From an optimization exercise on the open Yosys and OpenROAD flow, aimed at small area and few clock cycles; shortcuts taken in it are not production practice. Where RTL was checked, it was by simulation tests only, not by an equivalence proof against the original. The series may have gaps, and a smaller design here may also do less where the tests do not look. For runs 3 to 6, only the layout was checked, not whether the RTL still works.

Run 1, nets reached from selected ports:
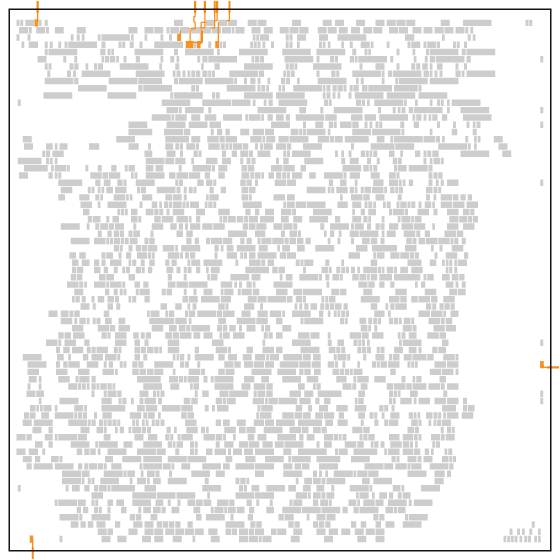
Run 1, met2 routing:
Cells faint in the background.
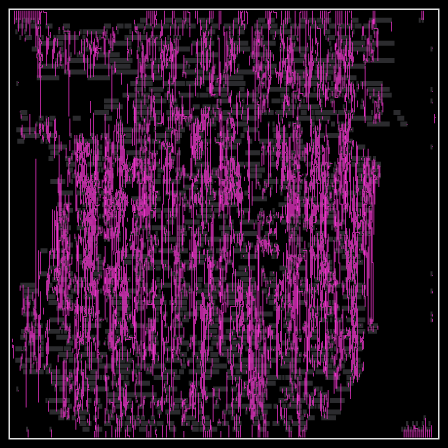
Run 1, cell density map:
The bar under the picture is 50 um long. 20 x 20 tiles, from white (low) to dark blue (high), 0 to 100% covered.
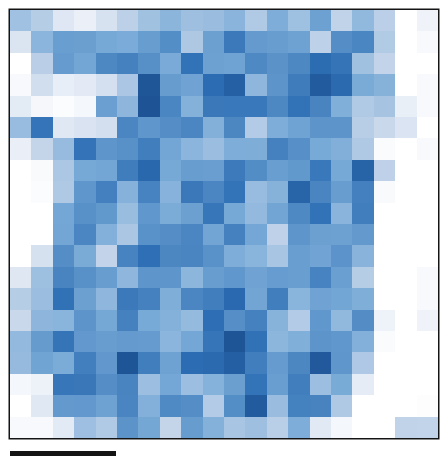
### flow/config.mk
export PLATFORM = sky130hd
export DESIGN_NAME = huffman
export DESIGN_NICKNAME = huffman
export VERILOG_FILES = /design/flow/design.v
export SDC_FILE = /design/flow/constraint.sdc
export NUM_CORES = 4
export LEC_CHECK = 0
export CAP_MARGIN = 20
export CORE_MARGIN = 2
export CORE_UTILIZATION = 40
export SLEW_MARGIN = 20
### flow/constraint.sdc
create_clock -name core_clock -period 12.0 [get_ports {clk}]
set_input_delay 2.4000 -clock core_clock [delete_from_list [all_inputs] [get_ports {clk}]]
set_output_delay 2.4000 -clock core_clock [all_outputs]
set_load 0.01 [all_outputs]
### flow/design.v
module huffman(
  clk, 
  rst_n, 
  in_valid, 
  gray_data, 
  CNT_valid, 
  CNT1, 
  CNT2, 
  CNT3, 
  CNT4, 
  CNT5, 
  CNT6,
  code_valid, 
  HC1, 
  HC2, 
  HC3, 
  HC4, 
  HC5, 
  HC6, 
  M1, 
  M2, 
  M3, 
  M4, 
  M5, 
  M6
);
input clk;
input rst_n;
input in_valid;
input [7:0] gray_data;
output logic CNT_valid;
output logic [7:0] CNT1, CNT2, CNT3, CNT4, CNT5, CNT6;
output logic code_valid;
output logic [7:0] HC1, HC2, HC3, HC4, HC5, HC6;
output logic [7:0] M1, M2, M3, M4, M5, M6;
logic [14:0] Huf1,Huf2,Huf3,Huf4,Huf5,Huf6;
logic [14:0] Huf1_sort,Huf2_sort,Huf3_sort,Huf4_sort,Huf5_sort,Huf6_sort;
logic [14:0] Huf1_ns,Huf2_ns,Huf3_ns,Huf4_ns,Huf5_ns,Huf6_ns;
logic [6:0] CNT1_temp,CNT2_temp,CNT3_temp,CNT4_temp,CNT5_temp,CNT6_temp;
logic [6:0] CNT1_temp_ns,CNT2_temp_ns,CNT3_temp_ns,CNT4_temp_ns,CNT5_temp_ns,CNT6_temp_ns;
logic [4:0] HC1_temp, HC2_temp, HC3_temp, HC4_temp, HC5_temp, HC6_temp;
logic [4:0] HC1_temp_ns, HC2_temp_ns, HC3_temp_ns, HC4_temp_ns, HC5_temp_ns, HC6_temp_ns;
logic [4:0] M1_temp, M2_temp, M3_temp, M4_temp, M5_temp, M6_temp;
logic [4:0] M1_temp_ns, M2_temp_ns, M3_temp_ns, M4_temp_ns, M5_temp_ns, M6_temp_ns;
logic [1:0] current_state,next;
logic round1,round1_ns,round2,round2_ns;
parameter
IDLE      = 2'b00,
COUNT_PRO = 2'b01,
HUFFMAN   = 2'b11;
parameter
C0 = 2'b00,
C1 = 2'b01,
C2 = 2'b10,
C3 = 2'b11;
CN SORT (Huf6_sort,Huf5_sort,Huf4_sort,Huf3_sort,Huf2_sort,Huf1_sort,Huf6_ns,Huf5_ns,Huf4_ns,Huf3_ns,Huf2_ns,Huf1_ns);
always_comb begin
  CNT_valid = 0;
  code_valid = 0;
  CNT1 = 0; 
  CNT2 = 0;
  CNT3 = 0;
  CNT4 = 0;
  CNT5 = 0;
  CNT6 = 0;
  HC1 = 0;
  HC2 = 0;
  HC3 = 0;
  HC4 = 0;
  HC5 = 0;
  HC6 = 0;
  M1 = 0;
  M2 = 0;
  M3 = 0;
  M4 = 0;
  M5 = 0;
  M6 = 0;
  CNT1_temp_ns = CNT1_temp;
  CNT2_temp_ns = CNT2_temp;
  CNT3_temp_ns = CNT3_temp;
  CNT4_temp_ns = CNT4_temp;
  CNT5_temp_ns = CNT5_temp;
  CNT6_temp_ns = CNT6_temp;
  HC1_temp_ns = HC1_temp;
  HC2_temp_ns = HC2_temp;
  HC3_temp_ns = HC3_temp;
  HC4_temp_ns = HC4_temp;
  HC5_temp_ns = HC5_temp;
  HC6_temp_ns = HC6_temp;
  M1_temp_ns = M1_temp;
  M2_temp_ns = M2_temp;
  M3_temp_ns = M3_temp;
  M4_temp_ns = M4_temp;
  M5_temp_ns = M5_temp;
  M6_temp_ns = M6_temp;
  Huf1_sort = {CNT1_temp,C3,6'b10_0000};
  Huf2_sort = {CNT2_temp,C3,6'b01_0000};
  Huf3_sort = {CNT3_temp,C3,6'b00_1000};
  Huf4_sort = {CNT4_temp,C3,6'b00_0100};
  Huf5_sort = {CNT5_temp,C3,6'b00_0010};
  Huf6_sort = {CNT6_temp,C3,6'b00_0001};
  round1_ns = 0;
  round2_ns = 0;
  next = IDLE;
  if (gray_data[2]) begin
    if (gray_data[1]) begin 
      CNT6_temp_ns = CNT6_temp + 1;
    end
    else begin
      if (gray_data[0]) begin 
        CNT5_temp_ns = CNT5_temp + 1; 
      end
      else begin 
        CNT4_temp_ns = CNT4_temp + 1;
      end
    end
  end
  else begin
    if (gray_data[1]) begin
      if (gray_data[0]) begin 
        CNT3_temp_ns = CNT3_temp + 1; 
      end
      else begin 
        CNT2_temp_ns = CNT2_temp + 1;
      end
    end
    else begin
      if (gray_data[0]) begin 
        CNT1_temp_ns = CNT1_temp + 1; 
      end
    end
  end
  case (current_state)
    IDLE : begin 
      HC1_temp_ns = 0;
      HC2_temp_ns = 0;
      HC3_temp_ns = 0;
      HC4_temp_ns = 0;
      HC5_temp_ns = 0;
      HC6_temp_ns = 0;
      M1_temp_ns = 0;
      M2_temp_ns = 0;
      M3_temp_ns = 0;
      M4_temp_ns = 0;
      M5_temp_ns = 0;
      M6_temp_ns = 0;
      if (in_valid) next = COUNT_PRO;
      else begin
        CNT1_temp_ns = 0;
        CNT2_temp_ns = 0;
        CNT3_temp_ns = 0;
        CNT4_temp_ns = 0;
        CNT5_temp_ns = 0;
        CNT6_temp_ns = 0;
      end
    end
    COUNT_PRO : begin
      next = current_state;
      if (!in_valid) next = HUFFMAN;
    end
    HUFFMAN : begin
      next = current_state;
      round1_ns = 1;
      round2_ns = round1;
      Huf6_sort = ~(Huf6 & 0);
      Huf5_sort = Huf6;
      Huf4_sort = Huf5;
      Huf3_sort = Huf4;
      Huf2_sort = Huf3;
      Huf1_sort[14:8] = Huf1[14:8] + Huf2[14:8];
      Huf1_sort[5:0] = Huf1[5:0] + Huf2[5:0];
      Huf1_sort[7:6] = C2;
      if (round1) Huf1_sort[7:6] = C1;
      else begin
        CNT_valid = 1;
        CNT1 = {1'b0,CNT1_temp};
        CNT2 = {1'b0,CNT2_temp};
        CNT3 = {1'b0,CNT3_temp};
        CNT4 = {1'b0,CNT4_temp};
        CNT5 = {1'b0,CNT5_temp};
        CNT6 = {1'b0,CNT6_temp};
      end
      if (round2) Huf1_sort[7:6] = C0;
      if (Huf1[5]) begin 
        if (M1_temp[3]) HC1_temp_ns[4] = 1;
        else if (M1_temp[2]) HC1_temp_ns[3] = 1;
        else if (M1_temp[1]) HC1_temp_ns[2] = 1;
        else if (M1_temp[0]) HC1_temp_ns[1] = 1;
        else HC1_temp_ns[0] = 1;
      end
      if (Huf1[4]) begin 
        if (M2_temp[3]) HC2_temp_ns[4] = 1;
        else if (M2_temp[2]) HC2_temp_ns[3] = 1;
        else if (M2_temp[1]) HC2_temp_ns[2] = 1;
        else if (M2_temp[0]) HC2_temp_ns[1] = 1;
        else HC2_temp_ns[0] = 1; 
      end      
      if (Huf1[3]) begin 
        if (M3_temp[3]) HC3_temp_ns[4] = 1;
        else if (M3_temp[2]) HC3_temp_ns[3] = 1;
        else if (M3_temp[1]) HC3_temp_ns[2] = 1;
        else if (M3_temp[0]) HC3_temp_ns[1] = 1;
        else HC3_temp_ns[0] = 1; 
      end
      if (Huf1[2]) begin 
        if (M4_temp[3]) HC4_temp_ns[4] = 1;
        else if (M4_temp[2]) HC4_temp_ns[3] = 1;
        else if (M4_temp[1]) HC4_temp_ns[2] = 1;
        else if (M4_temp[0]) HC4_temp_ns[1] = 1;
        else HC4_temp_ns[0] = 1;  
      end
      if (Huf1[1]) begin 
        if (M5_temp[3]) HC5_temp_ns[4] = 1;
        else if (M5_temp[2]) HC5_temp_ns[3] = 1;
        else if (M5_temp[1]) HC5_temp_ns[2] = 1;
        else if (M5_temp[0]) HC5_temp_ns[1] = 1;
        else HC5_temp_ns[0] = 1;  
      end
      if (Huf1[0]) begin 
        if (M6_temp[3]) HC6_temp_ns[4] = 1;
        else if (M6_temp[2]) HC6_temp_ns[3] = 1;
        else if (M6_temp[1]) HC6_temp_ns[2] = 1;
        else if (M6_temp[0]) HC6_temp_ns[1] = 1;
        else HC6_temp_ns[0] = 1;  
      end
      if (Huf1[5] | Huf2[5]) begin 
        if (M1_temp[3]) M1_temp_ns[4] = 1;
        else if (M1_temp[2]) M1_temp_ns[3] = 1;
        else if (M1_temp[1]) M1_temp_ns[2] = 1;
        else if (M1_temp[0]) M1_temp_ns[1] = 1;
        else M1_temp_ns[0] = 1;
      end
      if (Huf1[4] | Huf2[4]) begin 
        if (M2_temp[3]) M2_temp_ns[4] = 1;
        else if (M2_temp[2]) M2_temp_ns[3] = 1;
        else if (M2_temp[1]) M2_temp_ns[2] = 1;
        else if (M2_temp[0]) M2_temp_ns[1] = 1;
        else M2_temp_ns[0] = 1; 
      end      
      if (Huf1[3] | Huf2[3]) begin 
        if (M3_temp[3]) M3_temp_ns[4] = 1;
        else if (M3_temp[2]) M3_temp_ns[3] = 1;
        else if (M3_temp[1]) M3_temp_ns[2] = 1;
        else if (M3_temp[0]) M3_temp_ns[1] = 1;
        else M3_temp_ns[0] = 1; 
      end
      if (Huf1[2] | Huf2[2]) begin 
        if (M4_temp[3]) M4_temp_ns[4] = 1;
        else if (M4_temp[2]) M4_temp_ns[3] = 1;
        else if (M4_temp[1]) M4_temp_ns[2] = 1;
        else if (M4_temp[0]) M4_temp_ns[1] = 1;
        else M4_temp_ns[0] = 1;  
      end
      if (Huf1[1] | Huf2[1]) begin 
        if (M5_temp[3]) M5_temp_ns[4] = 1;
        else if (M5_temp[2]) M5_temp_ns[3] = 1;
        else if (M5_temp[1]) M5_temp_ns[2] = 1;
        else if (M5_temp[0]) M5_temp_ns[1] = 1;
        else M5_temp_ns[0] = 1;  
      end
      if (Huf1[0] | Huf2[0]) begin 
        if (M6_temp[3]) M6_temp_ns[4] = 1;
        else if (M6_temp[2]) M6_temp_ns[3] = 1;
        else if (M6_temp[1]) M6_temp_ns[2] = 1;
        else if (M6_temp[0]) M6_temp_ns[1] = 1;
        else M6_temp_ns[0] = 1;  
      end
      if (Huf1_sort[14] & Huf1_sort[13] & Huf1_sort[10]) begin
      next = IDLE;
      code_valid = 1;
      M1[4:0] = M1_temp_ns;
      M2[4:0] = M2_temp_ns;
      M3[4:0] = M3_temp_ns;
      M4[4:0] = M4_temp_ns;
      M5[4:0] = M5_temp_ns;
      M6[4:0] = M6_temp_ns;
      HC1[4:0] = HC1_temp_ns;
      HC2[4:0] = HC2_temp_ns;
      HC3[4:0] = HC3_temp_ns;
      HC4[4:0] = HC4_temp_ns;
      HC5[4:0] = HC5_temp_ns;
      HC6[4:0] = HC6_temp_ns;
      end
    end
  endcase 
end
always_ff @(posedge clk) begin
    Huf6 <= Huf6_ns;
    Huf5 <= Huf5_ns;
    Huf4 <= Huf4_ns;
    Huf3 <= Huf3_ns;
    Huf2 <= Huf2_ns;
    Huf1 <= Huf1_ns;
end
always_ff @(posedge clk) begin
    round1 <= round1_ns;
    round2 <= round2_ns;
end
always_ff @(posedge clk) begin
    CNT1_temp <= CNT1_temp_ns;
    CNT2_temp <= CNT2_temp_ns;
    CNT3_temp <= CNT3_temp_ns;
    CNT4_temp <= CNT4_temp_ns;
    CNT5_temp <= CNT5_temp_ns;
    CNT6_temp <= CNT6_temp_ns;
end
always_ff @(posedge clk) begin
    HC1_temp <= HC1_temp_ns;
    HC2_temp <= HC2_temp_ns;
    HC3_temp <= HC3_temp_ns;
    HC4_temp <= HC4_temp_ns;
    HC5_temp <= HC5_temp_ns;
    HC6_temp <= HC6_temp_ns;
end
always_ff @(posedge clk) begin
    M1_temp <= M1_temp_ns;
    M2_temp <= M2_temp_ns;
    M3_temp <= M3_temp_ns;
    M4_temp <= M4_temp_ns;
    M5_temp <= M5_temp_ns;
    M6_temp <= M6_temp_ns;
end
always_ff @(posedge clk,negedge rst_n) begin
  if (!rst_n) current_state <= IDLE;
  else current_state <= next;
end
endmodule
module CN(number1,number2,number3,number4,number5,number6,s_number6,s_number5,s_number4,s_number3,s_number2,s_number1);
	input [14:0] number1, number2, number3, number4, number5, number6;
	output logic [14:0] s_number1, s_number2, s_number3, s_number4, s_number5, s_number6;
	logic [14:0] w1,w2,w3,w4,w5,w6,w7,w8,w9,w10;
	always_comb begin
		if(number1 > number2) begin
            w1 = (number2 > number3) ? number3 : number2;
            w2 = (number2 > number3) ? number2 : number3;
            w3 = number1;
		end 
        else begin
            w1 = (number1 > number3) ? number3 : number1;
            w2 = (number1 > number3) ? number1 : number3;
            w3 = number2;
		end
	end
	always_comb begin
		if(number5 > number6) begin
            w4 = (number4 > number6) ? number6 : number4;
            w5 = (number4 > number6) ? number4 : number6;
            w6 = number5;
		end 
        else begin
            w4 = (number4 > number5) ? number5 : number4;
            w5 = (number4 > number5) ? number4 : number5;
            w6 = number6;
		end
	end
    assign s_number3 = (w2 > w3) ? w2 : w3;
    assign w7 = (w2 > w3) ? w3 : w2;
    assign s_number4 = (w5 > w6) ? w5 : w6;
    assign w8 = (w5 > w6) ? w6 : w5;
    assign w9 = (w1 > w4) ? w1 : w4;
    assign s_number1 = (w1 > w4) ? w4 : w1;
    assign s_number5 = (w7 > w8) ? w7 : w8;
    assign w10 = (w7 > w8) ? w8 : w7;
    assign s_number6 = (w9 > w10) ? w9 : w10;
    assign s_number2 = (w9 > w10) ? w10 : w9;
endmodule
### flow/run.sh
#!/bin/bash
# synth_recipe.tcl (not shown) runs the flow's synth.tcl, then flattens the netlist and writes it again
# the make line also repeats each setting of config.mk as NAME=value (left out here)
make -C /OpenROAD-flow-scripts/flow DESIGN_CONFIG=/design/flow/config.mk WORK_HOME=/design/flow/orfs CLKGATE_MAP_FILE= SYNTH_SCRIPT=/design/flow/synth_recipe.tcl finish
==> results.txt, run 1 <==
simple-gate share of the synthesized area 18.87%; hpwl dp 35.92 mm; number of global-route vias before repair 13.47k; global routing usage on met1 30.59%; Worst Slack Setup Final 0.4758 ns; clk root buf clkbuf_16; FFs w/ async S/R, synth 1.042%; post-synthesis register bit count 192; first-pass iteration count of the detailed router 6; Post-synth EDFFs 60; prevailing post-synth register cell dfxtp_1; max_cap viols 0; # DRC 0; Avg Cell Area, Syn 8.068 um^2; most used routing layer in global routing met2; Worst Tran Pin Value 0.8152 ns; placed insts 2542; worst path arrival time 11.88 ns; die boundary height 202.0 um; Max H-tree Level 4; WHS 0.5156 ns; Fmax 86.77 MHz; Clock Path Buffers 2; RePlAce Congestion 0.9093; Yosys top cell by area dfxtp_1; Finished Cell Area 18100 um^2; fin crit share 96.03%; fill count 3849; reg2reg end Huf6[0]$_DFF_P_; # diodes 0; Seq/Total Area, Yosys 28.40%; final setup violation count 0; xor/xnor share of the synthesized area 2.569%; RR Startpoint Huf1[8]$_DFF_P_; initial antenna violation count 1; Cell Area, Placed 17450 um^2; fin nets 2231; hold endpoint CNT6_temp[1]$_DFF_P_; Place WS 0.4764 ns; Tmin final 11.52 ns; drt wl/cell 17.75 um; Die W 202.0 um; Post-DRT Antenna Nets 0; Detail Route met3 WL 2.224 mm; Site Rows 72; CP Launch Point Huf1[8]$_DFF_P_; GRT overflow 0; DR iter-0 viols 1321; Post-Synthesis Cells 1944; status complete, no violations; Compound-Gate Fraction of Synth Area 18.11%; worst clock skew 0.01233 ns; clk sinks 192; Ys Warns 2; Tot GR Track Use 22.15%; CP startpoint kind register; WL met2 20.87 mm; multiplexer share of the synthesized area 10.42%; Buf/Inv on CP 6; Slew HR 45.54%; share of cells above drive strength 1 8.919%; clk slew on worst S/H paths 0.08 ns
Testbench counts for the RTL of run 1, summed over its fixed seeds: cycles 20,536.
Back to the opening pictures, 'nets reached from selected ports':
M2 -> orange  # bits 8, direction output, edge 6 north, 1 east, 1 south, end cells 8, buffers 5, wire 82.7 um
Port Buffers: 109
Top Ports: 157

Back to the opening pictures, 'met2 routing':
main direction = vertical
longest straight run = 72.8 um
final WL: 45.80 mm
met2 Use GR: 35.48%
via count: 14.13k

Back to the opening pictures, 'cell density map':
mean over tiles = 43%
nearly empty tiles = 12%
tiles over 75% full = 4.5%
fullest tile = 86%
emptiest ninth of the die = south-east
CORE AREA: 38650 um^2
initial core utilization: 40.59%
Util after Layout: 46.83%

==> run 1: area by class of cell <==
cell class | instances | area, um^2 | area share, %
tap | 518 | 648.1 | 3.581
clock buffer | 17 | 425.4 | 2.351
inverter | 145 | 544.3 | 3.007
multi-input combinational | 1514 | 10240 | 56.59
clock inverter | 15 | 132.6 | 0.7328
timing repair buffer | 180 | 1653 | 9.132
sequential | 192 | 4454 | 24.61
==> run 1: what timing repair did <==
item / in CTS / in global routing
buffers inserted: 0 / 7
hold endpoints to repair: 0 / 0
setup endpoints to repair: 0 / 26
resized for setup: 0 / 12
==> run 1: cells in the final DEF (no fill, tap or decap), drive strengths merged, types with 45 or more instances in the layout <==
cell type	n
mux2i	119
dfxtp	130
inv	153
buf	71
nand2	143
a21o	45
clkdlybuf4s50	109
a21oi	148
ha	168
edfxtp	60
and3	51
nor2	304
o21ai	111
Run 1, track usage over the die:
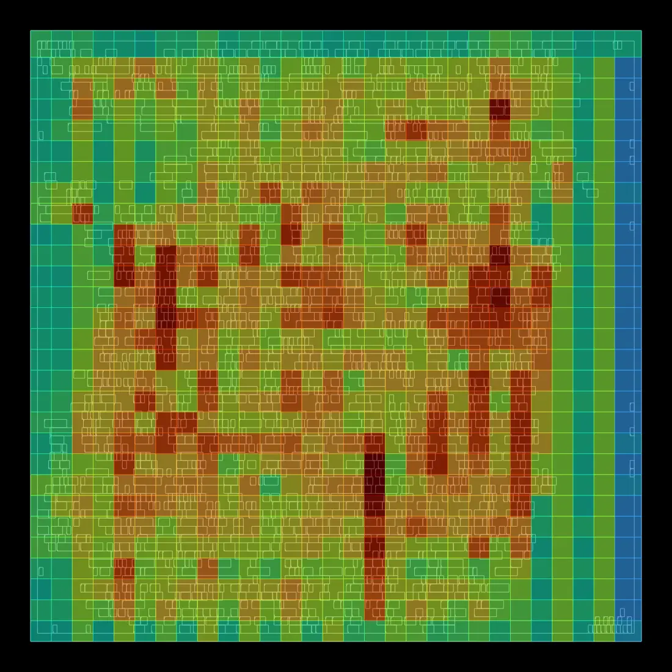

--- run 2 (changed files replaced; the others as in run 1) ---
==> flow/design.v <==
module huffman(
  input  logic       clk,
  input  logic       rst_n,
  input  logic       in_valid,
  input  logic [7:0] gray_data,
  output logic       CNT_valid,
  output logic [7:0] CNT1, CNT2, CNT3, CNT4, CNT5, CNT6,
  output logic       code_valid,
  output logic [7:0] HC1, HC2, HC3, HC4, HC5, HC6,
  output logic [7:0] M1, M2, M3, M4, M5, M6
);
  logic [1:0] st;
  logic [6:0] cnt [6];
  logic [1:0] tag [6];
  logic [2:0] ptr [6];
  logic [4:0] val [6];
  logic counting, merge1, merging, clr;
  assign counting = in_valid;
  assign merge1   = (st == 2'b01) & ~in_valid;
  assign merging  = merge1 | st[1];
  assign clr      = (st == 2'b00) & ~in_valid;
  logic [5:0] pix;
  always_comb begin
    pix[5] = in_valid &  gray_data[2] &  gray_data[1];
    pix[4] = in_valid &  gray_data[2] & ~gray_data[1] &  gray_data[0];
    pix[3] = in_valid &  gray_data[2] & ~gray_data[1] & ~gray_data[0];
    pix[2] = in_valid & ~gray_data[2] &  gray_data[1] &  gray_data[0];
    pix[1] = in_valid & ~gray_data[2] &  gray_data[1] & ~gray_data[0];
    pix[0] = in_valid & ~gray_data[2] & ~gray_data[1] &  gray_data[0];
  end
  logic jb [6][6];
  always_comb begin
    for (int i = 0; i < 6; i++)
      for (int j = 0; j < 6; j++)
        jb[i][j] = 1'b0;
    for (int i = 0; i < 6; i++)
      for (int j = i + 1; j < 6; j++)
        jb[i][j] = {cnt[j], tag[j]} <= {cnt[i], tag[i]};
  end
  logic [5:0] a, b, sa, sb, r, d;
  always_comb begin
    for (int x = 0; x < 6; x++) begin
      a[x] = 1'b1;
      for (int y = 0; y < 6; y++)
        if (y < x) a[x] = a[x] & jb[y][x];
        else if (y > x) a[x] = a[x] & ~jb[x][y];
    end
    for (int x = 0; x < 6; x++) begin
      b[x] = ~a[x];
      for (int y = 0; y < 6; y++)
        if (y < x) b[x] = b[x] & (jb[y][x] | a[y]);
        else if (y > x) b[x] = b[x] & (~jb[x][y] | a[y]);
    end
    sa = merging ? a : pix;
    sb = merging ? b : 6'b0;
    for (int x = 0; x < 6; x++) begin
      r[x] = sa[x] | sb[x];
      for (int y = 0; y < x; y++) r[x] = r[x] & ~(sa[y] | sb[y]);
    end
    d = merging ? ((a | b) & ~r) : 6'b0;
  end
  logic [6:0] ca, cb, sum;
  always_comb begin
    ca = '0;
    cb = '0;
    for (int x = 0; x < 6; x++) begin
      ca = ca | (cnt[x] & {7{sa[x]}});
      cb = cb | (cnt[x] & {7{sb[x]}});
    end
    sum = ca + cb + {6'b0, ~merging};
  end
  logic last;
  assign last = merging & sum[6] & sum[5] & sum[2];
  logic [1:0] newtag;
  assign newtag = merge1 ? 2'b10 : (st == 2'b10) ? 2'b01 : 2'b00;
  logic [2:0] ridx;
  always_comb begin
    ridx = 3'd0;
    for (int x = 0; x < 6; x++) if (r[x]) ridx = ridx | 3'(x);
  end
  logic [5:0] ina, inb;
  always_comb begin
    for (int s = 0; s < 6; s++) begin
      ina[s] = a[ptr[s]];
      inb[s] = b[ptr[s]];
    end
  end
  logic [4:0] above [6];
  logic [4:0] lead [6];
  logic [4:0] vnext [6];
  always_comb begin
    for (int s = 0; s < 6; s++) begin
      above[s][4] = 1'b0;
      for (int j = 3; j >= 0; j--) above[s][j] = above[s][j + 1] | val[s][j + 1];
      lead[s] = val[s] & ~above[s];
      vnext[s] = (val[s] & ~lead[s]) | (lead[s] & {5{ina[s]}}) | {lead[s][3:0], 1'b0};
    end
  end
  always_ff @(posedge clk) begin
    for (int x = 0; x < 6; x++) begin
      if (clr) cnt[x] <= 7'd0;
      else if (d[x]) cnt[x] <= 7'd127;
      else if (r[x]) cnt[x] <= sum;
    end
    for (int x = 0; x < 6; x++) begin
      if (!merging) tag[x] <= 2'b11;
      else if (r[x]) tag[x] <= newtag;
    end
    for (int s = 0; s < 6; s++) begin
      if (!merging) begin
        ptr[s] <= 3'(s);
        val[s] <= 5'b00001;
      end else if (ina[s] | inb[s]) begin
        ptr[s] <= ridx;
        val[s] <= vnext[s];
      end
    end
  end
  always_ff @(posedge clk or negedge rst_n) begin
    if (!rst_n) st <= 2'b00;
    else begin
      case (st)
        2'b00: st <= in_valid ? 2'b01 : 2'b00;
        2'b01: st <= in_valid ? 2'b01 : 2'b10;
        2'b10: st <= 2'b11;
        default: st <= last ? 2'b00 : 2'b11;
      endcase
    end
  end
  logic [4:0] hc [6];
  logic [4:0] mk [6];
  always_comb begin
    for (int s = 0; s < 6; s++) begin
      hc[s] = {5{last}} & val[s] & (above[s] | {5{ina[s]}});
      mk[s] = {5{last}} & (above[s] | val[s]);
    end
  end
  assign CNT_valid  = merge1;
  assign code_valid = last;
  assign CNT1 = {1'b0, cnt[0] & {7{merge1}}};
  assign CNT2 = {1'b0, cnt[1] & {7{merge1}}};
  assign CNT3 = {1'b0, cnt[2] & {7{merge1}}};
  assign CNT4 = {1'b0, cnt[3] & {7{merge1}}};
  assign CNT5 = {1'b0, cnt[4] & {7{merge1}}};
  assign CNT6 = {1'b0, cnt[5] & {7{merge1}}};
  assign HC1 = {3'b0, hc[0]};
  assign HC2 = {3'b0, hc[1]};
  assign HC3 = {3'b0, hc[2]};
  assign HC4 = {3'b0, hc[3]};
  assign HC5 = {3'b0, hc[4]};
  assign HC6 = {3'b0, hc[5]};
  assign M1 = {3'b0, mk[0]};
  assign M2 = {3'b0, mk[1]};
  assign M3 = {3'b0, mk[2]};
  assign M4 = {3'b0, mk[3]};
  assign M5 = {3'b0, mk[4]};
  assign M6 = {3'b0, mk[5]};
endmodule
Run 2, track usage over the die:
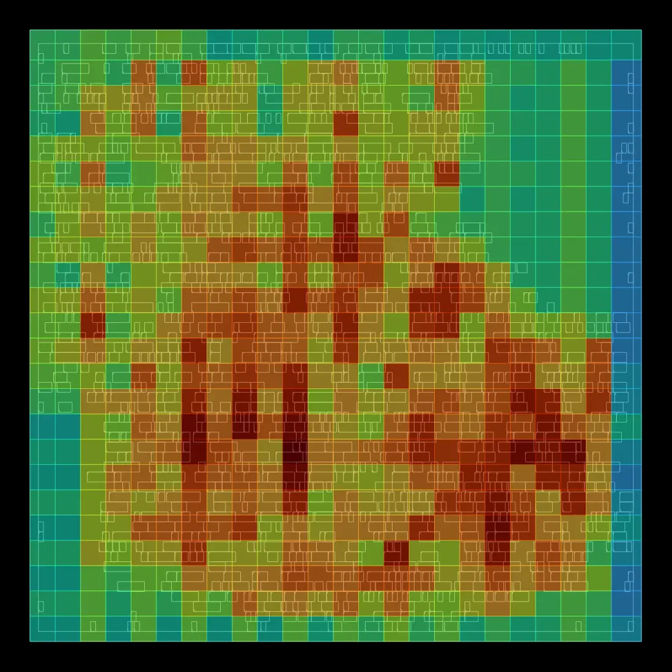
Util after Layout: 46.61%
global routing usage on met1: 37.81%
met3 Use GR: 5.204%
drt wl/cell: 21.63 um
most used routing layer in global routing: met2

Run 2, cell density map:
The bar under the picture is 50 um long. 17 x 17 tiles, from white (low) to dark blue (high), 0 to 100% covered.
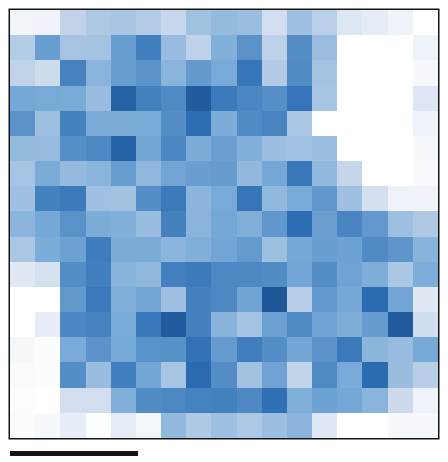
nearly empty tiles = 9.7%
tiles over 75% full = 3.8%
emptiest ninth of the die = north-east
mean over tiles = 42%

==> run 2 against run 1 <==
  * Global-route usage up 4.5 points
  * Cell count down 32%
  * Critical path depth down 30
  * Synthesized cell count down 30%
  * Fmax up 1.5%
  * Die area down 32%
  * Setup slack better by 0.18 ns
  * Highest routed layer unchanged
  * First-iteration DRC count down 10%
  * Cell area down 33%
  * Clock skew down 0.00095 ns
==> results.txt, run 2 <==
reg2reg end st[1]$_DFF_PN0_; initial core utilization 40.73% (+0.15 points); fill count 2619 (-32%); Worst path slowest cell nor4_1; Inverters excl. clock 72 (-50%); multi-input logic area 7839 um^2 (-23%); initial antenna violation count 1 (unchanged); post-synth top area share 19.24%; Reg2Reg Depth 22; Ys Warns 11 (+9); layout sequential cell count 104 (-46%); # diodes 1 (+1); Die W 166.9 um (-17%); post-CTS setup buffers 0 (unchanged); Buf/Inv on CP 5 (-1); FFs w/ async S/R, synth 1.923% (+0.88 points); status complete, no violations; Post-Synthesis Cells 1352 (-30%); worst path arrival time 8.95 ns (-2.93 ns); worst clock skew 0.01138 ns (-0.0009544 ns); hold endpoint tag[0][1]$_SDFFE_PP1P_; cell family with most CP delay simple AND/OR/NAND/NOR gates; final count of hold timing violations 0; Post-DRT Antenna Nets 0 (unchanged); max_cap viols 0 (unchanged); share of cell area taken by multi-input logic gates 64.53% (+7.9 points); clock-cell share of area 2.452% (-0.63 points); hpwl dp 28.28 mm (-21%); clk root buf clkbuf_16; Seq/Total Area, Yosys 19.71% (-8.7 points); post-synthesis register bit count 104 (-46%); RR Startpoint cnt[4][5]$_SDFFE_PP0P_; Tmin final 11.35 ns (-0.1753 ns); Post-synth EDFFs 0 (-100%); most common cell after layout, fill and taps aside nor2_1; Clock Path Buffers 2 (unchanged); # clk buffers 9 (-8); post-CTS sizing 0 (unchanged); WL met2 16.02 mm (-23%); first-pass iteration count of the detailed router 6 (unchanged); CORE AREA 26060 um^2 (-33%); number of global-route vias before repair 10.28k (-24%); Signal buf overhead 10.09% (+0.96 points); Crit. End Element primary output; largest class multi-input combinational cells; Top Ports 157 (unchanged); via count 11.09k (-22%); Setup crit end HC4[0]; fin crit share 94.57% (-1.5 points); commonest non-fill, non-tap cells in the layout 149 x nor2_1, 140 x ha_1, 109 x clkdlybuf4s50_1; fin nets 1577 (-29%); clk sinks 104 (-46%); FF+latch area 2092 um^2 (-53%); Port Buffers 109 (unchanged); largest net degree at the start of global routing 43; CP Launch Point in_valid; Cell Area, Placed 11850 um^2 (-32%); Tot GR Track Use 26.69% (+4.5 points); sequential share of cell area 17.22% (-7.4 points); GRT overflow 0 (unchanged); placed insts 1748 (-31%); final WL 38.18 mm (-17%); Multi-input comb cells 1110 (-27%); Finished Cell Area 12150 um^2 (-33%); RePlAce Congestion 0.9639 (+6.0%); Yosys top cell by area dfxtp_1; Site Rows 59 (-18%); Fmax 88.11 MHz (+1.5%); die boundary height 166.9 um (-17%); final setup violation count 0 (unchanged); # DRC 0 (unchanged); Worst Tran Pin Value 0.9940 ns (+0.1788 ns); Detail Route met3 WL 3.812 mm (+71%); Slew HR 33.45% (-12 points); Max H-tree Level 3 (-1); met2 Use GR 39.56% (+4.1 points); Buffers excl. clock 127 (-29%); tap cell count 335 (-35%); share of cells above drive strength 1 6.228% (-2.7 points); clk slew on worst S/H paths 0.07 ns (about the same); prevailing post-synth register cell dfxtp_1; CP startpoint kind primary input
Testbench counts for the RTL of run 2, summed over its fixed seeds: cycles 20,344.
Run 2, nets reached from selected ports:
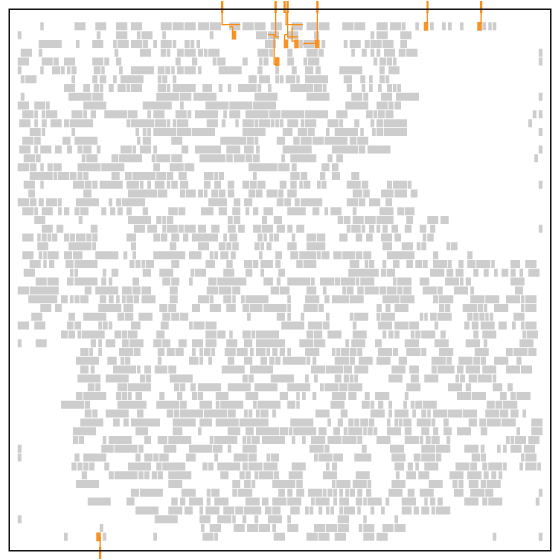
M2 -> orange  # bits 8, direction output, edge 7 north, 1 south, end cells 8, buffers 5, wire 90.4 um

Run 2, met2 routing:
Cells faint in the background.
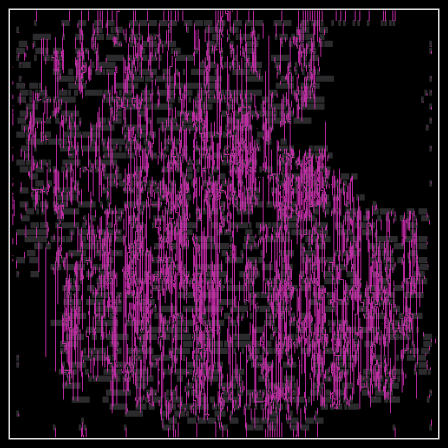
wire length on this layer = 16000 um
longest straight run = 66.5 um
main direction = vertical
nets with wire on the layer = 1299
share of all routed wire = 42%

run 2: cell types whose count changed in the layout (fill, tap and decap cells not counted), moves of 42 or more:
cell	previous run	this run
mux2i_1	118	30
edfxtp_1	60	0
buf_4	68	18
nand2_1	142	100
a21oi_1	144	79
nor2_1	299	149
inv_1	144	70
run 2: stage by stage:
stage          setup WS, ns  hold WS [ns]
5_1_grt              0.3794        0.5390
3_3_place_gp         0.9367        0.4505
2_1_floorplan         2.799        0.4389
3_5_place_dp         0.8180        0.4873
6_report             0.6511        0.4971
4_1_cts              0.8601        0.5023
run 2: logic make-up (layout without fill, tap and decap cells):
| family | after synthesis | in the layout | share of synthesized area [%] |
|---|---|---|---|
| AND/OR/NAND/NOR | 478 | 478 | 22.37 |
| AO/OA/AOI/OAI | 404 | 404 | 28.08 |
| other | 1 | 43 | 0.03533 |
| adder cells (fa/ha/maj) | 142 | 142 | 16.88 |
| buffers and inverters | 179 | 215 | 8.157 |
| multiplexers | 36 | 36 | 4.102 |
| XOR/XNOR | 8 | 8 | 0.6602 |
| flip-flops | 104 | 104 | 19.71 |
Run 2, register map, names as in the netlist:
Other sequential cells in the stronger grey, the rest of the logic in the fainter grey.
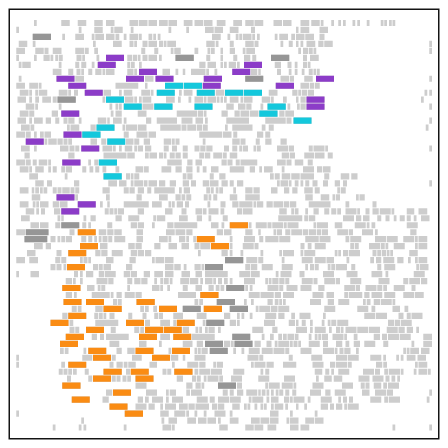

--- run 3 (changed files replaced; the others as in run 2) ---
==> flow/design.v <==
module huffman(
  input  logic       clk,
  input  logic       rst_n,
  input  logic       in_valid,
  input  logic [7:0] gray_data,
  output logic       CNT_valid,
  output logic [7:0] CNT1, CNT2, CNT3, CNT4, CNT5, CNT6,
  output logic       code_valid,
  output logic [7:0] HC1, HC2, HC3, HC4, HC5, HC6,
  output logic [7:0] M1, M2, M3, M4, M5, M6
);
  localparam logic [2:0] IDLE = 3'd0, COUNT = 3'd1, MG2 = 3'd2, MG3 = 3'd3,
                         MG4 = 3'd4, MG5 = 3'd5;
  logic [2:0] st;
  logic [6:0] cnt [6];
  logic [5:0] z;           
  assign z[5] = 1'b0;      
  logic       rel [6][6];  
  logic [2:0] ptr [6];
  logic [4:0] val [6];
  logic merge1, merging, late, clr;
  assign merge1  = (st == COUNT) & ~in_valid;
  assign merging = merge1 | (st >= MG2);
  assign late    = (st >= MG3);
  assign clr     = (st == IDLE) & ~in_valid;
  logic [5:0] pix;
  always_comb begin
    pix[5] = in_valid &  gray_data[2] &  gray_data[1];
    pix[4] = in_valid &  gray_data[2] & ~gray_data[1] &  gray_data[0];
    pix[3] = in_valid &  gray_data[2] & ~gray_data[1] & ~gray_data[0];
    pix[2] = in_valid & ~gray_data[2] &  gray_data[1] &  gray_data[0];
    pix[1] = in_valid & ~gray_data[2] &  gray_data[1] & ~gray_data[0];
    pix[0] = in_valid & ~gray_data[2] & ~gray_data[1] &  gray_data[0];
  end
  logic [5:0] a, b, sa, sb, r, d, gt;
  always_comb begin
    for (int x = 0; x < 6; x++) begin
      a[x] = 1'b1;
      b[x] = 1'b1;
      for (int y = 0; y < 6; y++)
        if (y < x) a[x] = a[x] & rel[y][x];
        else if (y > x) a[x] = a[x] & ~rel[x][y];
    end
    for (int x = 0; x < 6; x++) begin
      b[x] = ~a[x];
      for (int y = 0; y < 6; y++)
        if (y < x) b[x] = b[x] & (rel[y][x] | a[y]);
        else if (y > x) b[x] = b[x] & (~rel[x][y] | a[y]);
    end
    sa = merging ? a : pix;
    sb = merging ? b : 6'b0;
    for (int x = 0; x < 6; x++) begin
      r[x] = sa[x] | sb[x];
      for (int y = 0; y < x; y++) r[x] = r[x] & ~(sa[y] | sb[y]);
    end
    d = (sa | sb) & ~r;
    for (int j = 0; j < 6; j++) begin
      gt[j] = 1'b0;
      for (int x = j + 1; x < 6; x++) gt[j] = gt[j] | r[x];
    end
  end
  logic [6:0] ca, cb, sum;
  always_comb begin
    ca = '0;
    cb = '0;
    for (int x = 0; x < 6; x++) begin
      ca = ca | (cnt[x] & {7{sa[x]}});
      cb = cb | (cnt[x] & {7{sb[x]}});
    end
    sum = ca + cb + {6'b0, in_valid};
  end
  logic [5:0] xb;
  always_comb begin
    for (int j = 0; j < 6; j++) begin
      logic t;
      t = merging & ~(late & z[j]) | gt[j];
      for (int k = 0; k < 7; k++)
        t = (~sum[k] & cnt[j][k]) | (~(sum[k] ^ cnt[j][k]) & t);
      xb[j] = t;
    end
  end
  logic [5:0] ina, inb;
  logic [2:0] ridx;
  always_comb begin
    for (int s = 0; s < 6; s++) begin
      ina[s] = a[ptr[s]];
      inb[s] = b[ptr[s]];
    end
    ridx = 3'd0;
    for (int x = 0; x < 6; x++) if (r[x]) ridx = ridx | 3'(x);
  end
  logic [4:0] above [6];
  logic [4:0] lead [6];
  logic [4:0] vnext [6];
  always_comb begin
    for (int s = 0; s < 6; s++) begin
      above[s][4] = 1'b0;
      for (int j = 3; j >= 0; j--) above[s][j] = above[s][j + 1] | val[s][j + 1];
      lead[s] = val[s] & ~above[s];
      vnext[s] = (val[s] & ~lead[s]) | (lead[s] & {5{ina[s]}}) | {lead[s][3:0], 1'b0};
    end
  end
  always_ff @(posedge clk) begin
    for (int x = 0; x < 6; x++) begin
      if (r[x] | clr) cnt[x] <= sum;
      else if (d[x]) cnt[x] <= cnt[x] | 7'b1110000;
    end
    for (int x = 0; x < 5; x++) begin
      if (clr) z[x] <= 1'b0;
      else if (r[x] & late) z[x] <= 1'b1;
    end
    for (int i = 0; i < 6; i++)
      for (int j = i + 1; j < 6; j++) begin
        if (clr) rel[i][j] <= 1'b1;
        else if (d[j]) rel[i][j] <= 1'b0;
        else if (d[i]) rel[i][j] <= 1'b1;
        else if (r[i]) rel[i][j] <= ~xb[j];
        else if (r[j]) rel[i][j] <= xb[i];
      end
    for (int s = 0; s < 6; s++) begin
      if (!merging) begin
        ptr[s] <= 3'(s);
        val[s] <= 5'b00001;
      end else if (ina[s] | inb[s]) begin
        ptr[s] <= ridx;
        val[s] <= vnext[s];
      end
    end
  end
  always_ff @(posedge clk or negedge rst_n) begin
    if (!rst_n) st <= IDLE;
    else begin
      case (st)
        IDLE:    st <= in_valid ? COUNT : IDLE;
        COUNT:   st <= in_valid ? COUNT : MG2;
        MG2:     st <= MG3;
        MG3:     st <= MG4;
        MG4:     st <= MG5;
        default: st <= IDLE;
      endcase
    end
  end
  logic last;
  assign last = (st == MG5);
  logic [4:0] hc [6];
  logic [4:0] mk [6];
  always_comb begin
    for (int s = 0; s < 6; s++) begin
      hc[s] = {5{last}} & val[s] & (above[s] | {5{ina[s]}});
      mk[s] = {5{last}} & (above[s] | val[s]);
    end
  end
  assign CNT_valid  = merge1;
  assign code_valid = last;
  assign CNT1 = {1'b0, cnt[0] & {7{merge1}}};
  assign CNT2 = {1'b0, cnt[1] & {7{merge1}}};
  assign CNT3 = {1'b0, cnt[2] & {7{merge1}}};
  assign CNT4 = {1'b0, cnt[3] & {7{merge1}}};
  assign CNT5 = {1'b0, cnt[4] & {7{merge1}}};
  assign CNT6 = {1'b0, cnt[5] & {7{merge1}}};
  assign HC1 = {3'b0, hc[0]};
  assign HC2 = {3'b0, hc[1]};
  assign HC3 = {3'b0, hc[2]};
  assign HC4 = {3'b0, hc[3]};
  assign HC5 = {3'b0, hc[4]};
  assign HC6 = {3'b0, hc[5]};
  assign M1 = {3'b0, mk[0]};
  assign M2 = {3'b0, mk[1]};
  assign M3 = {3'b0, mk[2]};
  assign M4 = {3'b0, mk[3]};
  assign M5 = {3'b0, mk[4]};
  assign M6 = {3'b0, mk[5]};
endmodule
==> flow/config.mk <==
export PLATFORM = sky130hd
export DESIGN_NAME = huffman
export DESIGN_NICKNAME = huffman
export VERILOG_FILES = /design/flow/design.v
export SDC_FILE = /design/flow/constraint.sdc
export NUM_CORES = 4
export LEC_CHECK = 0
export ABC_AREA = 1
export ABC_CLOCK_PERIOD_IN_PS = 12000
export CAP_MARGIN = 20
export CORE_MARGIN = 2
export CORE_UTILIZATION = 65
export SLEW_MARGIN = 20
Run 3, register map, names as in the netlist:
Other sequential cells in the stronger grey, the rest of the logic in the fainter grey.
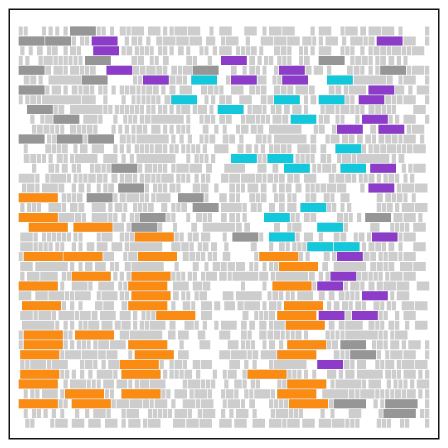
ptr -> cyan  # placed flops 18
val -> purple  # placed flops 24
cnt -> orange  # placed flops 42

Run 3, cell density map:
The bar under the picture is 20 um long. 12 x 12 tiles, from white (low) to dark blue (high), 0 to 100% covered.
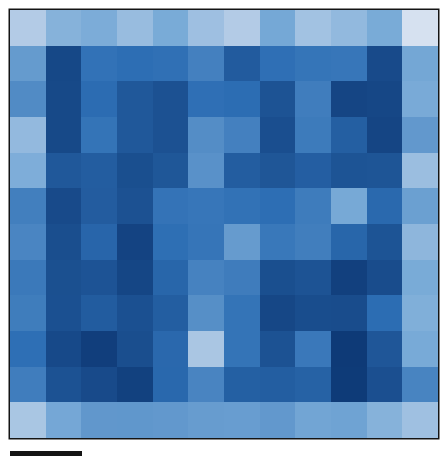
tiles over 75% full = 47%
mean over tiles = 71%
fullest tile = 96%
CORE AREA: 12720 um^2
Util after Layout: 80.38%
initial core utilization: 67.25%

Run 3, met2 routing:
Cells faint in the background.
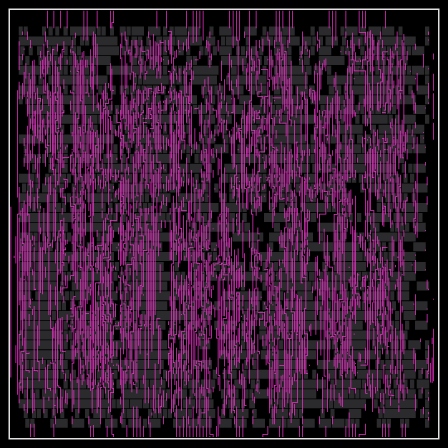
wire length on this layer = 11900 um
longest straight run = 50.0 um
share of all routed wire = 47%
main direction = vertical
final WL: 25.52 mm
met2 Use GR: 58.37%

Run 3, nets reached from selected ports:
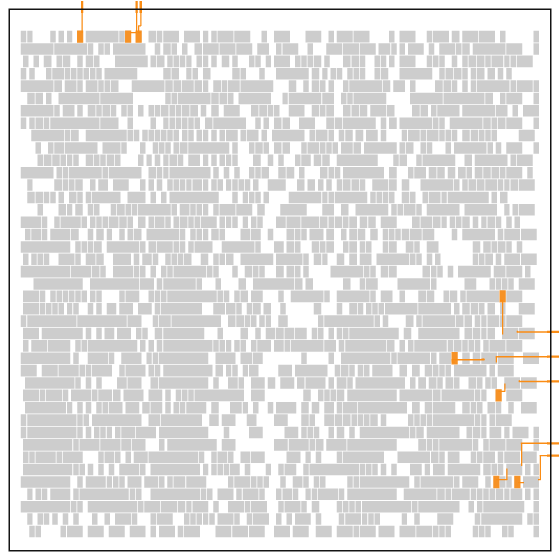
M2 -> orange  # bits 8, direction output, edge 5 east, 3 north, end cells 8, buffers 5, wire 85.6 um

==> run 3 against run 2 <==
  * Still clean
  * Via count down 16%
  * Non-clock buffer count down 14
  * Register-to-register slack better by 1.2 ns
  * Cell count down 9.6%
  * Global-route usage up 8.8 points
  * Cell area down 16%
  * Core utilization up 34 points
  * Critical path type is now primary input to register
==> results.txt, run 3 <==
WP data required 12.37 ns; fin crit share 72.59% (-22 points); Post-Synth Adder-Cell Area 4.709% (-12 points); worst path arrival time 9.08 ns (+0.13 ns); Yosys top cell by area dfxtp_1; Compound-Gate Fraction of Synth Area 18.59% (-9.5 points); Reg2Reg Depth 25 (+14%); GRT overflow 0 (unchanged); via count 9272 (-16%); Top Ports 157 (unchanged); Yosys cell types 47; Fmax 114.8 MHz (+30%); clock latency (worst-skew pair) 0.43 ns; fill count 959 (-63%); area of the die 14100 um^2; Worst Slack Setup Final 3.289 ns (+2.638 ns); final count of hold timing violations 0 (unchanged); largest registers cnt x42, val x24, ptr x18; Ys Warns 10 (-1); placed insts 1564 (-11%); status complete, no violations; clk sinks 113 (+8.7%); largest family of logic cells by synthesized area simple AND/OR/NAND/NOR gates; FFs w/ async S/R, synth 2.655% (+0.73 points); largest net degree at the start of global routing 46 (+7.0%); WHS 0.4525 ns (-0.04465 ns); number of global-route vias before repair 8270 (-20%); Worst Tran Pin Value 1.031 ns (+0.03697 ns); post-CTS sizing 0 (unchanged); Site Rows 41 (-31%); clk slew on worst S/H paths 0.05 ns (-0.02 ns); share of cells above drive strength 1 5.478% (-0.75 points); CP startpoint kind primary input; clk root buf clkbuf_16; Tmin final 8.711 ns (-2.638 ns); initial antenna violation count 0 (-1); vias per std cell 5.810; worst hold start z[4]$_SDFFE_PP0P_; Finished Cell Area 10230 um^2 (-16%); Post-synth EDFFs 42 (+42); post-CTS setup buffers 0 (unchanged); Tot GR Track Use 35.51% (+8.8 points); Max H-tree Level 4 (+1); non-filler cells, final 1596; max_cap viols 0 (unchanged); Worst path slowest cell xnor2_1; xor/xnor share of the synthesized area 0.4095% (-0.25 points); RePlAce Congestion 0.9664 (+0.26%); multiplexer share of the synthesized area 0% (-4.1 points); Cell Area, Placed 9625 um^2 (-19%); Place WS 3.152 ns (+2.334 ns); simple-gate share of the synthesized area 28.88% (+6.5 points); Port Buffers 109 (unchanged); fin nets 1453 (-7.9%); Buf/Inv on CP 4 (-1); Die W 118.7 um (-29%); Post-DRT Antenna Nets 0 (unchanged); Clock Path Buffers 2 (unchanged); Hold Path Stages 2; prevailing post-synth register cell dfxtp_1; Post-Synthesis Cells 1304 (-3.6%); first-pass iteration count of the detailed router 7 (+1); die boundary height 118.7 um (-29%); reg2reg end rel[17]$_SDFFE_PP1P_; commonest non-fill, non-tap cells in the layout 306 x nand2_1, 237 x inv_1, 164 x nor2_1; # diodes 0 (-1); post-synthesis register bit count 113 (+8.7%); cell family with most CP delay compound AO/OA/AOI/OAI gates; hold endpoint z[4]$_SDFFE_PP0P_; Crit. End Element register; cell area after synthesis 8556 um^2; FF+latch area 2698 um^2 (+29%); Slew HR 30.77% (-2.7 points); RR Startpoint st[2]$_DFF_PN0_; multi-input logic area 4657 um^2 (-41%); hpwl dp 18.15 mm (-36%); worst clock skew 0.008781 ns (-0.002595 ns); Seq/Total Area, Yosys 31.53% (+12 points); drt wl/cell 15.99 um (-26%); most common cell after layout, fill and taps aside nand2_1; post-synth top area share 15.91% (-3.3 points); cts hold-fix bufs 0; final setup violation count 0 (unchanged); # DRC 0 (unchanged)
==> run 3: final cells by class <==
type                    count  share of cell area, %
clock inverters             9                 0.9911
well taps                 172                  2.104
multi-input cells         917                  45.54
flip-flops and latches    113                  26.38
repair buffers            113                  10.96
inverters                 249                  9.140
clock buffers              23                  4.882
==> run 3: kinds of logic (layout without fill, tap and decap cells) <==
family	Yosys count	count (layout)
and+or+nand+nor	580	580
buffers and inverters	315	394
AOI/OAI and AO/OA	260	260
DFF	113	113
adders and majority gates	31	31
xor gates and xnor gates	4	4
other	1	42
==> run 3: per-layer routing <==
metal,wire length [um],global-route usage (%)
met1,9821,44.79
met2,11920,58.37
met3,2632,5.936
met4,1144,18.30
met5,0,0
==> run 3: worst max path at each step <==
stage | start | to | slack [ns] | cells past startpoint
floorplan | in_valid | rel[29]$_SDFFE_PP1P_ | 5.62 | 22
global placement | in_valid | rel[29]$_SDFFE_PP1P_ | 3.23 | 24
detailed placement | in_valid | rel[29]$_SDFFE_PP1P_ | 3.15 | 24
CTS | in_valid | rel[17]$_SDFFE_PP1P_ | 3.51 | 24
global route | in_valid | rel[17]$_SDFFE_PP1P_ | 2.95 | 24
finish | in_valid | rel[17]$_SDFFE_PP1P_ | 3.29 | 24
Run 3, track usage over the die:
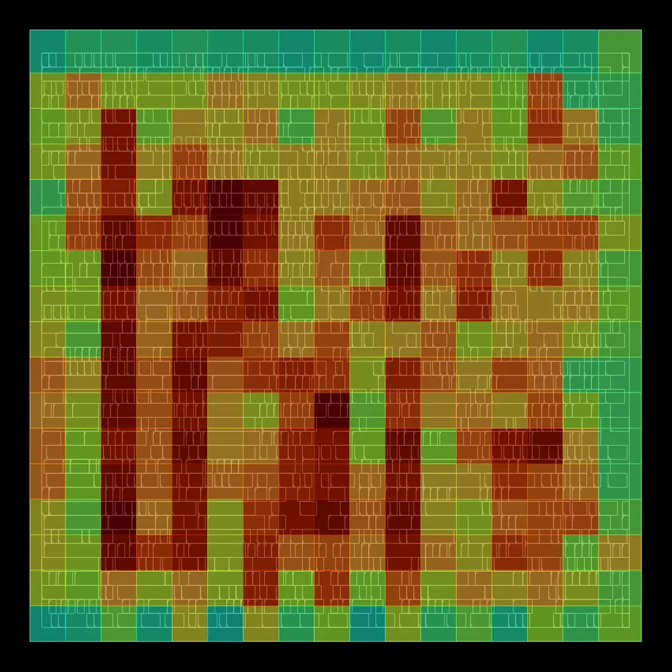

==> inputs of run 4 (changes only) <==
--- a/flow/config.mk
+++ b/flow/config.mk
@@ -11,3 +11,3 @@
 export CORE_MARGIN = 2
-export CORE_UTILIZATION = 65
+export CORE_UTILIZATION = 40
 export SLEW_MARGIN = 20
Run 4, track usage over the die:
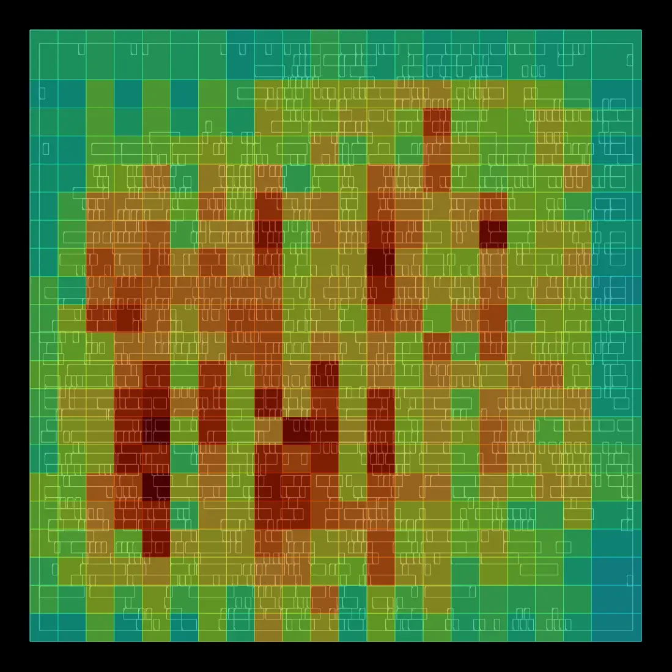
Util after Layout: 49.34%
Tot GR Track Use: 23.75%

Run 4, register map, names as in the netlist:
Other sequential cells in the stronger grey, the rest of the logic in the fainter grey.
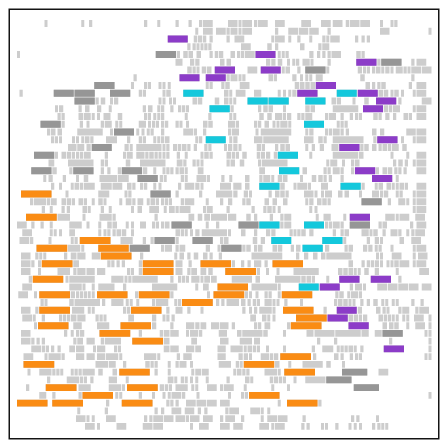
val -> purple  # placed flops 24
cnt -> orange  # placed flops 42
ptr -> cyan  # placed flops 18

Run 4, nets reached from selected ports:
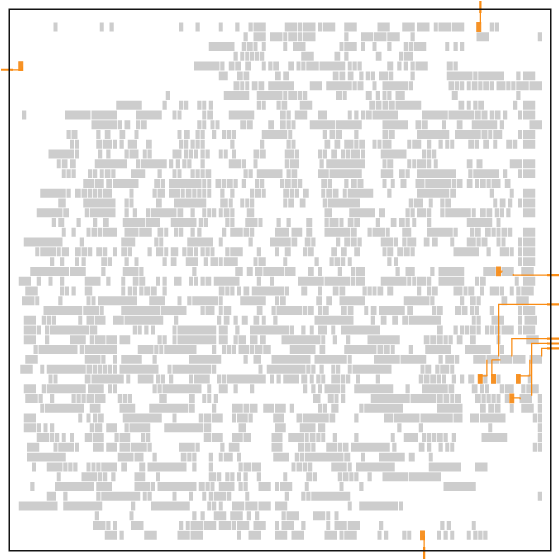
M2 -> orange  # bits 8, direction output, edge 5 east, 1 south, 1 north, 1 west, end cells 8, buffers 5, wire 111 um

Run 4, cell density map:
The bar under the picture is 50 um long. 15 x 15 tiles, from white (low) to dark blue (high), 0 to 100% covered.
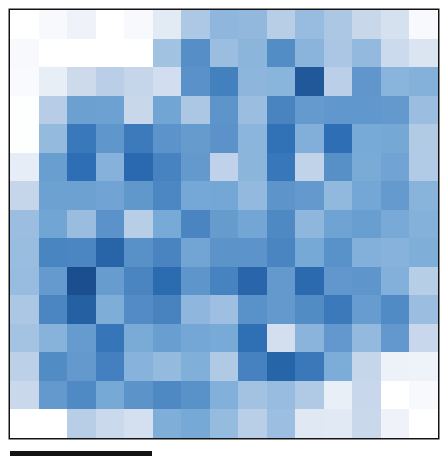
mean over tiles = 44%
nearly empty tiles = 5.3%
densest ninth of the die = centre

==> run 4 against run 3 <==
  * Core utilization fell by 31 points
  * Largest cell class unchanged
  * Critical endpoint unchanged
  * Cell area rose by 1.4%
  * Setup slack better by 0.29 ns
==> results.txt, run 4 <==
worst path arrival time 8.79 ns (-0.29 ns); largest net degree at the start of global routing 46 (unchanged); WL met1 11.81 mm (+20%); global routing usage on met1 31.45% (-13 points); max_cap viols 0 (unchanged); largest reg by FF count cnt; worst hold start z[1]$_SDFFE_PP0P_; post-synthesis register bit count 113 (unchanged); Post-synth EDFFs 42 (unchanged); hpwl dp 19.18 mm (+5.7%); via count 8657 (-6.6%); Setup crit end rel[17]$_SDFFE_PP1P_; final setup violation count 0 (unchanged); CP Class primary input to register; CP startpoint kind primary input; CORE AREA 21020 um^2 (+65%); Port Buffers 109 (unchanged); CTS tree yes; Hold Path Stages 2 (unchanged); Worst Tran Pin Value 0.9302 ns (-0.1008 ns); GRT overflow 0 (unchanged); clk slew on worst S/H paths 0.06 ns (about the same); RR Startpoint st[2]$_DFF_PN0_; clock latency (worst-skew pair) 0.43 ns (about the same); Worst Path Max Fanout 45; met3 Use GR 3.545% (-2.4 points); final WL 26.28 mm (+3.0%); prevailing post-synth register cell dfxtp_1; first-pass GRT wire length 41.54 mm; # diodes 0 (unchanged); initial antenna violation count 0 (unchanged); Reg2Reg Depth 25 (unchanged); share of cells above drive strength 1 5.552% (+0.074 points); FFs w/ async S/R, synth 2.655% (unchanged); Site Rows 53 (+29%); final count of hold timing violations 0 (unchanged); Compound-Gate Fraction of Synth Area 18.59% (unchanged); Yosys top cell by area dfxtp_1; clk sinks 113 (unchanged); cell area after synthesis 8556 um^2 (unchanged); Top Ports 157 (unchanged); cell family with most CP delay compound AO/OA/AOI/OAI gates; post-CTS setup buffers 0 (unchanged); WP data required 12.37 ns (about the same); CP Launch Point in_valid; Die W 150.3 um (+27%); most common cell after layout, fill and taps aside nand2_1; clk root buf clkbuf_16; WP depth 24 (unchanged); Yosys cell types 47 (unchanged); xor/xnor share of the synthesized area 0.4095% (unchanged); RePlAce Congestion 0.9201 (-4.8%); CP Cell Sequence clkdlybuf4s50_1 > nor2_8 > nand2_8 > nand2_8 > inv_2 > nor3_1 > inv_1 > o22ai_1 > a2111oi_0 > fa_1 > inv_1 > fa_1 > a21oi_1 > o21ai_0 > a21o_1 > a21oi_1 > xnor2_1 > xnor2_2 > ha_1 > nand2_1 > nand2_1 > a211oi_1 > nand2_1 > nand2_1; post-synth top area share 15.91% (unchanged); Avg Cell Area, Syn 6.561 um^2; fin crit share 70.16% (-2.4 points); multiplexer share of the synthesized area 0% (unchanged); fill count 2162 (+130%); Tmin final 8.419 ns (-0.2918 ns); largest family of logic cells by synthesized area simple AND/OR/NAND/NOR gates; met2 Use GR 38.86% (-20 points); # DRC 0 (unchanged); largest registers cnt x42, val x24, ptr x18; Buf/Inv on CP 4 (unchanged); cts hold-fix bufs 0 (unchanged); flop2flop setup slack 5.77 ns; vias per std cell 5.098 (-12%); Post-Synthesis Cells 1304 (unchanged); Fmax 118.8 MHz (+3.5%); Post-DRT Antenna Nets 0 (unchanged); number of global-route vias before repair 7852 (-5.1%); worst clock skew 0.01137 ns (+0.002592 ns); simple-gate share of the synthesized area 28.88% (unchanged); initial core utilization 40.70% (-27 points); status complete, no violations; most used routing layer in global routing met2; Detail Route met3 WL 1.489 mm (-43%); WL met2 12.25 mm (+2.8%); max reg flops 42; Seq/Total Area, Yosys 31.53% (unchanged); FF+latch area 2698 um^2 (unchanged); reg2reg end rel[17]$_SDFFE_PP1P_; area grow syn2layout 21.23%; Slew HR 37.92% (+7.1 points); multi-input logic area 4672 um^2 (+0.32%); uppermost layer routed met4; die boundary height 150.3 um (+27%); Ys Warns 10 (unchanged); Max H-tree Level 4 (unchanged); Worst path slowest cell clkdlybuf4s50_1; area of the die 22580 um^2 (+60%); first-pass iteration count of the detailed router 5 (-2); Post-Synth Adder-Cell Area 4.709% (unchanged); hold endpoint z[1]$_SDFFE_PP0P_; drt wl/cell 15.48 um (-3.2%); top area cells in the synthesized netlist dfxtp_1 16%, edfxtp_1 15%, nand2_1 13%; post-CTS sizing 0 (unchanged); commonest non-fill, non-tap cells in the layout 306 x nand2_1, 237 x inv_1, 164 x nor2_1; fin nets 1452 (-0.069%); Clock Path Buffers 2 (unchanged); Crit. End Element register
## run 4: cell types whose count changed in the layout (fill, tap and decap cells not counted), moves of 2 or more
cell | previous run | this run
clkbuf_1 | 2 | 0
clkinv_4 | 0 | 2
clkinv_1 | 3 | 5
clkbuf_8 | 3 | 0
## run 4: tightest hold or removal path: stages, from the launching register on
cell and delay, ns:
dfxtp_1 0.29, inv_1 0.06, a21oi_1 0.06
## run 4: per-stage QoR
step / hold slack (ns) / area [um^2] / cells / setup WS (ns)
2_1_floorplan: 0.4301 / 8710 / 1345 / 5.617
3_3_place_gp: 0.4403 / 9747 / 1666 / 2.938
3_5_place_dp: 0.4445 / 9747 / 1666 / 2.901
4_1_cts: 0.4532 / 10360 / 1698 / 3.315
5_1_grt: 0.4625 / 10370 / 1698 / 3.123
6_report: 0.4546 / 10370 / 1698 / 3.581
## run 4: final cells by class
type | count | share of cell area, %
multi-input combinational | 917 | 45.04
inverter | 249 | 9.011
clock buffer | 18 | 4.343
timing repair buffer | 112 | 10.74
tap | 275 | 3.317
sequential | 113 | 26.01
clock inverter | 14 | 1.544
Run 4, met2 routing:
Cells faint in the background.
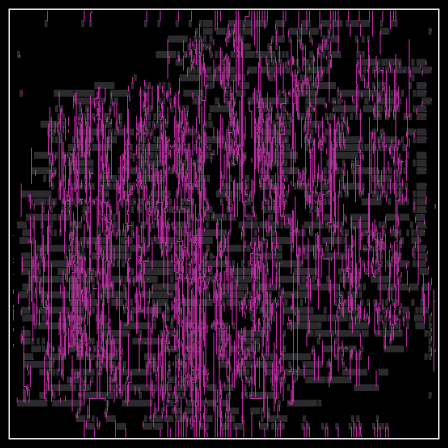

==> inputs of run 5 (changes only) <==
--- a/flow/design.v
+++ b/flow/design.v
@@ -19,2 +19,3 @@
   logic [2:0] ptr [6];
+  localparam logic [17:0] PMASK = {3'b111, 3'b111, 3'b011, 3'b011, 3'b001, 3'b000};
   logic [4:0] val [6];
@@ -124,3 +125,3 @@
       end else if (ina[s] | inb[s]) begin
-        ptr[s] <= ridx;
+        ptr[s] <= ridx & PMASK[3*s +: 3];   
         val[s] <= vnext[s];
--- a/flow/config.mk
+++ b/flow/config.mk
@@ -11,3 +11,4 @@
 export CORE_MARGIN = 2
-export CORE_UTILIZATION = 40
+export CORE_UTILIZATION = 50
+export CTS_BUF_LIST = sky130_fd_sc_hd__clkbuf_8
 export SLEW_MARGIN = 20
Run 5, met2 routing:
Cells faint in the background.
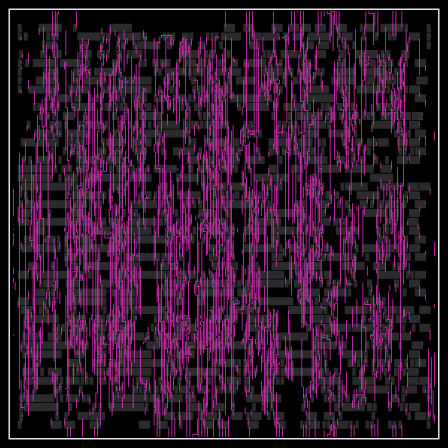
main direction = vertical
wire length on this layer = 11600 um
longest straight run = 72.8 um
via count: 7997
met2 Use GR: 46.27%
final WL: 23.77 mm

Run 5, nets reached from selected ports:
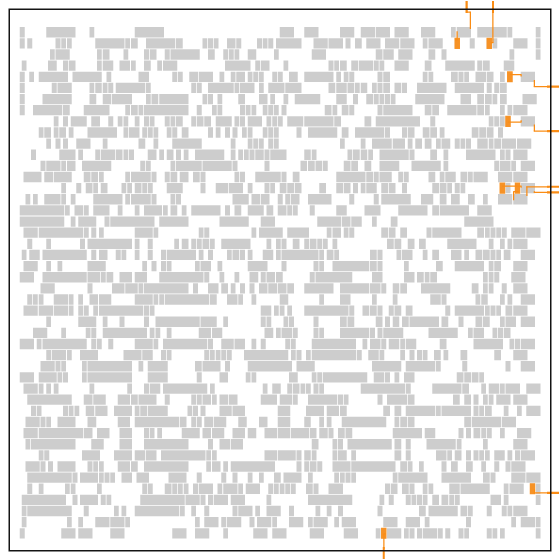
M2 -> orange  # bits 8, direction output, edge 5 east, 2 north, 1 south, end cells 8, buffers 5, wire 59.8 um

==> run 5 against run 4 <==
  * First-iteration DRC count shrank 2.2%
  * Cell area shrank 7.9%
  * Setup slack gained 0.83 ns
  * Critical path type unchanged
  * Critical endpoint is now rel[23]$_SDFFE_PP1P_
  * Highest routed layer unchanged
==> results.txt, run 5 <==
status complete, no violations; drt wl/cell 15.65 um (+1.1%); final setup violation count 0 (unchanged); RePlAce Congestion 0.8680 (-5.7%); first-pass iteration count of the detailed router 5 (unchanged); Detail Route met3 WL 1.425 mm (-4.3%); cell family with most CP delay compound AO/OA/AOI/OAI gates; CP Cell Sequence clkdlybuf4s50_1 > o21ai_4 > buf_4 > nand2_1 > nand2_2 > o22ai_1 > nor3_1 > fa_1 > inv_1 > fa_1 > a21oi_1 > o21ai_0 > a21o_1 > a21oi_1 > xnor2_1 > xnor2_1 > ha_1 > nand2_1 > nand2_1 > o21ai_0 > inv_1 > nand2_1 > nand2_1 > nand2_1; # clk buffers 11 (-7); post-synth top area share 15.42% (-0.50 points); Crit. End Element register; number of global-route vias before repair 7155 (-8.9%); post-synthesis register bit count 106 (-6.2%); WL met2 11.56 mm (-5.6%); Final TNS setup 0 ns; GRT overflow 0 (unchanged); worst path arrival time 7.94 ns (-0.85 ns); Avg Cell Area, Syn 6.841 um^2 (+4.3%); met3 Use GR 3.345% (-0.20 points); simple-gate share of the synthesized area 29.35% (+0.46 points); CP Class primary input to register; fin. max-slew vios 0; Post-synth EDFFs 42 (unchanged); final count of hold timing violations 0 (unchanged); flop2flop setup slack 6.53 ns (+0.76 ns); area grow syn2layout 16.72%; most common cell after layout, fill and taps aside nand2_1; Largest stage delay, worst path 0.82 ns; Die W 131.9 um (-12%); global routing usage on met1 35.56% (+4.1 points); WP data required 12.35 ns (-0.02 ns); post-CTS sizing 0 (unchanged); Tot GR Track Use 26.91% (+3.2 points); Max H-tree Level 3 (-1); clk sinks 106 (-6.2%); clock latency (worst-skew pair) 0.40 ns (-0.03 ns); xor/xnor share of the synthesized area 0.4282% (+0.019 points); Top Ports 157 (unchanged); Num CTS Buffers 9; Inverters excl. clock 226 (-9.2%); Buf/Inv on CP 4 (unchanged); Port Buffers 109 (unchanged); hpwl dp 17.77 mm (-7.4%); Post-DRT Antenna Nets 0 (unchanged); vias per std cell 5.265 (+3.3%); commonest non-fill, non-tap cells in the layout 248 x nand2_1, 213 x inv_1, 159 x nor2_1; share of cell area taken by multi-input logic gates 47.18% (+2.1 points); largest reg by FF count cnt; largest class multi-input combinational cells; Post-Synth Adder-Cell Area 4.924% (+0.22 points); uppermost layer routed met4; Clock Path Buffers 2 (unchanged); CP dominant cell by count nand2_1; # DRC 0 (unchanged); Fmax 131.8 MHz (+11%); fill count 1594 (-26%); largest family of logic cells by synthesized area simple AND/OR/NAND/NOR gates; CTS tree yes; top area cells in the synthesized netlist edfxtp_1 15%, dfxtp_1 15%, nand2_1 11%; post-CTS setup buffers 0 (unchanged); Multi-input comb cells 840 (-8.4%); die boundary height 131.9 um (-12%); max_cap viols 0 (unchanged); Worst Hold Class register to register; FFs w/ async S/R, synth 2.830% (+0.18 points); worst clock skew 0.01278 ns (+0.001404 ns); prevailing post-synth register cell dfxtp_1; non-filler cells, final 1519 (-11%); cell area after synthesis 8182 um^2 (-4.4%); Seq/Total Area, Yosys 31.26% (-0.27 points); Tmin final 7.590 ns (-0.8289 ns); largest net degree at the start of global routing 44 (-4.3%); # diodes 0 (unchanged); initial antenna violation count 0 (unchanged); tap cell count 216 (-21%); Post-Synthesis Cells 1196 (-8.3%); Site Rows 46 (-13%); fin crit share 63.25% (-6.9 points); most common cell in the netlist nand2_1; clk slew on worst S/H paths 0.11 ns (+0.05 ns); Worst path slowest cell xnor2_1; CP startpoint kind primary input; placed insts 1503 (-9.8%); Ys Warns 10 (unchanged); max reg flops 42 (unchanged); largest registers cnt x42, val x24, rel x15; Worst Tran Pin Value 1.042 ns (+0.1119 ns); Worst Path Max Fanout 33 (-27%); WHS 0.4608 ns (+0.006203 ns); Buffers excl. clock 115 (+2.7%); Yosys cell types 50 (+6.4%); DR iter-0 viols 629; Compound-Gate Fraction of Synth Area 18.44% (-0.14 points); layout sequential cell count 106 (-6.2%); share of cells above drive strength 1 7.521% (+2.0 points); cts hold-fix bufs 0 (unchanged); multi-input logic area 4506 um^2 (-3.6%); first-pass GRT wire length 37.45 mm (-9.8%); most used routing layer in global routing met2; area of the die 17400 um^2 (-23%); multiplexer share of the synthesized area 0% (unchanged); Yosys top cell by area edfxtp_1; Post-synth top cells 248 x nand2_1, 212 x inv_1, 159 x nor2_1; clk root buf clkbuf_8; Signal buf overhead 11.90% (+1.2 points); WL met1 10.34 mm (-12%); fin nets 1340 (-7.7%); Slew HR 30.03% (-7.9 points); clock-cell share of area 2.398% (-3.5 points)
Run 5, cell density map:
The bar under the picture is 50 um long. 13 x 13 tiles, from white (low) to dark blue (high), 0 to 100% covered.
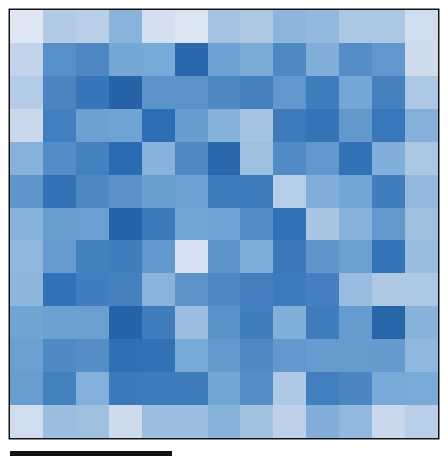
fullest tile = 80%
tiles over 75% full = 4.7%
mean over tiles = 53%
Util after Layout: 59.90%
initial core utilization: 51.32%
CORE AREA: 15940 um^2

Run 5, register map, names as in the netlist:
Other sequential cells in the stronger grey, the rest of the logic in the fainter grey.
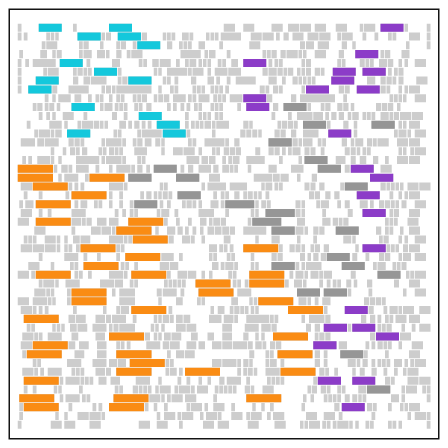
cnt -> orange  # placed flops 42
val -> purple  # placed flops 24
rel -> cyan  # placed flops 15, where north-west
not coloured = 25
FF+latch area: 2557 um^2
sequential share of cell area: 26.78%

[run 5: changes by cell type in the layout (fill, tap and decap cells not counted), sizes merged, moves of 6 or more]
cell	previous run	this run
dfxtp	68	61
o211ai	29	18
o21ai	76	66
nand3	75	61
clkbuf	18	11
nand2	321	268
nor2	172	178
inv	248	224
a21oi	86	75
[run 5: worst paths after layout]
kind | startpoint | to | cells after the start
setup / recovery | in_valid | rel[23]$_SDFFE_PP1P_ | 24
hold / removal | z[2]$_SDFFE_PP0P_ | z[2]$_SDFFE_PP0P_ | 2
setup reg to reg | rel[4]$_SDFFE_PP1P_ | rel[23]$_SDFFE_PP1P_ | 28
hold reg to reg | z[2]$_SDFFE_PP0P_ | z[2]$_SDFFE_PP0P_ | 2
max in group asynchronous | rst_n | st[0]$_DFF_PN0_ | 1
min in group asynchronous | rst_n | st[1]$_DFF_PN0_ | 1
[run 5: stage by stage]
stage               worst slack [ns]  utilization (%)  cell area (um^2)
floorplan                      5.731                -              8335
global placement               4.062            58.46              9320
detailed placement             4.069            58.46              9320
CTS                            4.452            59.90              9549
global route                   4.046            59.90              9549
finish                         4.410            59.90              9549
Run 5, track usage over the die:
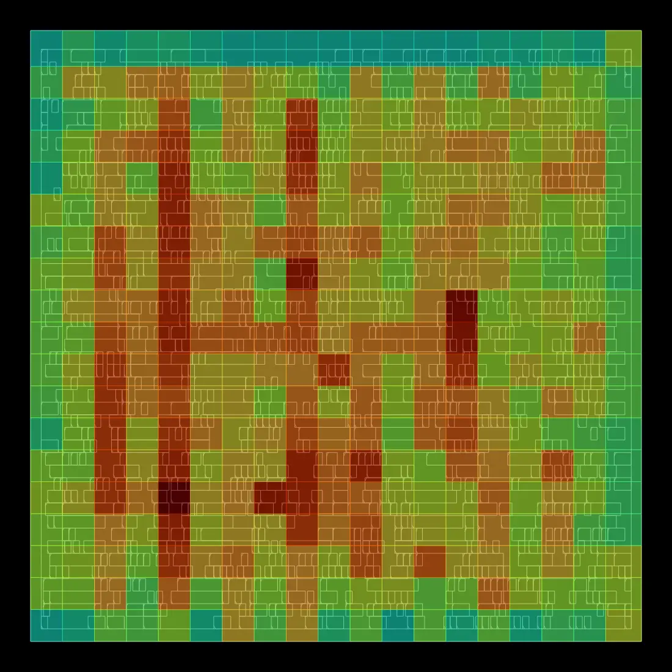

==> inputs of run 6 (changes only) <==
==> flow/flow/run.sh (new file) <==
#!/bin/bash
# Own layout flow: the standard synthesis, then its combinational logic
# re-mapped for area (every flip-flop kept as the standard synthesis made
# it, same instance name and cell), then the standard layout steps with
# small port buffers. Each tool's output goes to a log file here.
set -euo pipefail
here=$(pwd)
res=$here/orfs/results/$FLOW_PLATFORM/huffman/base
lib=$FLOW_HOME/platforms/$FLOW_PLATFORM/lib/sky130_fd_sc_hd__tt_025C_1v80.lib
yosys_bin=${YOSYS_EXE:-$FLOW_HOME/../tools/install/yosys/bin/yosys}

# 1. standard synthesis, netlist only
bash standard.sh "$res/1_2_yosys.v" > "$here/flow_synth.log" 2>&1
cp "$res/1_2_yosys.v" "$here/standard_synth.v"

# 2. re-map the combinational logic for area
grep -o 'cell *( *"\?sky130_fd_sc_hd__[a-z0-9_]*' "$lib" | sed 's/.*(\s*"\?//' \
  | grep -E "__(df|edf|sdf|sedf|dl|conb|lpflow|probe)" | tr '\n' ' ' > "$here/keep_cells.txt"
REOPT_LIB=$lib REOPT_KEEP=$here/keep_cells.txt REOPT_IN=$here/standard_synth.v \
  REOPT_OUT=$here/reopt.v REOPT_SCRIPT=$here/flow/area.abc \
  "$yosys_bin" -c "$here/flow/reopt.tcl" > "$here/flow_reopt.log" 2>&1
cp "$here/reopt.v" "$res/1_2_yosys.v"
rm -f "$res/1_synth.odb" "$res/1_synth.sdc"

# 3. the standard layout from there, ports buffered with the smallest buffer
bash standard.sh "BUFFER_PORTS_ARGS=-buffer_cell sky130_fd_sc_hd__buf_1" finish \
  > "$here/flow_layout.log" 2>&1
==> flow/flow/area.abc (new file) <==
strash; dch; map -a; topo
==> flow/flow/reopt.tcl (new file) <==
yosys -import
# Re-map the combinational logic of a mapped netlist for area, keeping
# every flip-flop (and its instance name) as it is.
set lib $::env(REOPT_LIB)
set keep [read [open $::env(REOPT_KEEP)]]
read_liberty -ignore_miss_func $lib
foreach c $keep { catch { blackbox $c } }
read_verilog $::env(REOPT_IN)
hierarchy -top huffman
flatten
opt_clean -purge
set du {}
foreach c $keep { if {[string match *lpflow* $c] || [string match *probe* $c]} { lappend du -dont_use $c } }
abc -liberty $lib {*}$du -script $::env(REOPT_SCRIPT)
opt_clean -purge
hilomap -singleton -hicell sky130_fd_sc_hd__conb_1 HI -locell sky130_fd_sc_hd__conb_1 LO
splitnets
opt_clean -purge
stat -liberty $lib
write_verilog -noattr -nohex -nodec $::env(REOPT_OUT)
==> flow/standard.sh (new file) <==
#!/bin/bash
# synth_recipe.tcl (not shown) runs the flow's synth.tcl, then flattens the netlist and writes it again
# the make line also repeats each setting of config.mk as NAME=value (left out here)
make -C /OpenROAD-flow-scripts/flow DESIGN_CONFIG=/design/flow/config.mk WORK_HOME=/design/flow/orfs CLKGATE_MAP_FILE= SYNTH_SCRIPT=/design/flow/synth_recipe.tcl "${@:-finish}"
--- a/flow/config.mk
+++ b/flow/config.mk
@@ -12,3 +12,2 @@
 export CORE_UTILIZATION = 50
-export CTS_BUF_LIST = sky130_fd_sc_hd__clkbuf_8
 export SLEW_MARGIN = 20
removed: flow/run.sh
Run 6, track usage over the die:
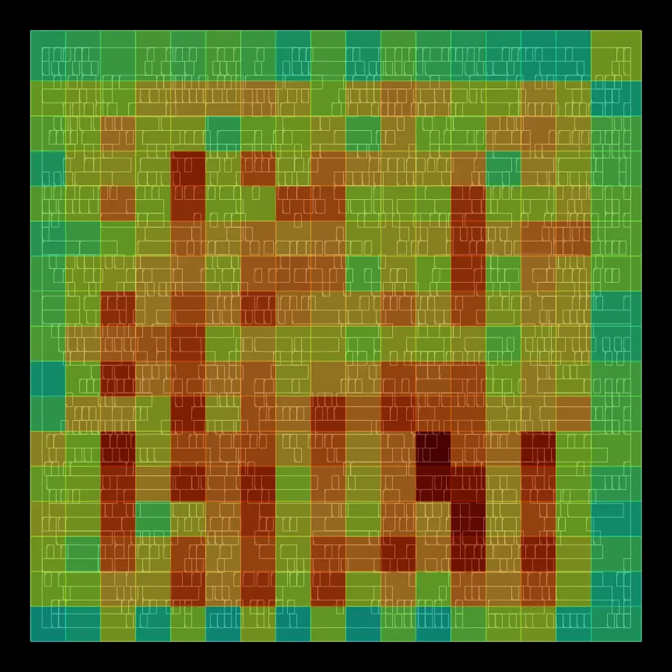
drt wl/cell: 15.96 um
global routing usage on met1: 45.42%
met3 Use GR: 5.142%
Util after Layout: 59.98%
met2 Use GR: 42.76%

Run 6, met2 routing:
Cells faint in the background.
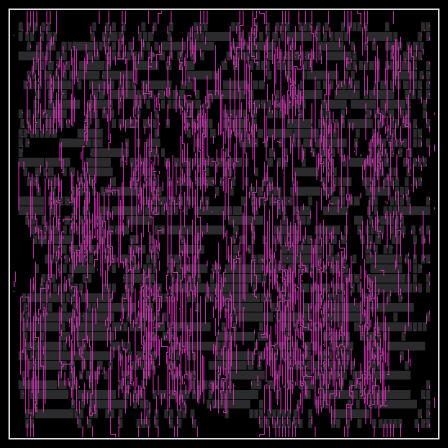
longest straight run = 39.8 um
wire length on this layer = 8960 um
share of all routed wire = 41%
main direction = vertical

Run 6, register map, names as in the netlist:
Other sequential cells in the stronger grey, the rest of the logic in the fainter grey.
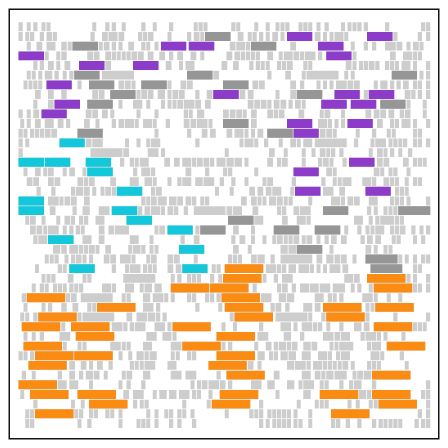
cnt -> orange  # placed flops 42
val -> purple  # placed flops 24
rel -> cyan  # placed flops 15, where west

Run 6, nets reached from selected ports:
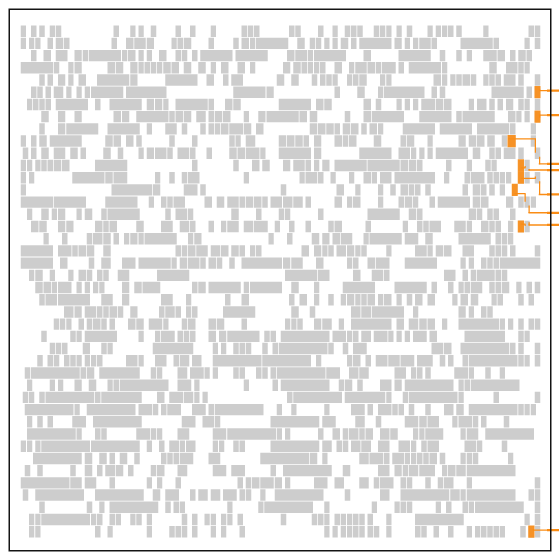
M2 -> orange  # bits 8, direction output, edge east, end cells 8, buffers 5, wire 51.4 um

==> run 6 against run 5 <==
  * Still clean
  * Largest cell class unchanged
  * Synthesized cell count is 16% lower
  * Cell count is 10% lower
  * Fmax is 7.2% lower
  * Global-route usage is 2.9 points higher
  * Setup slack worse by 0.58 ns
  * Sequential cell count stayed put
  * Worst hold slack worse by 0.014 ns
  * Critical endpoint is now rel[17]$_SDFFE_PP1P_
  * Critical path type unchanged
  * Critical path depth is 3 higher
==> results.txt, run 6 <==
FF+latch area 2557 um^2 (unchanged); vias per std cell 5.647 (+7.3%); Post-DRT Antenna Nets 0 (unchanged); Fmax 122.3 MHz (-7.2%); via count 7685 (-3.9%); GRT overflow 0 (unchanged); Clock Path Buffers 2 (unchanged); Worst Tran Pin Value 0.8828 ns (-0.1593 ns); Cell Area, Placed 7654 um^2 (-18%); Worst Path Max Fanout 50 (+52%); WHS 0.4468 ns (-0.01398 ns); non-filler cells, final 1361 (-10%); clock latency (worst-skew pair) 0.36 ns (-0.04 ns); final setup violation count 0 (unchanged); fill count 1369 (-14%); Site Rows 42 (-8.7%); Port Buffers 109 (unchanged); fin nets 1191 (-11%); initial core utilization 51.09% (-0.23 points); share of cells above drive strength 1 3.122% (-4.4 points); post-CTS sizing 0 (unchanged); placed insts 1345 (-11%); fin crit share 68.12% (+4.9 points); Post-Synthesis Cells 1006 (-16%); Slew HR 40.69% (+11 points); Worst Hold Class register to register; Avg Cell Area, Syn 6.725 um^2 (-1.7%); worst hold start z[2]$_SDFFE_PP0P_; largest reg by FF count cnt; worst clock skew 0.01168 ns (-0.001098 ns); Tot GR Track Use 29.81% (+2.9 points); CP Class primary input to register; initial antenna violation count 0 (unchanged); first-pass GRT wire length 33.99 mm (-9.2%); Final TNS setup 0 ns (unchanged); CP dominant cell by count nand2_1; CP Launch Point in_valid; final WL 21.72 mm (-8.6%); most common cell after layout, fill and taps aside nor2_1; post-CTS setup buffers 0 (unchanged); CP startpoint kind primary input; Max H-tree Level 3 (unchanged); Buf/Inv on CP 5 (+1); cell family with most CP delay compound AO/OA/AOI/OAI gates; number of global-route vias before repair 6515 (-8.9%); area of the die 14480 um^2 (-17%); clk slew on worst S/H paths 0.08 ns (-0.03 ns); WP data required 12.24 ns (-0.11 ns); largest registers cnt x42, val x24, rel x15; fin. max-slew vios 0 (unchanged); worst path arrival time 8.42 ns (+0.48 ns); hpwl dp 16.46 mm (-7.4%); RePlAce Congestion 0.9597 (+11%); die boundary height 120.3 um (-8.8%); max reg flops 42 (unchanged); first-pass iteration count of the detailed router 6 (+1); Die W 120.3 um (-8.8%); cell area after synthesis 6765 um^2 (-17%); area grow syn2layout 17.40%; Finished Cell Area 7943 um^2 (-17%); Num CTS Buffers 9 (unchanged); commonest non-fill, non-tap cells in the layout 232 x nor2_1, 177 x clkinv_1, 118 x nand2_1; cts hold-fix bufs 0 (unchanged); status complete, no violations; Worst path slowest cell clkinv_1; # diodes 0 (unchanged); CTS tree yes; Ys Warns 10 (unchanged); multi-input logic area 3701 um^2 (-18%); clk root buf clkbuf_16; largest net degree at the start of global routing 51 (+16%); RR Startpoint rel[8]$_SDFFE_PP1P_; Top Ports 157 (unchanged); final count of hold timing violations 0 (unchanged); Place WS 3.580 ns (-0.4890 ns); Worst Slack Setup Final 3.825 ns (-0.5849 ns); Tmin final 8.175 ns (+0.5849 ns); # DRC 0 (unchanged); max_cap viols 0 (unchanged); unrepaired setup endpoints after global routing false; clk sinks 106 (unchanged); Crit. End Element register; DR iter-0 viols 762 (+21%); Largest stage delay, worst path 0.64 ns (-0.18 ns); CORE AREA 13240 um^2 (-17%)
==> run 6: final timing paths <==
kind	endpoint	slack [ns]	cells past startpoint
setup reg to reg	rel[1]$_SDFFE_PP1P_	5.22	23
min in group asynchronous	st[1]$_DFF_PN0_	1.84	1
hold / removal	z[2]$_SDFFE_PP0P_	0.45	2
max in group asynchronous	st[0]$_DFF_PN0_	10.00	1
hold reg to reg	z[2]$_SDFFE_PP0P_	0.45	2
setup / recovery	rel[17]$_SDFFE_PP1P_	3.83	27
==> run 6: metal layers <==
metal | global-route usage, % | up-vias | part of all wire, %
li1 | - | 3799 | -
met1 | 45.42 | 3465 | 46
met2 | 42.76 | 380 | 41
met3 | 5.142 | 41 | 11
met4 | 9.448 | 0 | 1.9
met5 | 0 | - | 0
==> run 6: area by class of cell <==
type,count,share of cell area (%)
Multi-Input combinational cell,763,46.60
Sequential cell,106,32.20
Inverter,178,8.412
Tap cell,176,2.773
Clock inverter,5,0.4411
Timing Repair Buffer,122,6.380
Clock buffer,11,3.198
Run 6, cell density map:
The bar under the picture is 20 um long. 12 x 12 tiles, from white (low) to dark blue (high), 0 to 100% covered.
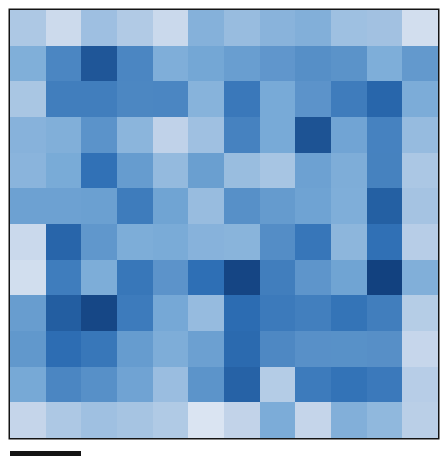

==> inputs of run 7 (changes only) <==
--- a/flow/design.v
+++ b/flow/design.v
@@ -93,3 +93,2 @@
   logic [4:0] above [6];
-  logic [4:0] lead [6];
   logic [4:0] vnext [6];
@@ -99,4 +98,6 @@
       for (int j = 3; j >= 0; j--) above[s][j] = above[s][j + 1] | val[s][j + 1];
-      lead[s] = val[s] & ~above[s];
-      vnext[s] = (val[s] & ~lead[s]) | (lead[s] & {5{ina[s]}}) | {lead[s][3:0], 1'b0};
+      for (int j = 0; j < 5; j++)
+        vnext[s][j] = above[s][j] ? val[s][j] :
+                      val[s][j]   ? ~inb[s] :
+                      (j > 0) & (ina[s] | inb[s]) & val[s][(j > 0) ? j - 1 : 0];
     end
@@ -124,4 +125,4 @@
         val[s] <= 5'b00001;
-      end else if (ina[s] | inb[s]) begin
-        ptr[s] <= ridx & PMASK[3*s +: 3];   
+      end else begin
+        if (ina[s] | inb[s]) ptr[s] <= ridx & PMASK[3*s +: 3];   
         val[s] <= vnext[s];
@@ -150,3 +151,3 @@
       hc[s] = {5{last}} & val[s] & (above[s] | {5{ina[s]}});
-      mk[s] = {5{last}} & (above[s] | val[s]);
+      mk[s] = {{4{last}} & (above[s][4:1] | val[s][4:1]), last};
     end
Run 7, cell density map:
The bar under the picture is 20 um long. 12 x 12 tiles, from white (low) to dark blue (high), 0 to 100% covered.
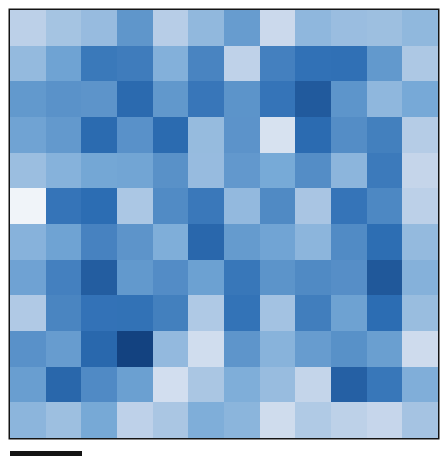
mean over tiles = 53%
emptiest ninth of the die = south
tiles over 75% full = 10%
fullest tile = 93%
Util after Layout: 59.39%
CORE AREA: 13140 um^2
initial core utilization: 50.81%

Run 7, met2 routing:
Cells faint in the background.
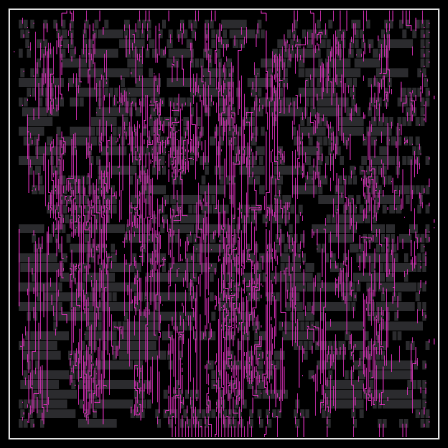
nets with wire on the layer = 965
wire length on this layer = 8540 um
main direction = vertical
final WL: 21.24 mm
via count: 7573
met2 Use GR: 40.89%

==> run 7 against run 6 <==
  * Register-to-register slack worse by 0.03 ns
  * Cell area down 1.8%
  * Cell count fell by 1.3%
  * Routed wire length is 2.2% lower
  * Worst hold slack improved by 0.0039 ns
  * Clock skew fell by 0.0024 ns
  * Fmax down 5.3%
  * Critical path type unchanged
  * Highest routed layer unchanged
==> results.txt, run 7 <==
status complete, no violations; max_cap viols 0 (unchanged); fin crit share 71.91% (+3.8 points); Clock Path Buffers 2 (unchanged); Avg Cell Area, Syn 6.729 um^2 (about the same); post-CTS setup buffers 0 (unchanged); RR Startpoint st[1]$_DFF_PN0_; Die W 119.5 um (-0.64%); CTS tree yes; Finished Cell Area 7802 um^2 (-1.8%); Top Ports 157 (unchanged); die boundary height 119.5 um (-0.64%); CP dominant cell by count nor2_1; final count of hold timing violations 0 (unchanged); most common cell after layout, fill and taps aside nor2_1; Reg2Reg Depth 29 (+26%); RePlAce Congestion 0.9350 (-2.6%); Fmax 115.9 MHz (-5.3%); area grow syn2layout 16.89%; CP Class primary input to register; area of the die 14290 um^2 (-1.3%); share of cells above drive strength 1 2.913% (-0.21 points); largest registers cnt x42, val x30, rel x15; worst clock skew 0.009304 ns (-0.002375 ns); Ys Warns 9 (-1); clk sinks 106 (unchanged); Slew HR 30.40% (-10 points); worst hold start z[2]$_SDFFE_PP0P_; largest net degree at the start of global routing 51 (unchanged); clk slew on worst S/H paths 0.07 ns (about the same); Worst Hold Class register to register; # diodes 0 (unchanged); commonest non-fill, non-tap cells in the layout 236 x nor2_1, 170 x clkinv_1, 121 x nand2_1; Tmin final 8.629 ns (+0.4544 ns); Post-Synthesis Cells 992 (-1.4%); fin. max-slew vios 0 (unchanged); largest reg by FF count cnt; cell area after synthesis 6675 um^2 (-1.3%); Num CTS Buffers 9 (unchanged); Place WS 3.220 ns (-0.3597 ns); non-filler cells, final 1343 (-1.3%); Hold Path Stages 2 (unchanged); Crit. End Element register; flop2flop setup slack 5.19 ns (-0.03 ns); Worst Path Max Fanout 50 (unchanged); max reg flops 42 (unchanged); Site Rows 42 (unchanged); # DRC 0 (unchanged); first-pass iteration count of the detailed router 5 (-1); placed insts 1327 (-1.3%); Post-DRT Antenna Nets 0 (unchanged); hpwl dp 16.23 mm (-1.4%); vias per std cell 5.639 (-0.14%); DR iter-0 viols 683 (-10%); Port Buffers 109 (unchanged); Largest stage delay, worst path 0.76 ns (+0.12 ns); worst path arrival time 8.91 ns (+0.49 ns); cts hold-fix bufs 0 (unchanged); CP Launch Point in_valid; clk root buf clkbuf_16; reg2reg end rel[22]$_SDFFE_PP1P_; Worst Tran Pin Value 1.033 ns (+0.1502 ns); CP startpoint kind primary input
Testbench counts for the RTL of run 7, summed over its fixed seeds: cycles 20,344.
Run 7, nets reached from selected ports:
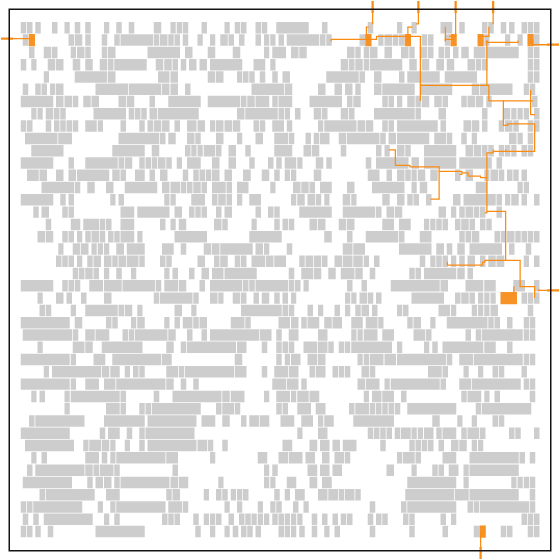
M2 -> orange  # bits 8, direction output, edge 4 north, 2 east, 1 west, 1 south, end cells 8, buffers 6, wire 262 um

Run 7, track usage over the die:
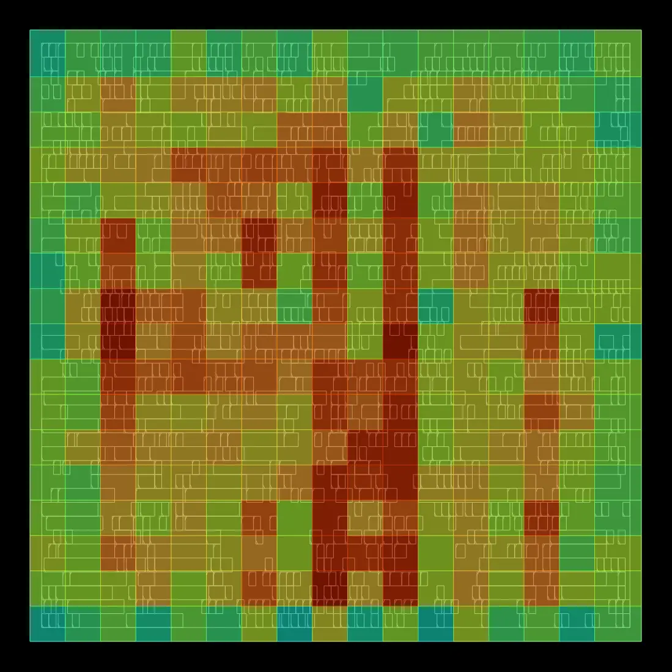
Tot GR Track Use: 29.57%
most used routing layer in global routing: met1
met3 Use GR: 5.846%
drt wl/cell: 15.81 um

==> run 7: area by class of cell <==
type,count,area (um^2)
fillers,1334,5335
multi-input cells,756,3642
flip-flops and latches,106,2557
inverters,171,641.9
repair buffers,118,476.7
clock buffers,11,232.7
well taps,176,220.2
clock inverters,5,31.28
==> run 7: how the worst max path moves through the flow <==
| stage | to |
|---|---|
| 2_1_floorplan | rel[29]$_SDFFE_PP1P_ |
| 3_3_place_gp | rel[29]$_SDFFE_PP1P_ |
| 3_5_place_dp | rel[29]$_SDFFE_PP1P_ |
| 4_1_cts | rel[29]$_SDFFE_PP1P_ |
| 5_1_grt | rel[5]$_SDFFE_PP1P_ |
| 6_report | rel[22]$_SDFFE_PP1P_ |
==> run 7: critical path: cells and delay by family <==
family,cells,cell delay (ns)
simple gates,12,1.47
compound gates,9,2.76
buf+inv,8,2.24
==> run 7: routing by layer <==
metal,vias to the layer above,global-route usage (%),share of wire [%]
met3,38,5.846,11
met1,3417,46.40,47
li1,3719,-,-
met4,0,8.162,2.1
met5,-,0,0
met2,399,40.89,40
Run 7, register map, names as in the netlist:
Other sequential cells in the stronger grey, the rest of the logic in the fainter grey.
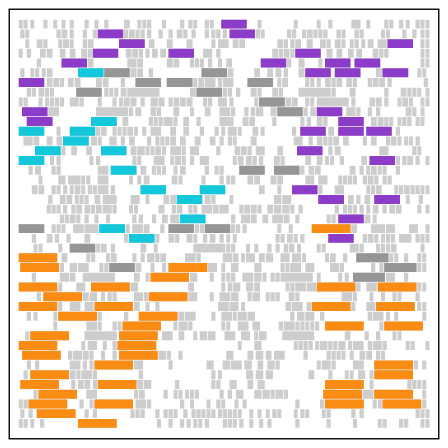

==> inputs of run 8 (changes only) <==
--- a/flow/flow/run.sh
+++ b/flow/flow/run.sh
@@ -25,3 +25,3 @@
 # 3. the standard layout from there, ports buffered with the smallest buffer
-bash standard.sh "BUFFER_PORTS_ARGS=-buffer_cell sky130_fd_sc_hd__buf_1" finish \
+bash standard.sh "BUFFER_PORTS_ARGS=-buffer_cell sky130_fd_sc_hd__buf_1" SKIP_REPAIR_TIE_FANOUT=1 finish \
   > "$here/flow_layout.log" 2>&1
--- a/flow/config.mk
+++ b/flow/config.mk
@@ -12,2 +12,5 @@
 export CORE_UTILIZATION = 50
+export CTS_BUF_LIST = sky130_fd_sc_hd__clkbuf_8
+export CTS_CLUSTER_DIAMETER = 100
+export CTS_CLUSTER_SIZE = 40
 export SLEW_MARGIN = 20
Run 8, register map, names as in the netlist:
Other sequential cells in the stronger grey, the rest of the logic in the fainter grey.
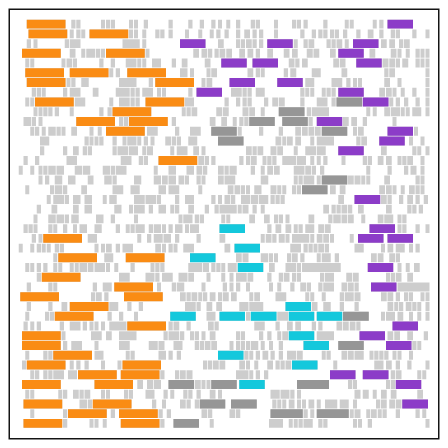
val -> purple  # placed flops 30
cnt -> orange  # placed flops 42, where a vertical strip on the left
rel -> cyan  # placed flops 15

Run 8, cell density map:
The bar under the picture is 20 um long. 12 x 12 tiles, from white (low) to dark blue (high), 0 to 100% covered.
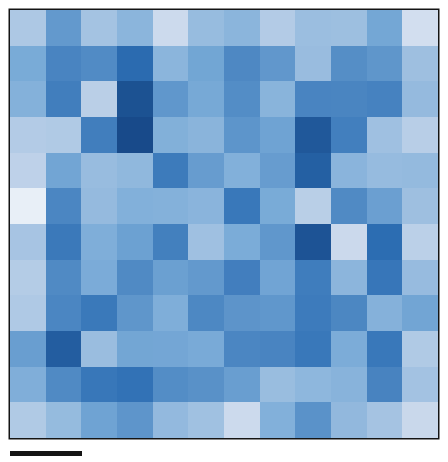
tiles over 75% full = 5.6%
mean over tiles = 52%
fullest tile = 89%
Util after Layout: 57.91%

Run 8, met2 routing:
Cells faint in the background.
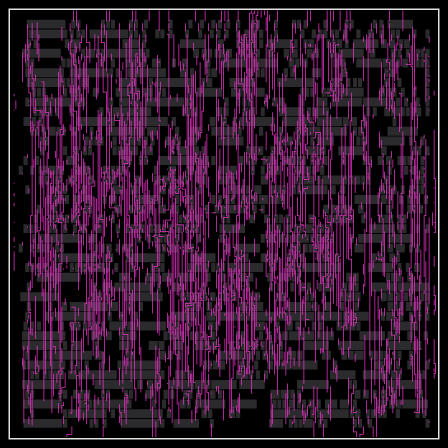
main direction = vertical
wire length on this layer = 10300 um
longest straight run = 53.5 um
nets with wire on the layer = 908

Run 8, nets reached from selected ports:
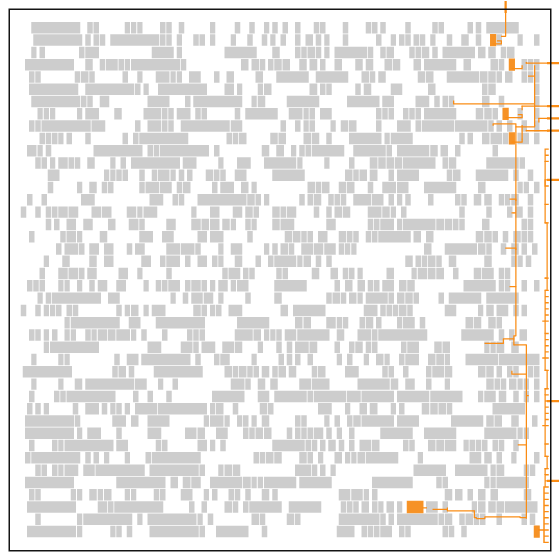
M2 -> orange  # bits 8, direction output, edge 7 east, 1 north, end cells 6, buffers 6, wire 347 um

==> run 8 against run 7 <==
  * Still clean
  * Setup slack improved by 0.16 ns
  * Cell area fell by 2.5%
  * Via count fell by 1.5%
  * First-iteration DRC count fell by 18%
  * Core utilization fell by 1.5 points
  * Critical path depth did not move
  * Register-to-register slack got worse by 0.10 ns
  * Worst hold slack improved by 0.0041 ns
  * Critical endpoint is now rel[23]$_SDFFE_PP1P_
  * Largest cell class unchanged
  * Highest routed layer unchanged
==> results.txt, run 8 <==
Worst Slack Setup Final 3.526 ns; final count of hold timing violations 0 (unchanged); CP dominant cell by count nor2_1; placed insts 1285 (-3.2%); final WL 21.94 mm (+3.3%); cell family with most CP delay compound AO/OA/AOI/OAI gates; largest registers cnt x42, val x30, rel x15; cell area after synthesis 6675 um^2 (unchanged); initial antenna violation count 0; worst clock skew 0.01279 ns (+0.003490 ns); Final TNS setup 0 ns; Buf/Inv on CP 6 (-2); area grow syn2layout 13.98%; first-pass GRT wire length 34.39 mm; Crit. End Element register; Reg2Reg Depth 30 (+3.4%); max reg flops 42 (unchanged); most common cell after layout, fill and taps aside nor2_1; largest reg by FF count cnt; Port Buffers 109 (unchanged); largest net degree at the start of global routing 51 (unchanged); Cell Area, Placed 7377 um^2; DR iter-0 viols 562 (-18%); Clock Path Buffers 2 (unchanged); Ys Warns 9 (unchanged); GRT overflow 0; clk sinks 106 (unchanged); vias per std cell 5.727 (+1.6%); clk slew on worst S/H paths 0.11 ns (+0.04 ns); Slew HR 22.20% (-8.2 points); via count 7462 (-1.5%); fill count 1384 (+3.7%); initial core utilization 50.81% (unchanged); Worst Hold Class register to register; first-pass iteration count of the detailed router 7 (+2); post-CTS sizing 0; Site Rows 42 (unchanged); Post-DRT Antenna Nets 0 (unchanged); post-CTS setup buffers 0 (unchanged); hpwl dp 16.51 mm (+1.7%); number of global-route vias before repair 6705; commonest non-fill, non-tap cells in the layout 236 x nor2_1, 170 x clkinv_1, 121 x nand2_1; multi-input logic area 3488 um^2 (-4.2%); fin nets 1133; # DRC 0 (unchanged); WHS 0.4548 ns; Max H-tree Level 3; share of cells above drive strength 1 3.194% (+0.28 points); area of the die 14290 um^2 (unchanged); Num CTS Buffers 9 (unchanged); max_cap viols 0 (unchanged); CP Class primary input to register; clk root buf clkbuf_8; RePlAce Congestion 0.9713 (+3.9%); Post-Synthesis Cells 992 (unchanged); final setup violation count 0; fin crit share 70.62% (-1.3 points); WP depth 29 (unchanged); unrepaired setup endpoints after global routing false; # diodes 0 (unchanged); Tot GR Track Use 30.57% (+1.0 points); CP startpoint kind primary input; Largest stage delay, worst path 0.90 ns (+0.14 ns); WP data required 12.30 ns; cts hold-fix bufs 0 (unchanged); drt wl/cell 16.84 um (+6.5%); Place WS 3.173 ns (-0.04741 ns); Worst Path Max Fanout 50 (unchanged); Top Ports 157 (unchanged); fin. max-slew vios 0 (unchanged); CORE AREA 13140 um^2 (unchanged); Avg Cell Area, Syn 6.729 um^2 (unchanged); FF+latch area 2557 um^2 (unchanged); status complete, no violations; Tmin final 8.474 ns (-0.1551 ns); Die W 119.5 um (unchanged); non-filler cells, final 1303 (-3.0%); Fmax 118.0 MHz (+1.8%); Worst path slowest cell o21ai_0; Worst Tran Pin Value 1.158 ns (+0.1251 ns); worst path arrival time 8.77 ns (-0.14 ns); clock latency (worst-skew pair) 0.40 ns; CTS tree yes; Hold Path Stages 2 (unchanged); die boundary height 119.5 um (unchanged); Finished Cell Area 7609 um^2 (-2.5%)
[run 8: routing by layer]
| layer | track usage [%] | vias up | routed length [um] |
|---|---|---|---|
| met5 | 0 | - | 0 |
| met1 | 37.81 | 3370 | 9079 |
| met4 | 17.87 | 0 | 1151 |
| li1 | - | 3687 | - |
| met3 | 4.183 | 73 | 1458 |
| met2 | 51.00 | 332 | 10260 |
[run 8: final cells by class]
class | count | share of cell area [%]
clock inverters | 7 | 1.020
multi-input cells | 715 | 45.85
flip-flops and latches | 106 | 33.61
clock buffers | 9 | 1.628
repair buffers | 119 | 6.561
well taps | 176 | 2.894
inverters | 171 | 8.436
[run 8: path summary, 6_finish.rpt]
check | slack, ns | end | start
worst max-delay path | 3.53 | rel[23]$_SDFFE_PP1P_ | in_valid
worst min-delay path | 0.45 | z[2]$_SDFFE_PP0P_ | z[2]$_SDFFE_PP0P_
worst max register to register | 5.09 | rel[23]$_SDFFE_PP1P_ | st[1]$_DFF_PN0_
worst min register to register | 0.45 | z[2]$_SDFFE_PP0P_ | z[2]$_SDFFE_PP0P_
max in group asynchronous | 10.06 | st[2]$_DFF_PN0_ | rst_n
min in group asynchronous | 1.78 | st[1]$_DFF_PN0_ | rst_n
Run 8, track usage over the die:
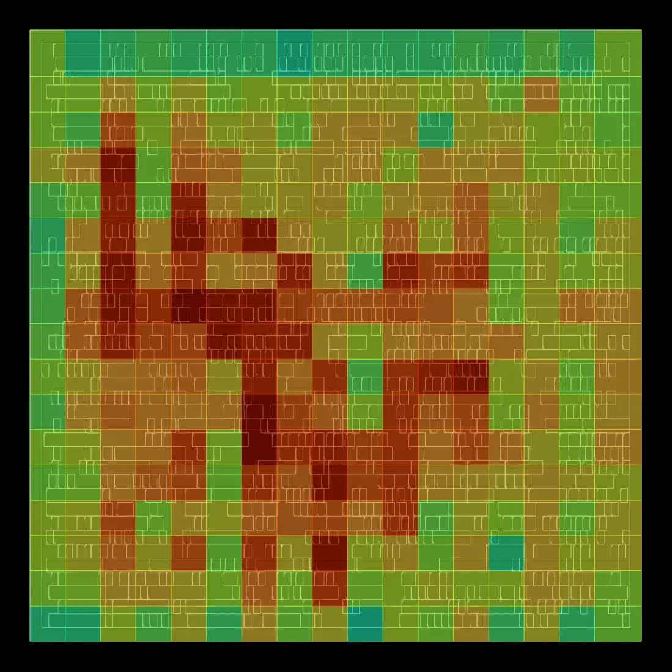

==> inputs of run 9 (changes only) <==
--- a/flow/design.v
+++ b/flow/design.v
@@ -18,4 +18,4 @@
   logic       rel [6][6];  
-  logic [2:0] ptr [6];
-  localparam logic [17:0] PMASK = {3'b111, 3'b111, 3'b011, 3'b011, 3'b001, 3'b000};
+  logic [2:0] par [6];     
+  localparam logic [17:0] PMASK = {3'b111, 3'b011, 3'b011, 3'b001, 3'b000, 3'b000};
   logic [4:0] val [6];
@@ -82,8 +82,19 @@
   end
-  logic [5:0] ina, inb;
+  logic [5:0] dead, ina, inb;
   logic [2:0] ridx;
   always_comb begin
-    for (int s = 0; s < 6; s++) begin
-      ina[s] = a[ptr[s]];
-      inb[s] = b[ptr[s]];
+    for (int x = 0; x < 6; x++) dead[x] = &cnt[x][6:4];
+    ina[0] = a[0];
+    inb[0] = b[0];
+    for (int s = 1; s < 6; s++) begin
+      logic pa, pb;
+      pa = ina[0];
+      pb = inb[0];
+      for (int q = 1; q < s; q++)
+        if (par[s] == 3'(q)) begin
+          pa = ina[q];
+          pb = inb[q];
+        end
+      ina[s] = dead[s] ? pa : a[s];
+      inb[s] = dead[s] ? pb : b[s];
     end
@@ -122,9 +133,5 @@
     for (int s = 0; s < 6; s++) begin
-      if (!merging) begin
-        ptr[s] <= 3'(s);
-        val[s] <= 5'b00001;
-      end else begin
-        if (ina[s] | inb[s]) ptr[s] <= ridx & PMASK[3*s +: 3];   
-        val[s] <= vnext[s];
-      end
+      if (!merging) val[s] <= 5'b00001;
+      else val[s] <= vnext[s];
+      if (d[s]) par[s] <= ridx & PMASK[3*s +: 3];
     end
Run 9, track usage over the die:
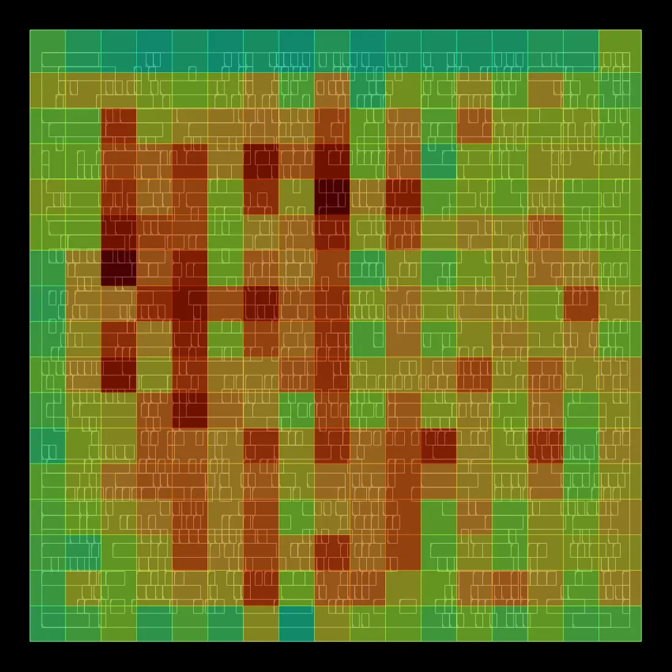
met3 Use GR: 2.654%
drt wl/cell: 17.03 um
global routing usage on met1: 41.83%

Run 9, met2 routing:
Cells faint in the background.
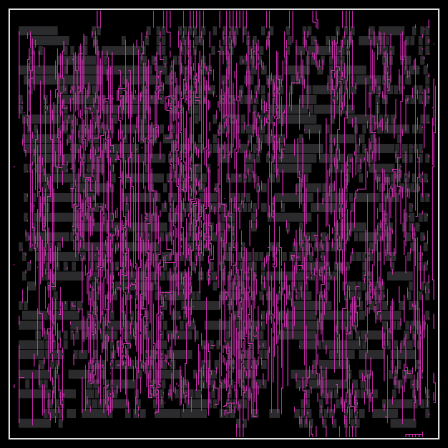
wire length on this layer = 10000 um
nets with wire on the layer = 902
final WL: 21.72 mm
met2 Use GR: 49.53%
via count: 7381

==> run 9 against run 8 <==
  * Critical endpoint is now rel[9]$_SDFFE_PP1P_
  * Via count down 1.1%
  * Fmax hardly changed
  * Critical path type unchanged
  * Cell area is 1.5% lower
  * Synthesized area is 1.5% lower
  * Cell count shrank 2.1%
  * Critical path depth fell by 4
==> results.txt, run 9 <==
unrepaired setup endpoints after global routing false; first-pass iteration count of the detailed router 5 (-2); fin. max-slew vios 0 (unchanged); CP Launch Point in_valid; Cell Area, Placed 7292 um^2 (-1.2%); final count of hold timing violations 0 (unchanged); Worst Slack Setup Final 3.534 ns (+0.008470 ns); status complete, no violations; area grow syn2layout 14.03% (about the same); Place WS 3.315 ns (+0.1416 ns); cell area after synthesis 6573 um^2 (-1.5%); Clock Path Buffers 2 (unchanged); Tmin final 8.466 ns (-0.008470 ns); largest registers cnt x42, val x30, rel x15; largest reg by FF count cnt; Hold Path Stages 2 (unchanged); vias per std cell 5.789 (+1.1%); Top Ports 157 (unchanged); CP startpoint kind primary input; Post-Synthesis Cells 967 (-2.5%); Worst Path Max Fanout 40 (-20%); Crit. End Element register; RePlAce Congestion 0.9720 (about the same); CP Class primary input to register; Avg Cell Area, Syn 6.797 um^2 (+1.0%); worst clock skew 0.02242 ns (+0.009625 ns); Site Rows 41 (-2.4%); fin crit share 70.55% (about the same); Worst path slowest cell a2111oi_0; clk root buf clkbuf_8; reg2reg end rel[9]$_SDFFE_PP1P_; post-CTS sizing 0 (unchanged); most common cell after layout, fill and taps aside nor2_1; max reg flops 42 (unchanged); Setup crit end rel[9]$_SDFFE_PP1P_; Final TNS setup 0 ns (unchanged); Worst Hold Class register to register; Num CTS Buffers 9 (unchanged); clk slew on worst S/H paths 0.10 ns (about the same); fin nets 1109 (-2.1%); area of the die 14080 um^2 (-1.5%); clock latency (worst-skew pair) 0.38 ns (-0.02 ns); cell family with most CP delay compound AO/OA/AOI/OAI gates; Tot GR Track Use 30.14% (-0.42 points); # diodes 0 (unchanged); die boundary height 118.7 um (-0.75%); Largest stage delay, worst path 0.76 ns (-0.14 ns); initial antenna violation count 0 (unchanged); Post-DRT Antenna Nets 0 (unchanged); GRT overflow 0 (unchanged); initial core utilization 51.66% (+0.85 points); Slew HR 44.19% (+22 points); Reg2Reg Depth 29 (-3.3%); final setup violation count 0 (unchanged); cts hold-fix bufs 0 (unchanged); worst path arrival time 8.74 ns (-0.03 ns); max_cap viols 0 (unchanged); DR iter-0 viols 724 (+29%); largest net degree at the start of global routing 43 (-16%); multi-input logic area 3403 um^2 (-2.4%); CTS tree yes; commonest non-fill, non-tap cells in the layout 217 x nor2_1, 161 x clkinv_1, 144 x nand2_1; Ys Warns 9 (unchanged); placed insts 1259 (-2.0%); Buf/Inv on CP 5 (-1); hold endpoint z[2]$_SDFFE_PP0P_; CORE AREA 12720 um^2 (-3.2%); first-pass GRT wire length 33.61 mm (-2.3%); Max H-tree Level 3 (unchanged); worst hold start z[2]$_SDFFE_PP0P_; number of global-route vias before repair 6422 (-4.2%); Die W 118.7 um (-0.75%); non-filler cells, final 1275 (-2.1%); flop2flop setup slack 5.12 ns (+0.03 ns); # DRC 0 (unchanged); share of cells above drive strength 1 2.992% (-0.20 points); fill count 1322 (-4.5%); RR Startpoint rel[10]$_SDFFE_PP1P_; Fmax 118.1 MHz (about the same); Worst Tran Pin Value 0.8320 ns (-0.3261 ns); WP data required 12.28 ns (-0.02 ns); post-CTS setup buffers 0 (unchanged); clk sinks 103 (-2.8%); Finished Cell Area 7495 um^2 (-1.5%); Port Buffers 109 (unchanged); hpwl dp 16.60 mm (+0.57%); WP depth 25 (-14%)
Testbench counts for the RTL of run 9, summed over its fixed seeds: cycles 20,344.
Run 9, nets reached from selected ports:
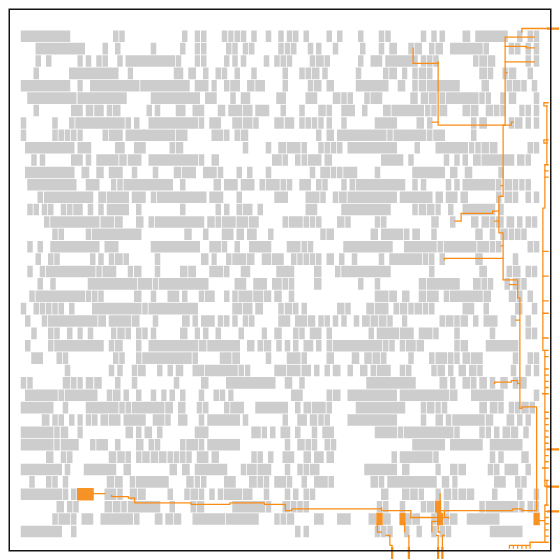
M2 -> orange  # bits 8, direction output, edge 4 east, 4 south, end cells 6, buffers 6, wire 504 um

Run 9, register map, names as in the netlist:
Other sequential cells in the stronger grey, the rest of the logic in the fainter grey.
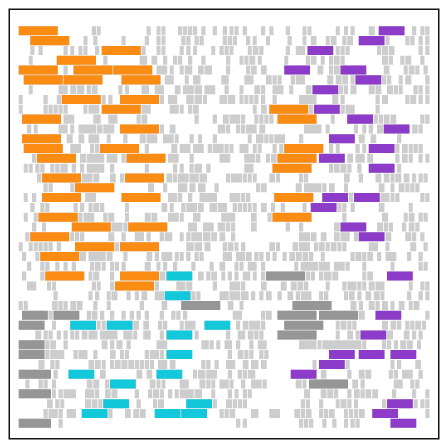
cnt -> orange  # placed flops 42
rel -> cyan  # placed flops 15
val -> purple  # placed flops 30, where a vertical strip on the right
sequential share of cell area: 34.39%
FF+latch area: 2577 um^2
Util after Layout: 58.91%

run 9: metal layers:
metal | vias to the layer above | wire [um] | track usage, %
met5 | - | 0 | 0
met4 | 0 | 537 | 10.04
met3 | 40 | 1743 | 2.654
met2 | 382 | 10020 | 49.53
met1 | 3370 | 9422 | 41.83
li1 | 3589 | - | -
run 9: area by class of cell:
type                            instances  share of cell area (%)
Clock buffer                           11                   2.020
Clock inverter                          5                  0.6845
Inverter                              161                   8.063
Multi-Input combinational cell        703                   45.41
Sequential cell                       103                   34.39
Tap cell                              172                   2.871
Timing Repair Buffer                  120                   6.561
run 9: worst register-to-register path: cells and delay by family, from the launching register on:
kind	cells	cell delay (ns)
buffers and inverters	5	1.16
and+or+nand+nor	12	2.97
AOI/OAI and AO/OA	12	2.23
DFF	1	0.42
run 9: stage by stage:
stage	util, %	hold WS (ns)
floorplan	-	0.4251
global route	58.91	0.4722
finish	58.91	0.4520
detailed placement	57.32	0.4410
CTS	58.91	0.4550
global placement	57.32	0.4429

==> re-timing with driven ports <==
In the flow no input, the clock included, has a driving cell. The finished layouts below were timed again as built, in two steps.
Step 1: set_driving_cell puts a clkbuf_16 on clk and a buf_2 on each other input, an assumption about the parent block.
Step 2 adds t to the input delays and takes it off the output delays; t is the mean of the earliest and latest rising clock arrival at the registers after step 1. Input paths then give back, and output paths get back, about the clock's delay inside the block.
a / b / c = ideal ports / drivers / drivers and shift; a / b = the first two.
| run | t, ns | setup slack, ns | hold WS [ns] | worst slew at a driven data input, ns |
|---|---|---|---|---|
| run 1 | 0.505 | 0.476 / 0.476 / 0.476 | 0.516 / 0.516 / 0.516 | 0.03 |
| run 2 | 0.404 | 0.651 / 0.627 / 0.627 | 0.497 / 0.497 / 0.497 | 0.09 |
| run 3 | 0.471 | 3.289 / 3.302 / 2.832 | 0.452 / 0.452 / 0.452 | 0.04 |
| run 4 | 0.471 | 3.581 / 3.605 / 3.135 | 0.455 / 0.455 / 0.455 | 0.05 |
| run 5 | 0.434 | 4.410 / 4.429 / 3.995 | 0.461 / 0.461 / 0.461 | 0.03 |
| run 6 | 0.393 | 3.825 / 3.841 / 3.448 | 0.447 / 0.447 / 0.447 | 0.05 |
| run 7 | 0.394 | 3.371 / 3.390 / 2.996 | 0.451 / 0.451 / 0.451 | 0.05 |
| run 8 | 0.433 | 3.526 / 3.546 / 3.112 | 0.455 / 0.455 / 0.455 | 0.06 |
| run 9 | 0.408 | 3.534 / 3.546 / 3.137 | 0.452 / 0.452 / 0.452 | 0.03 |
After both steps setup and hold are still met in every run listed. For run 3, which loses most, drivers alone change the setup slack by +0.013 ns; drivers and shift together by -0.457 ns.
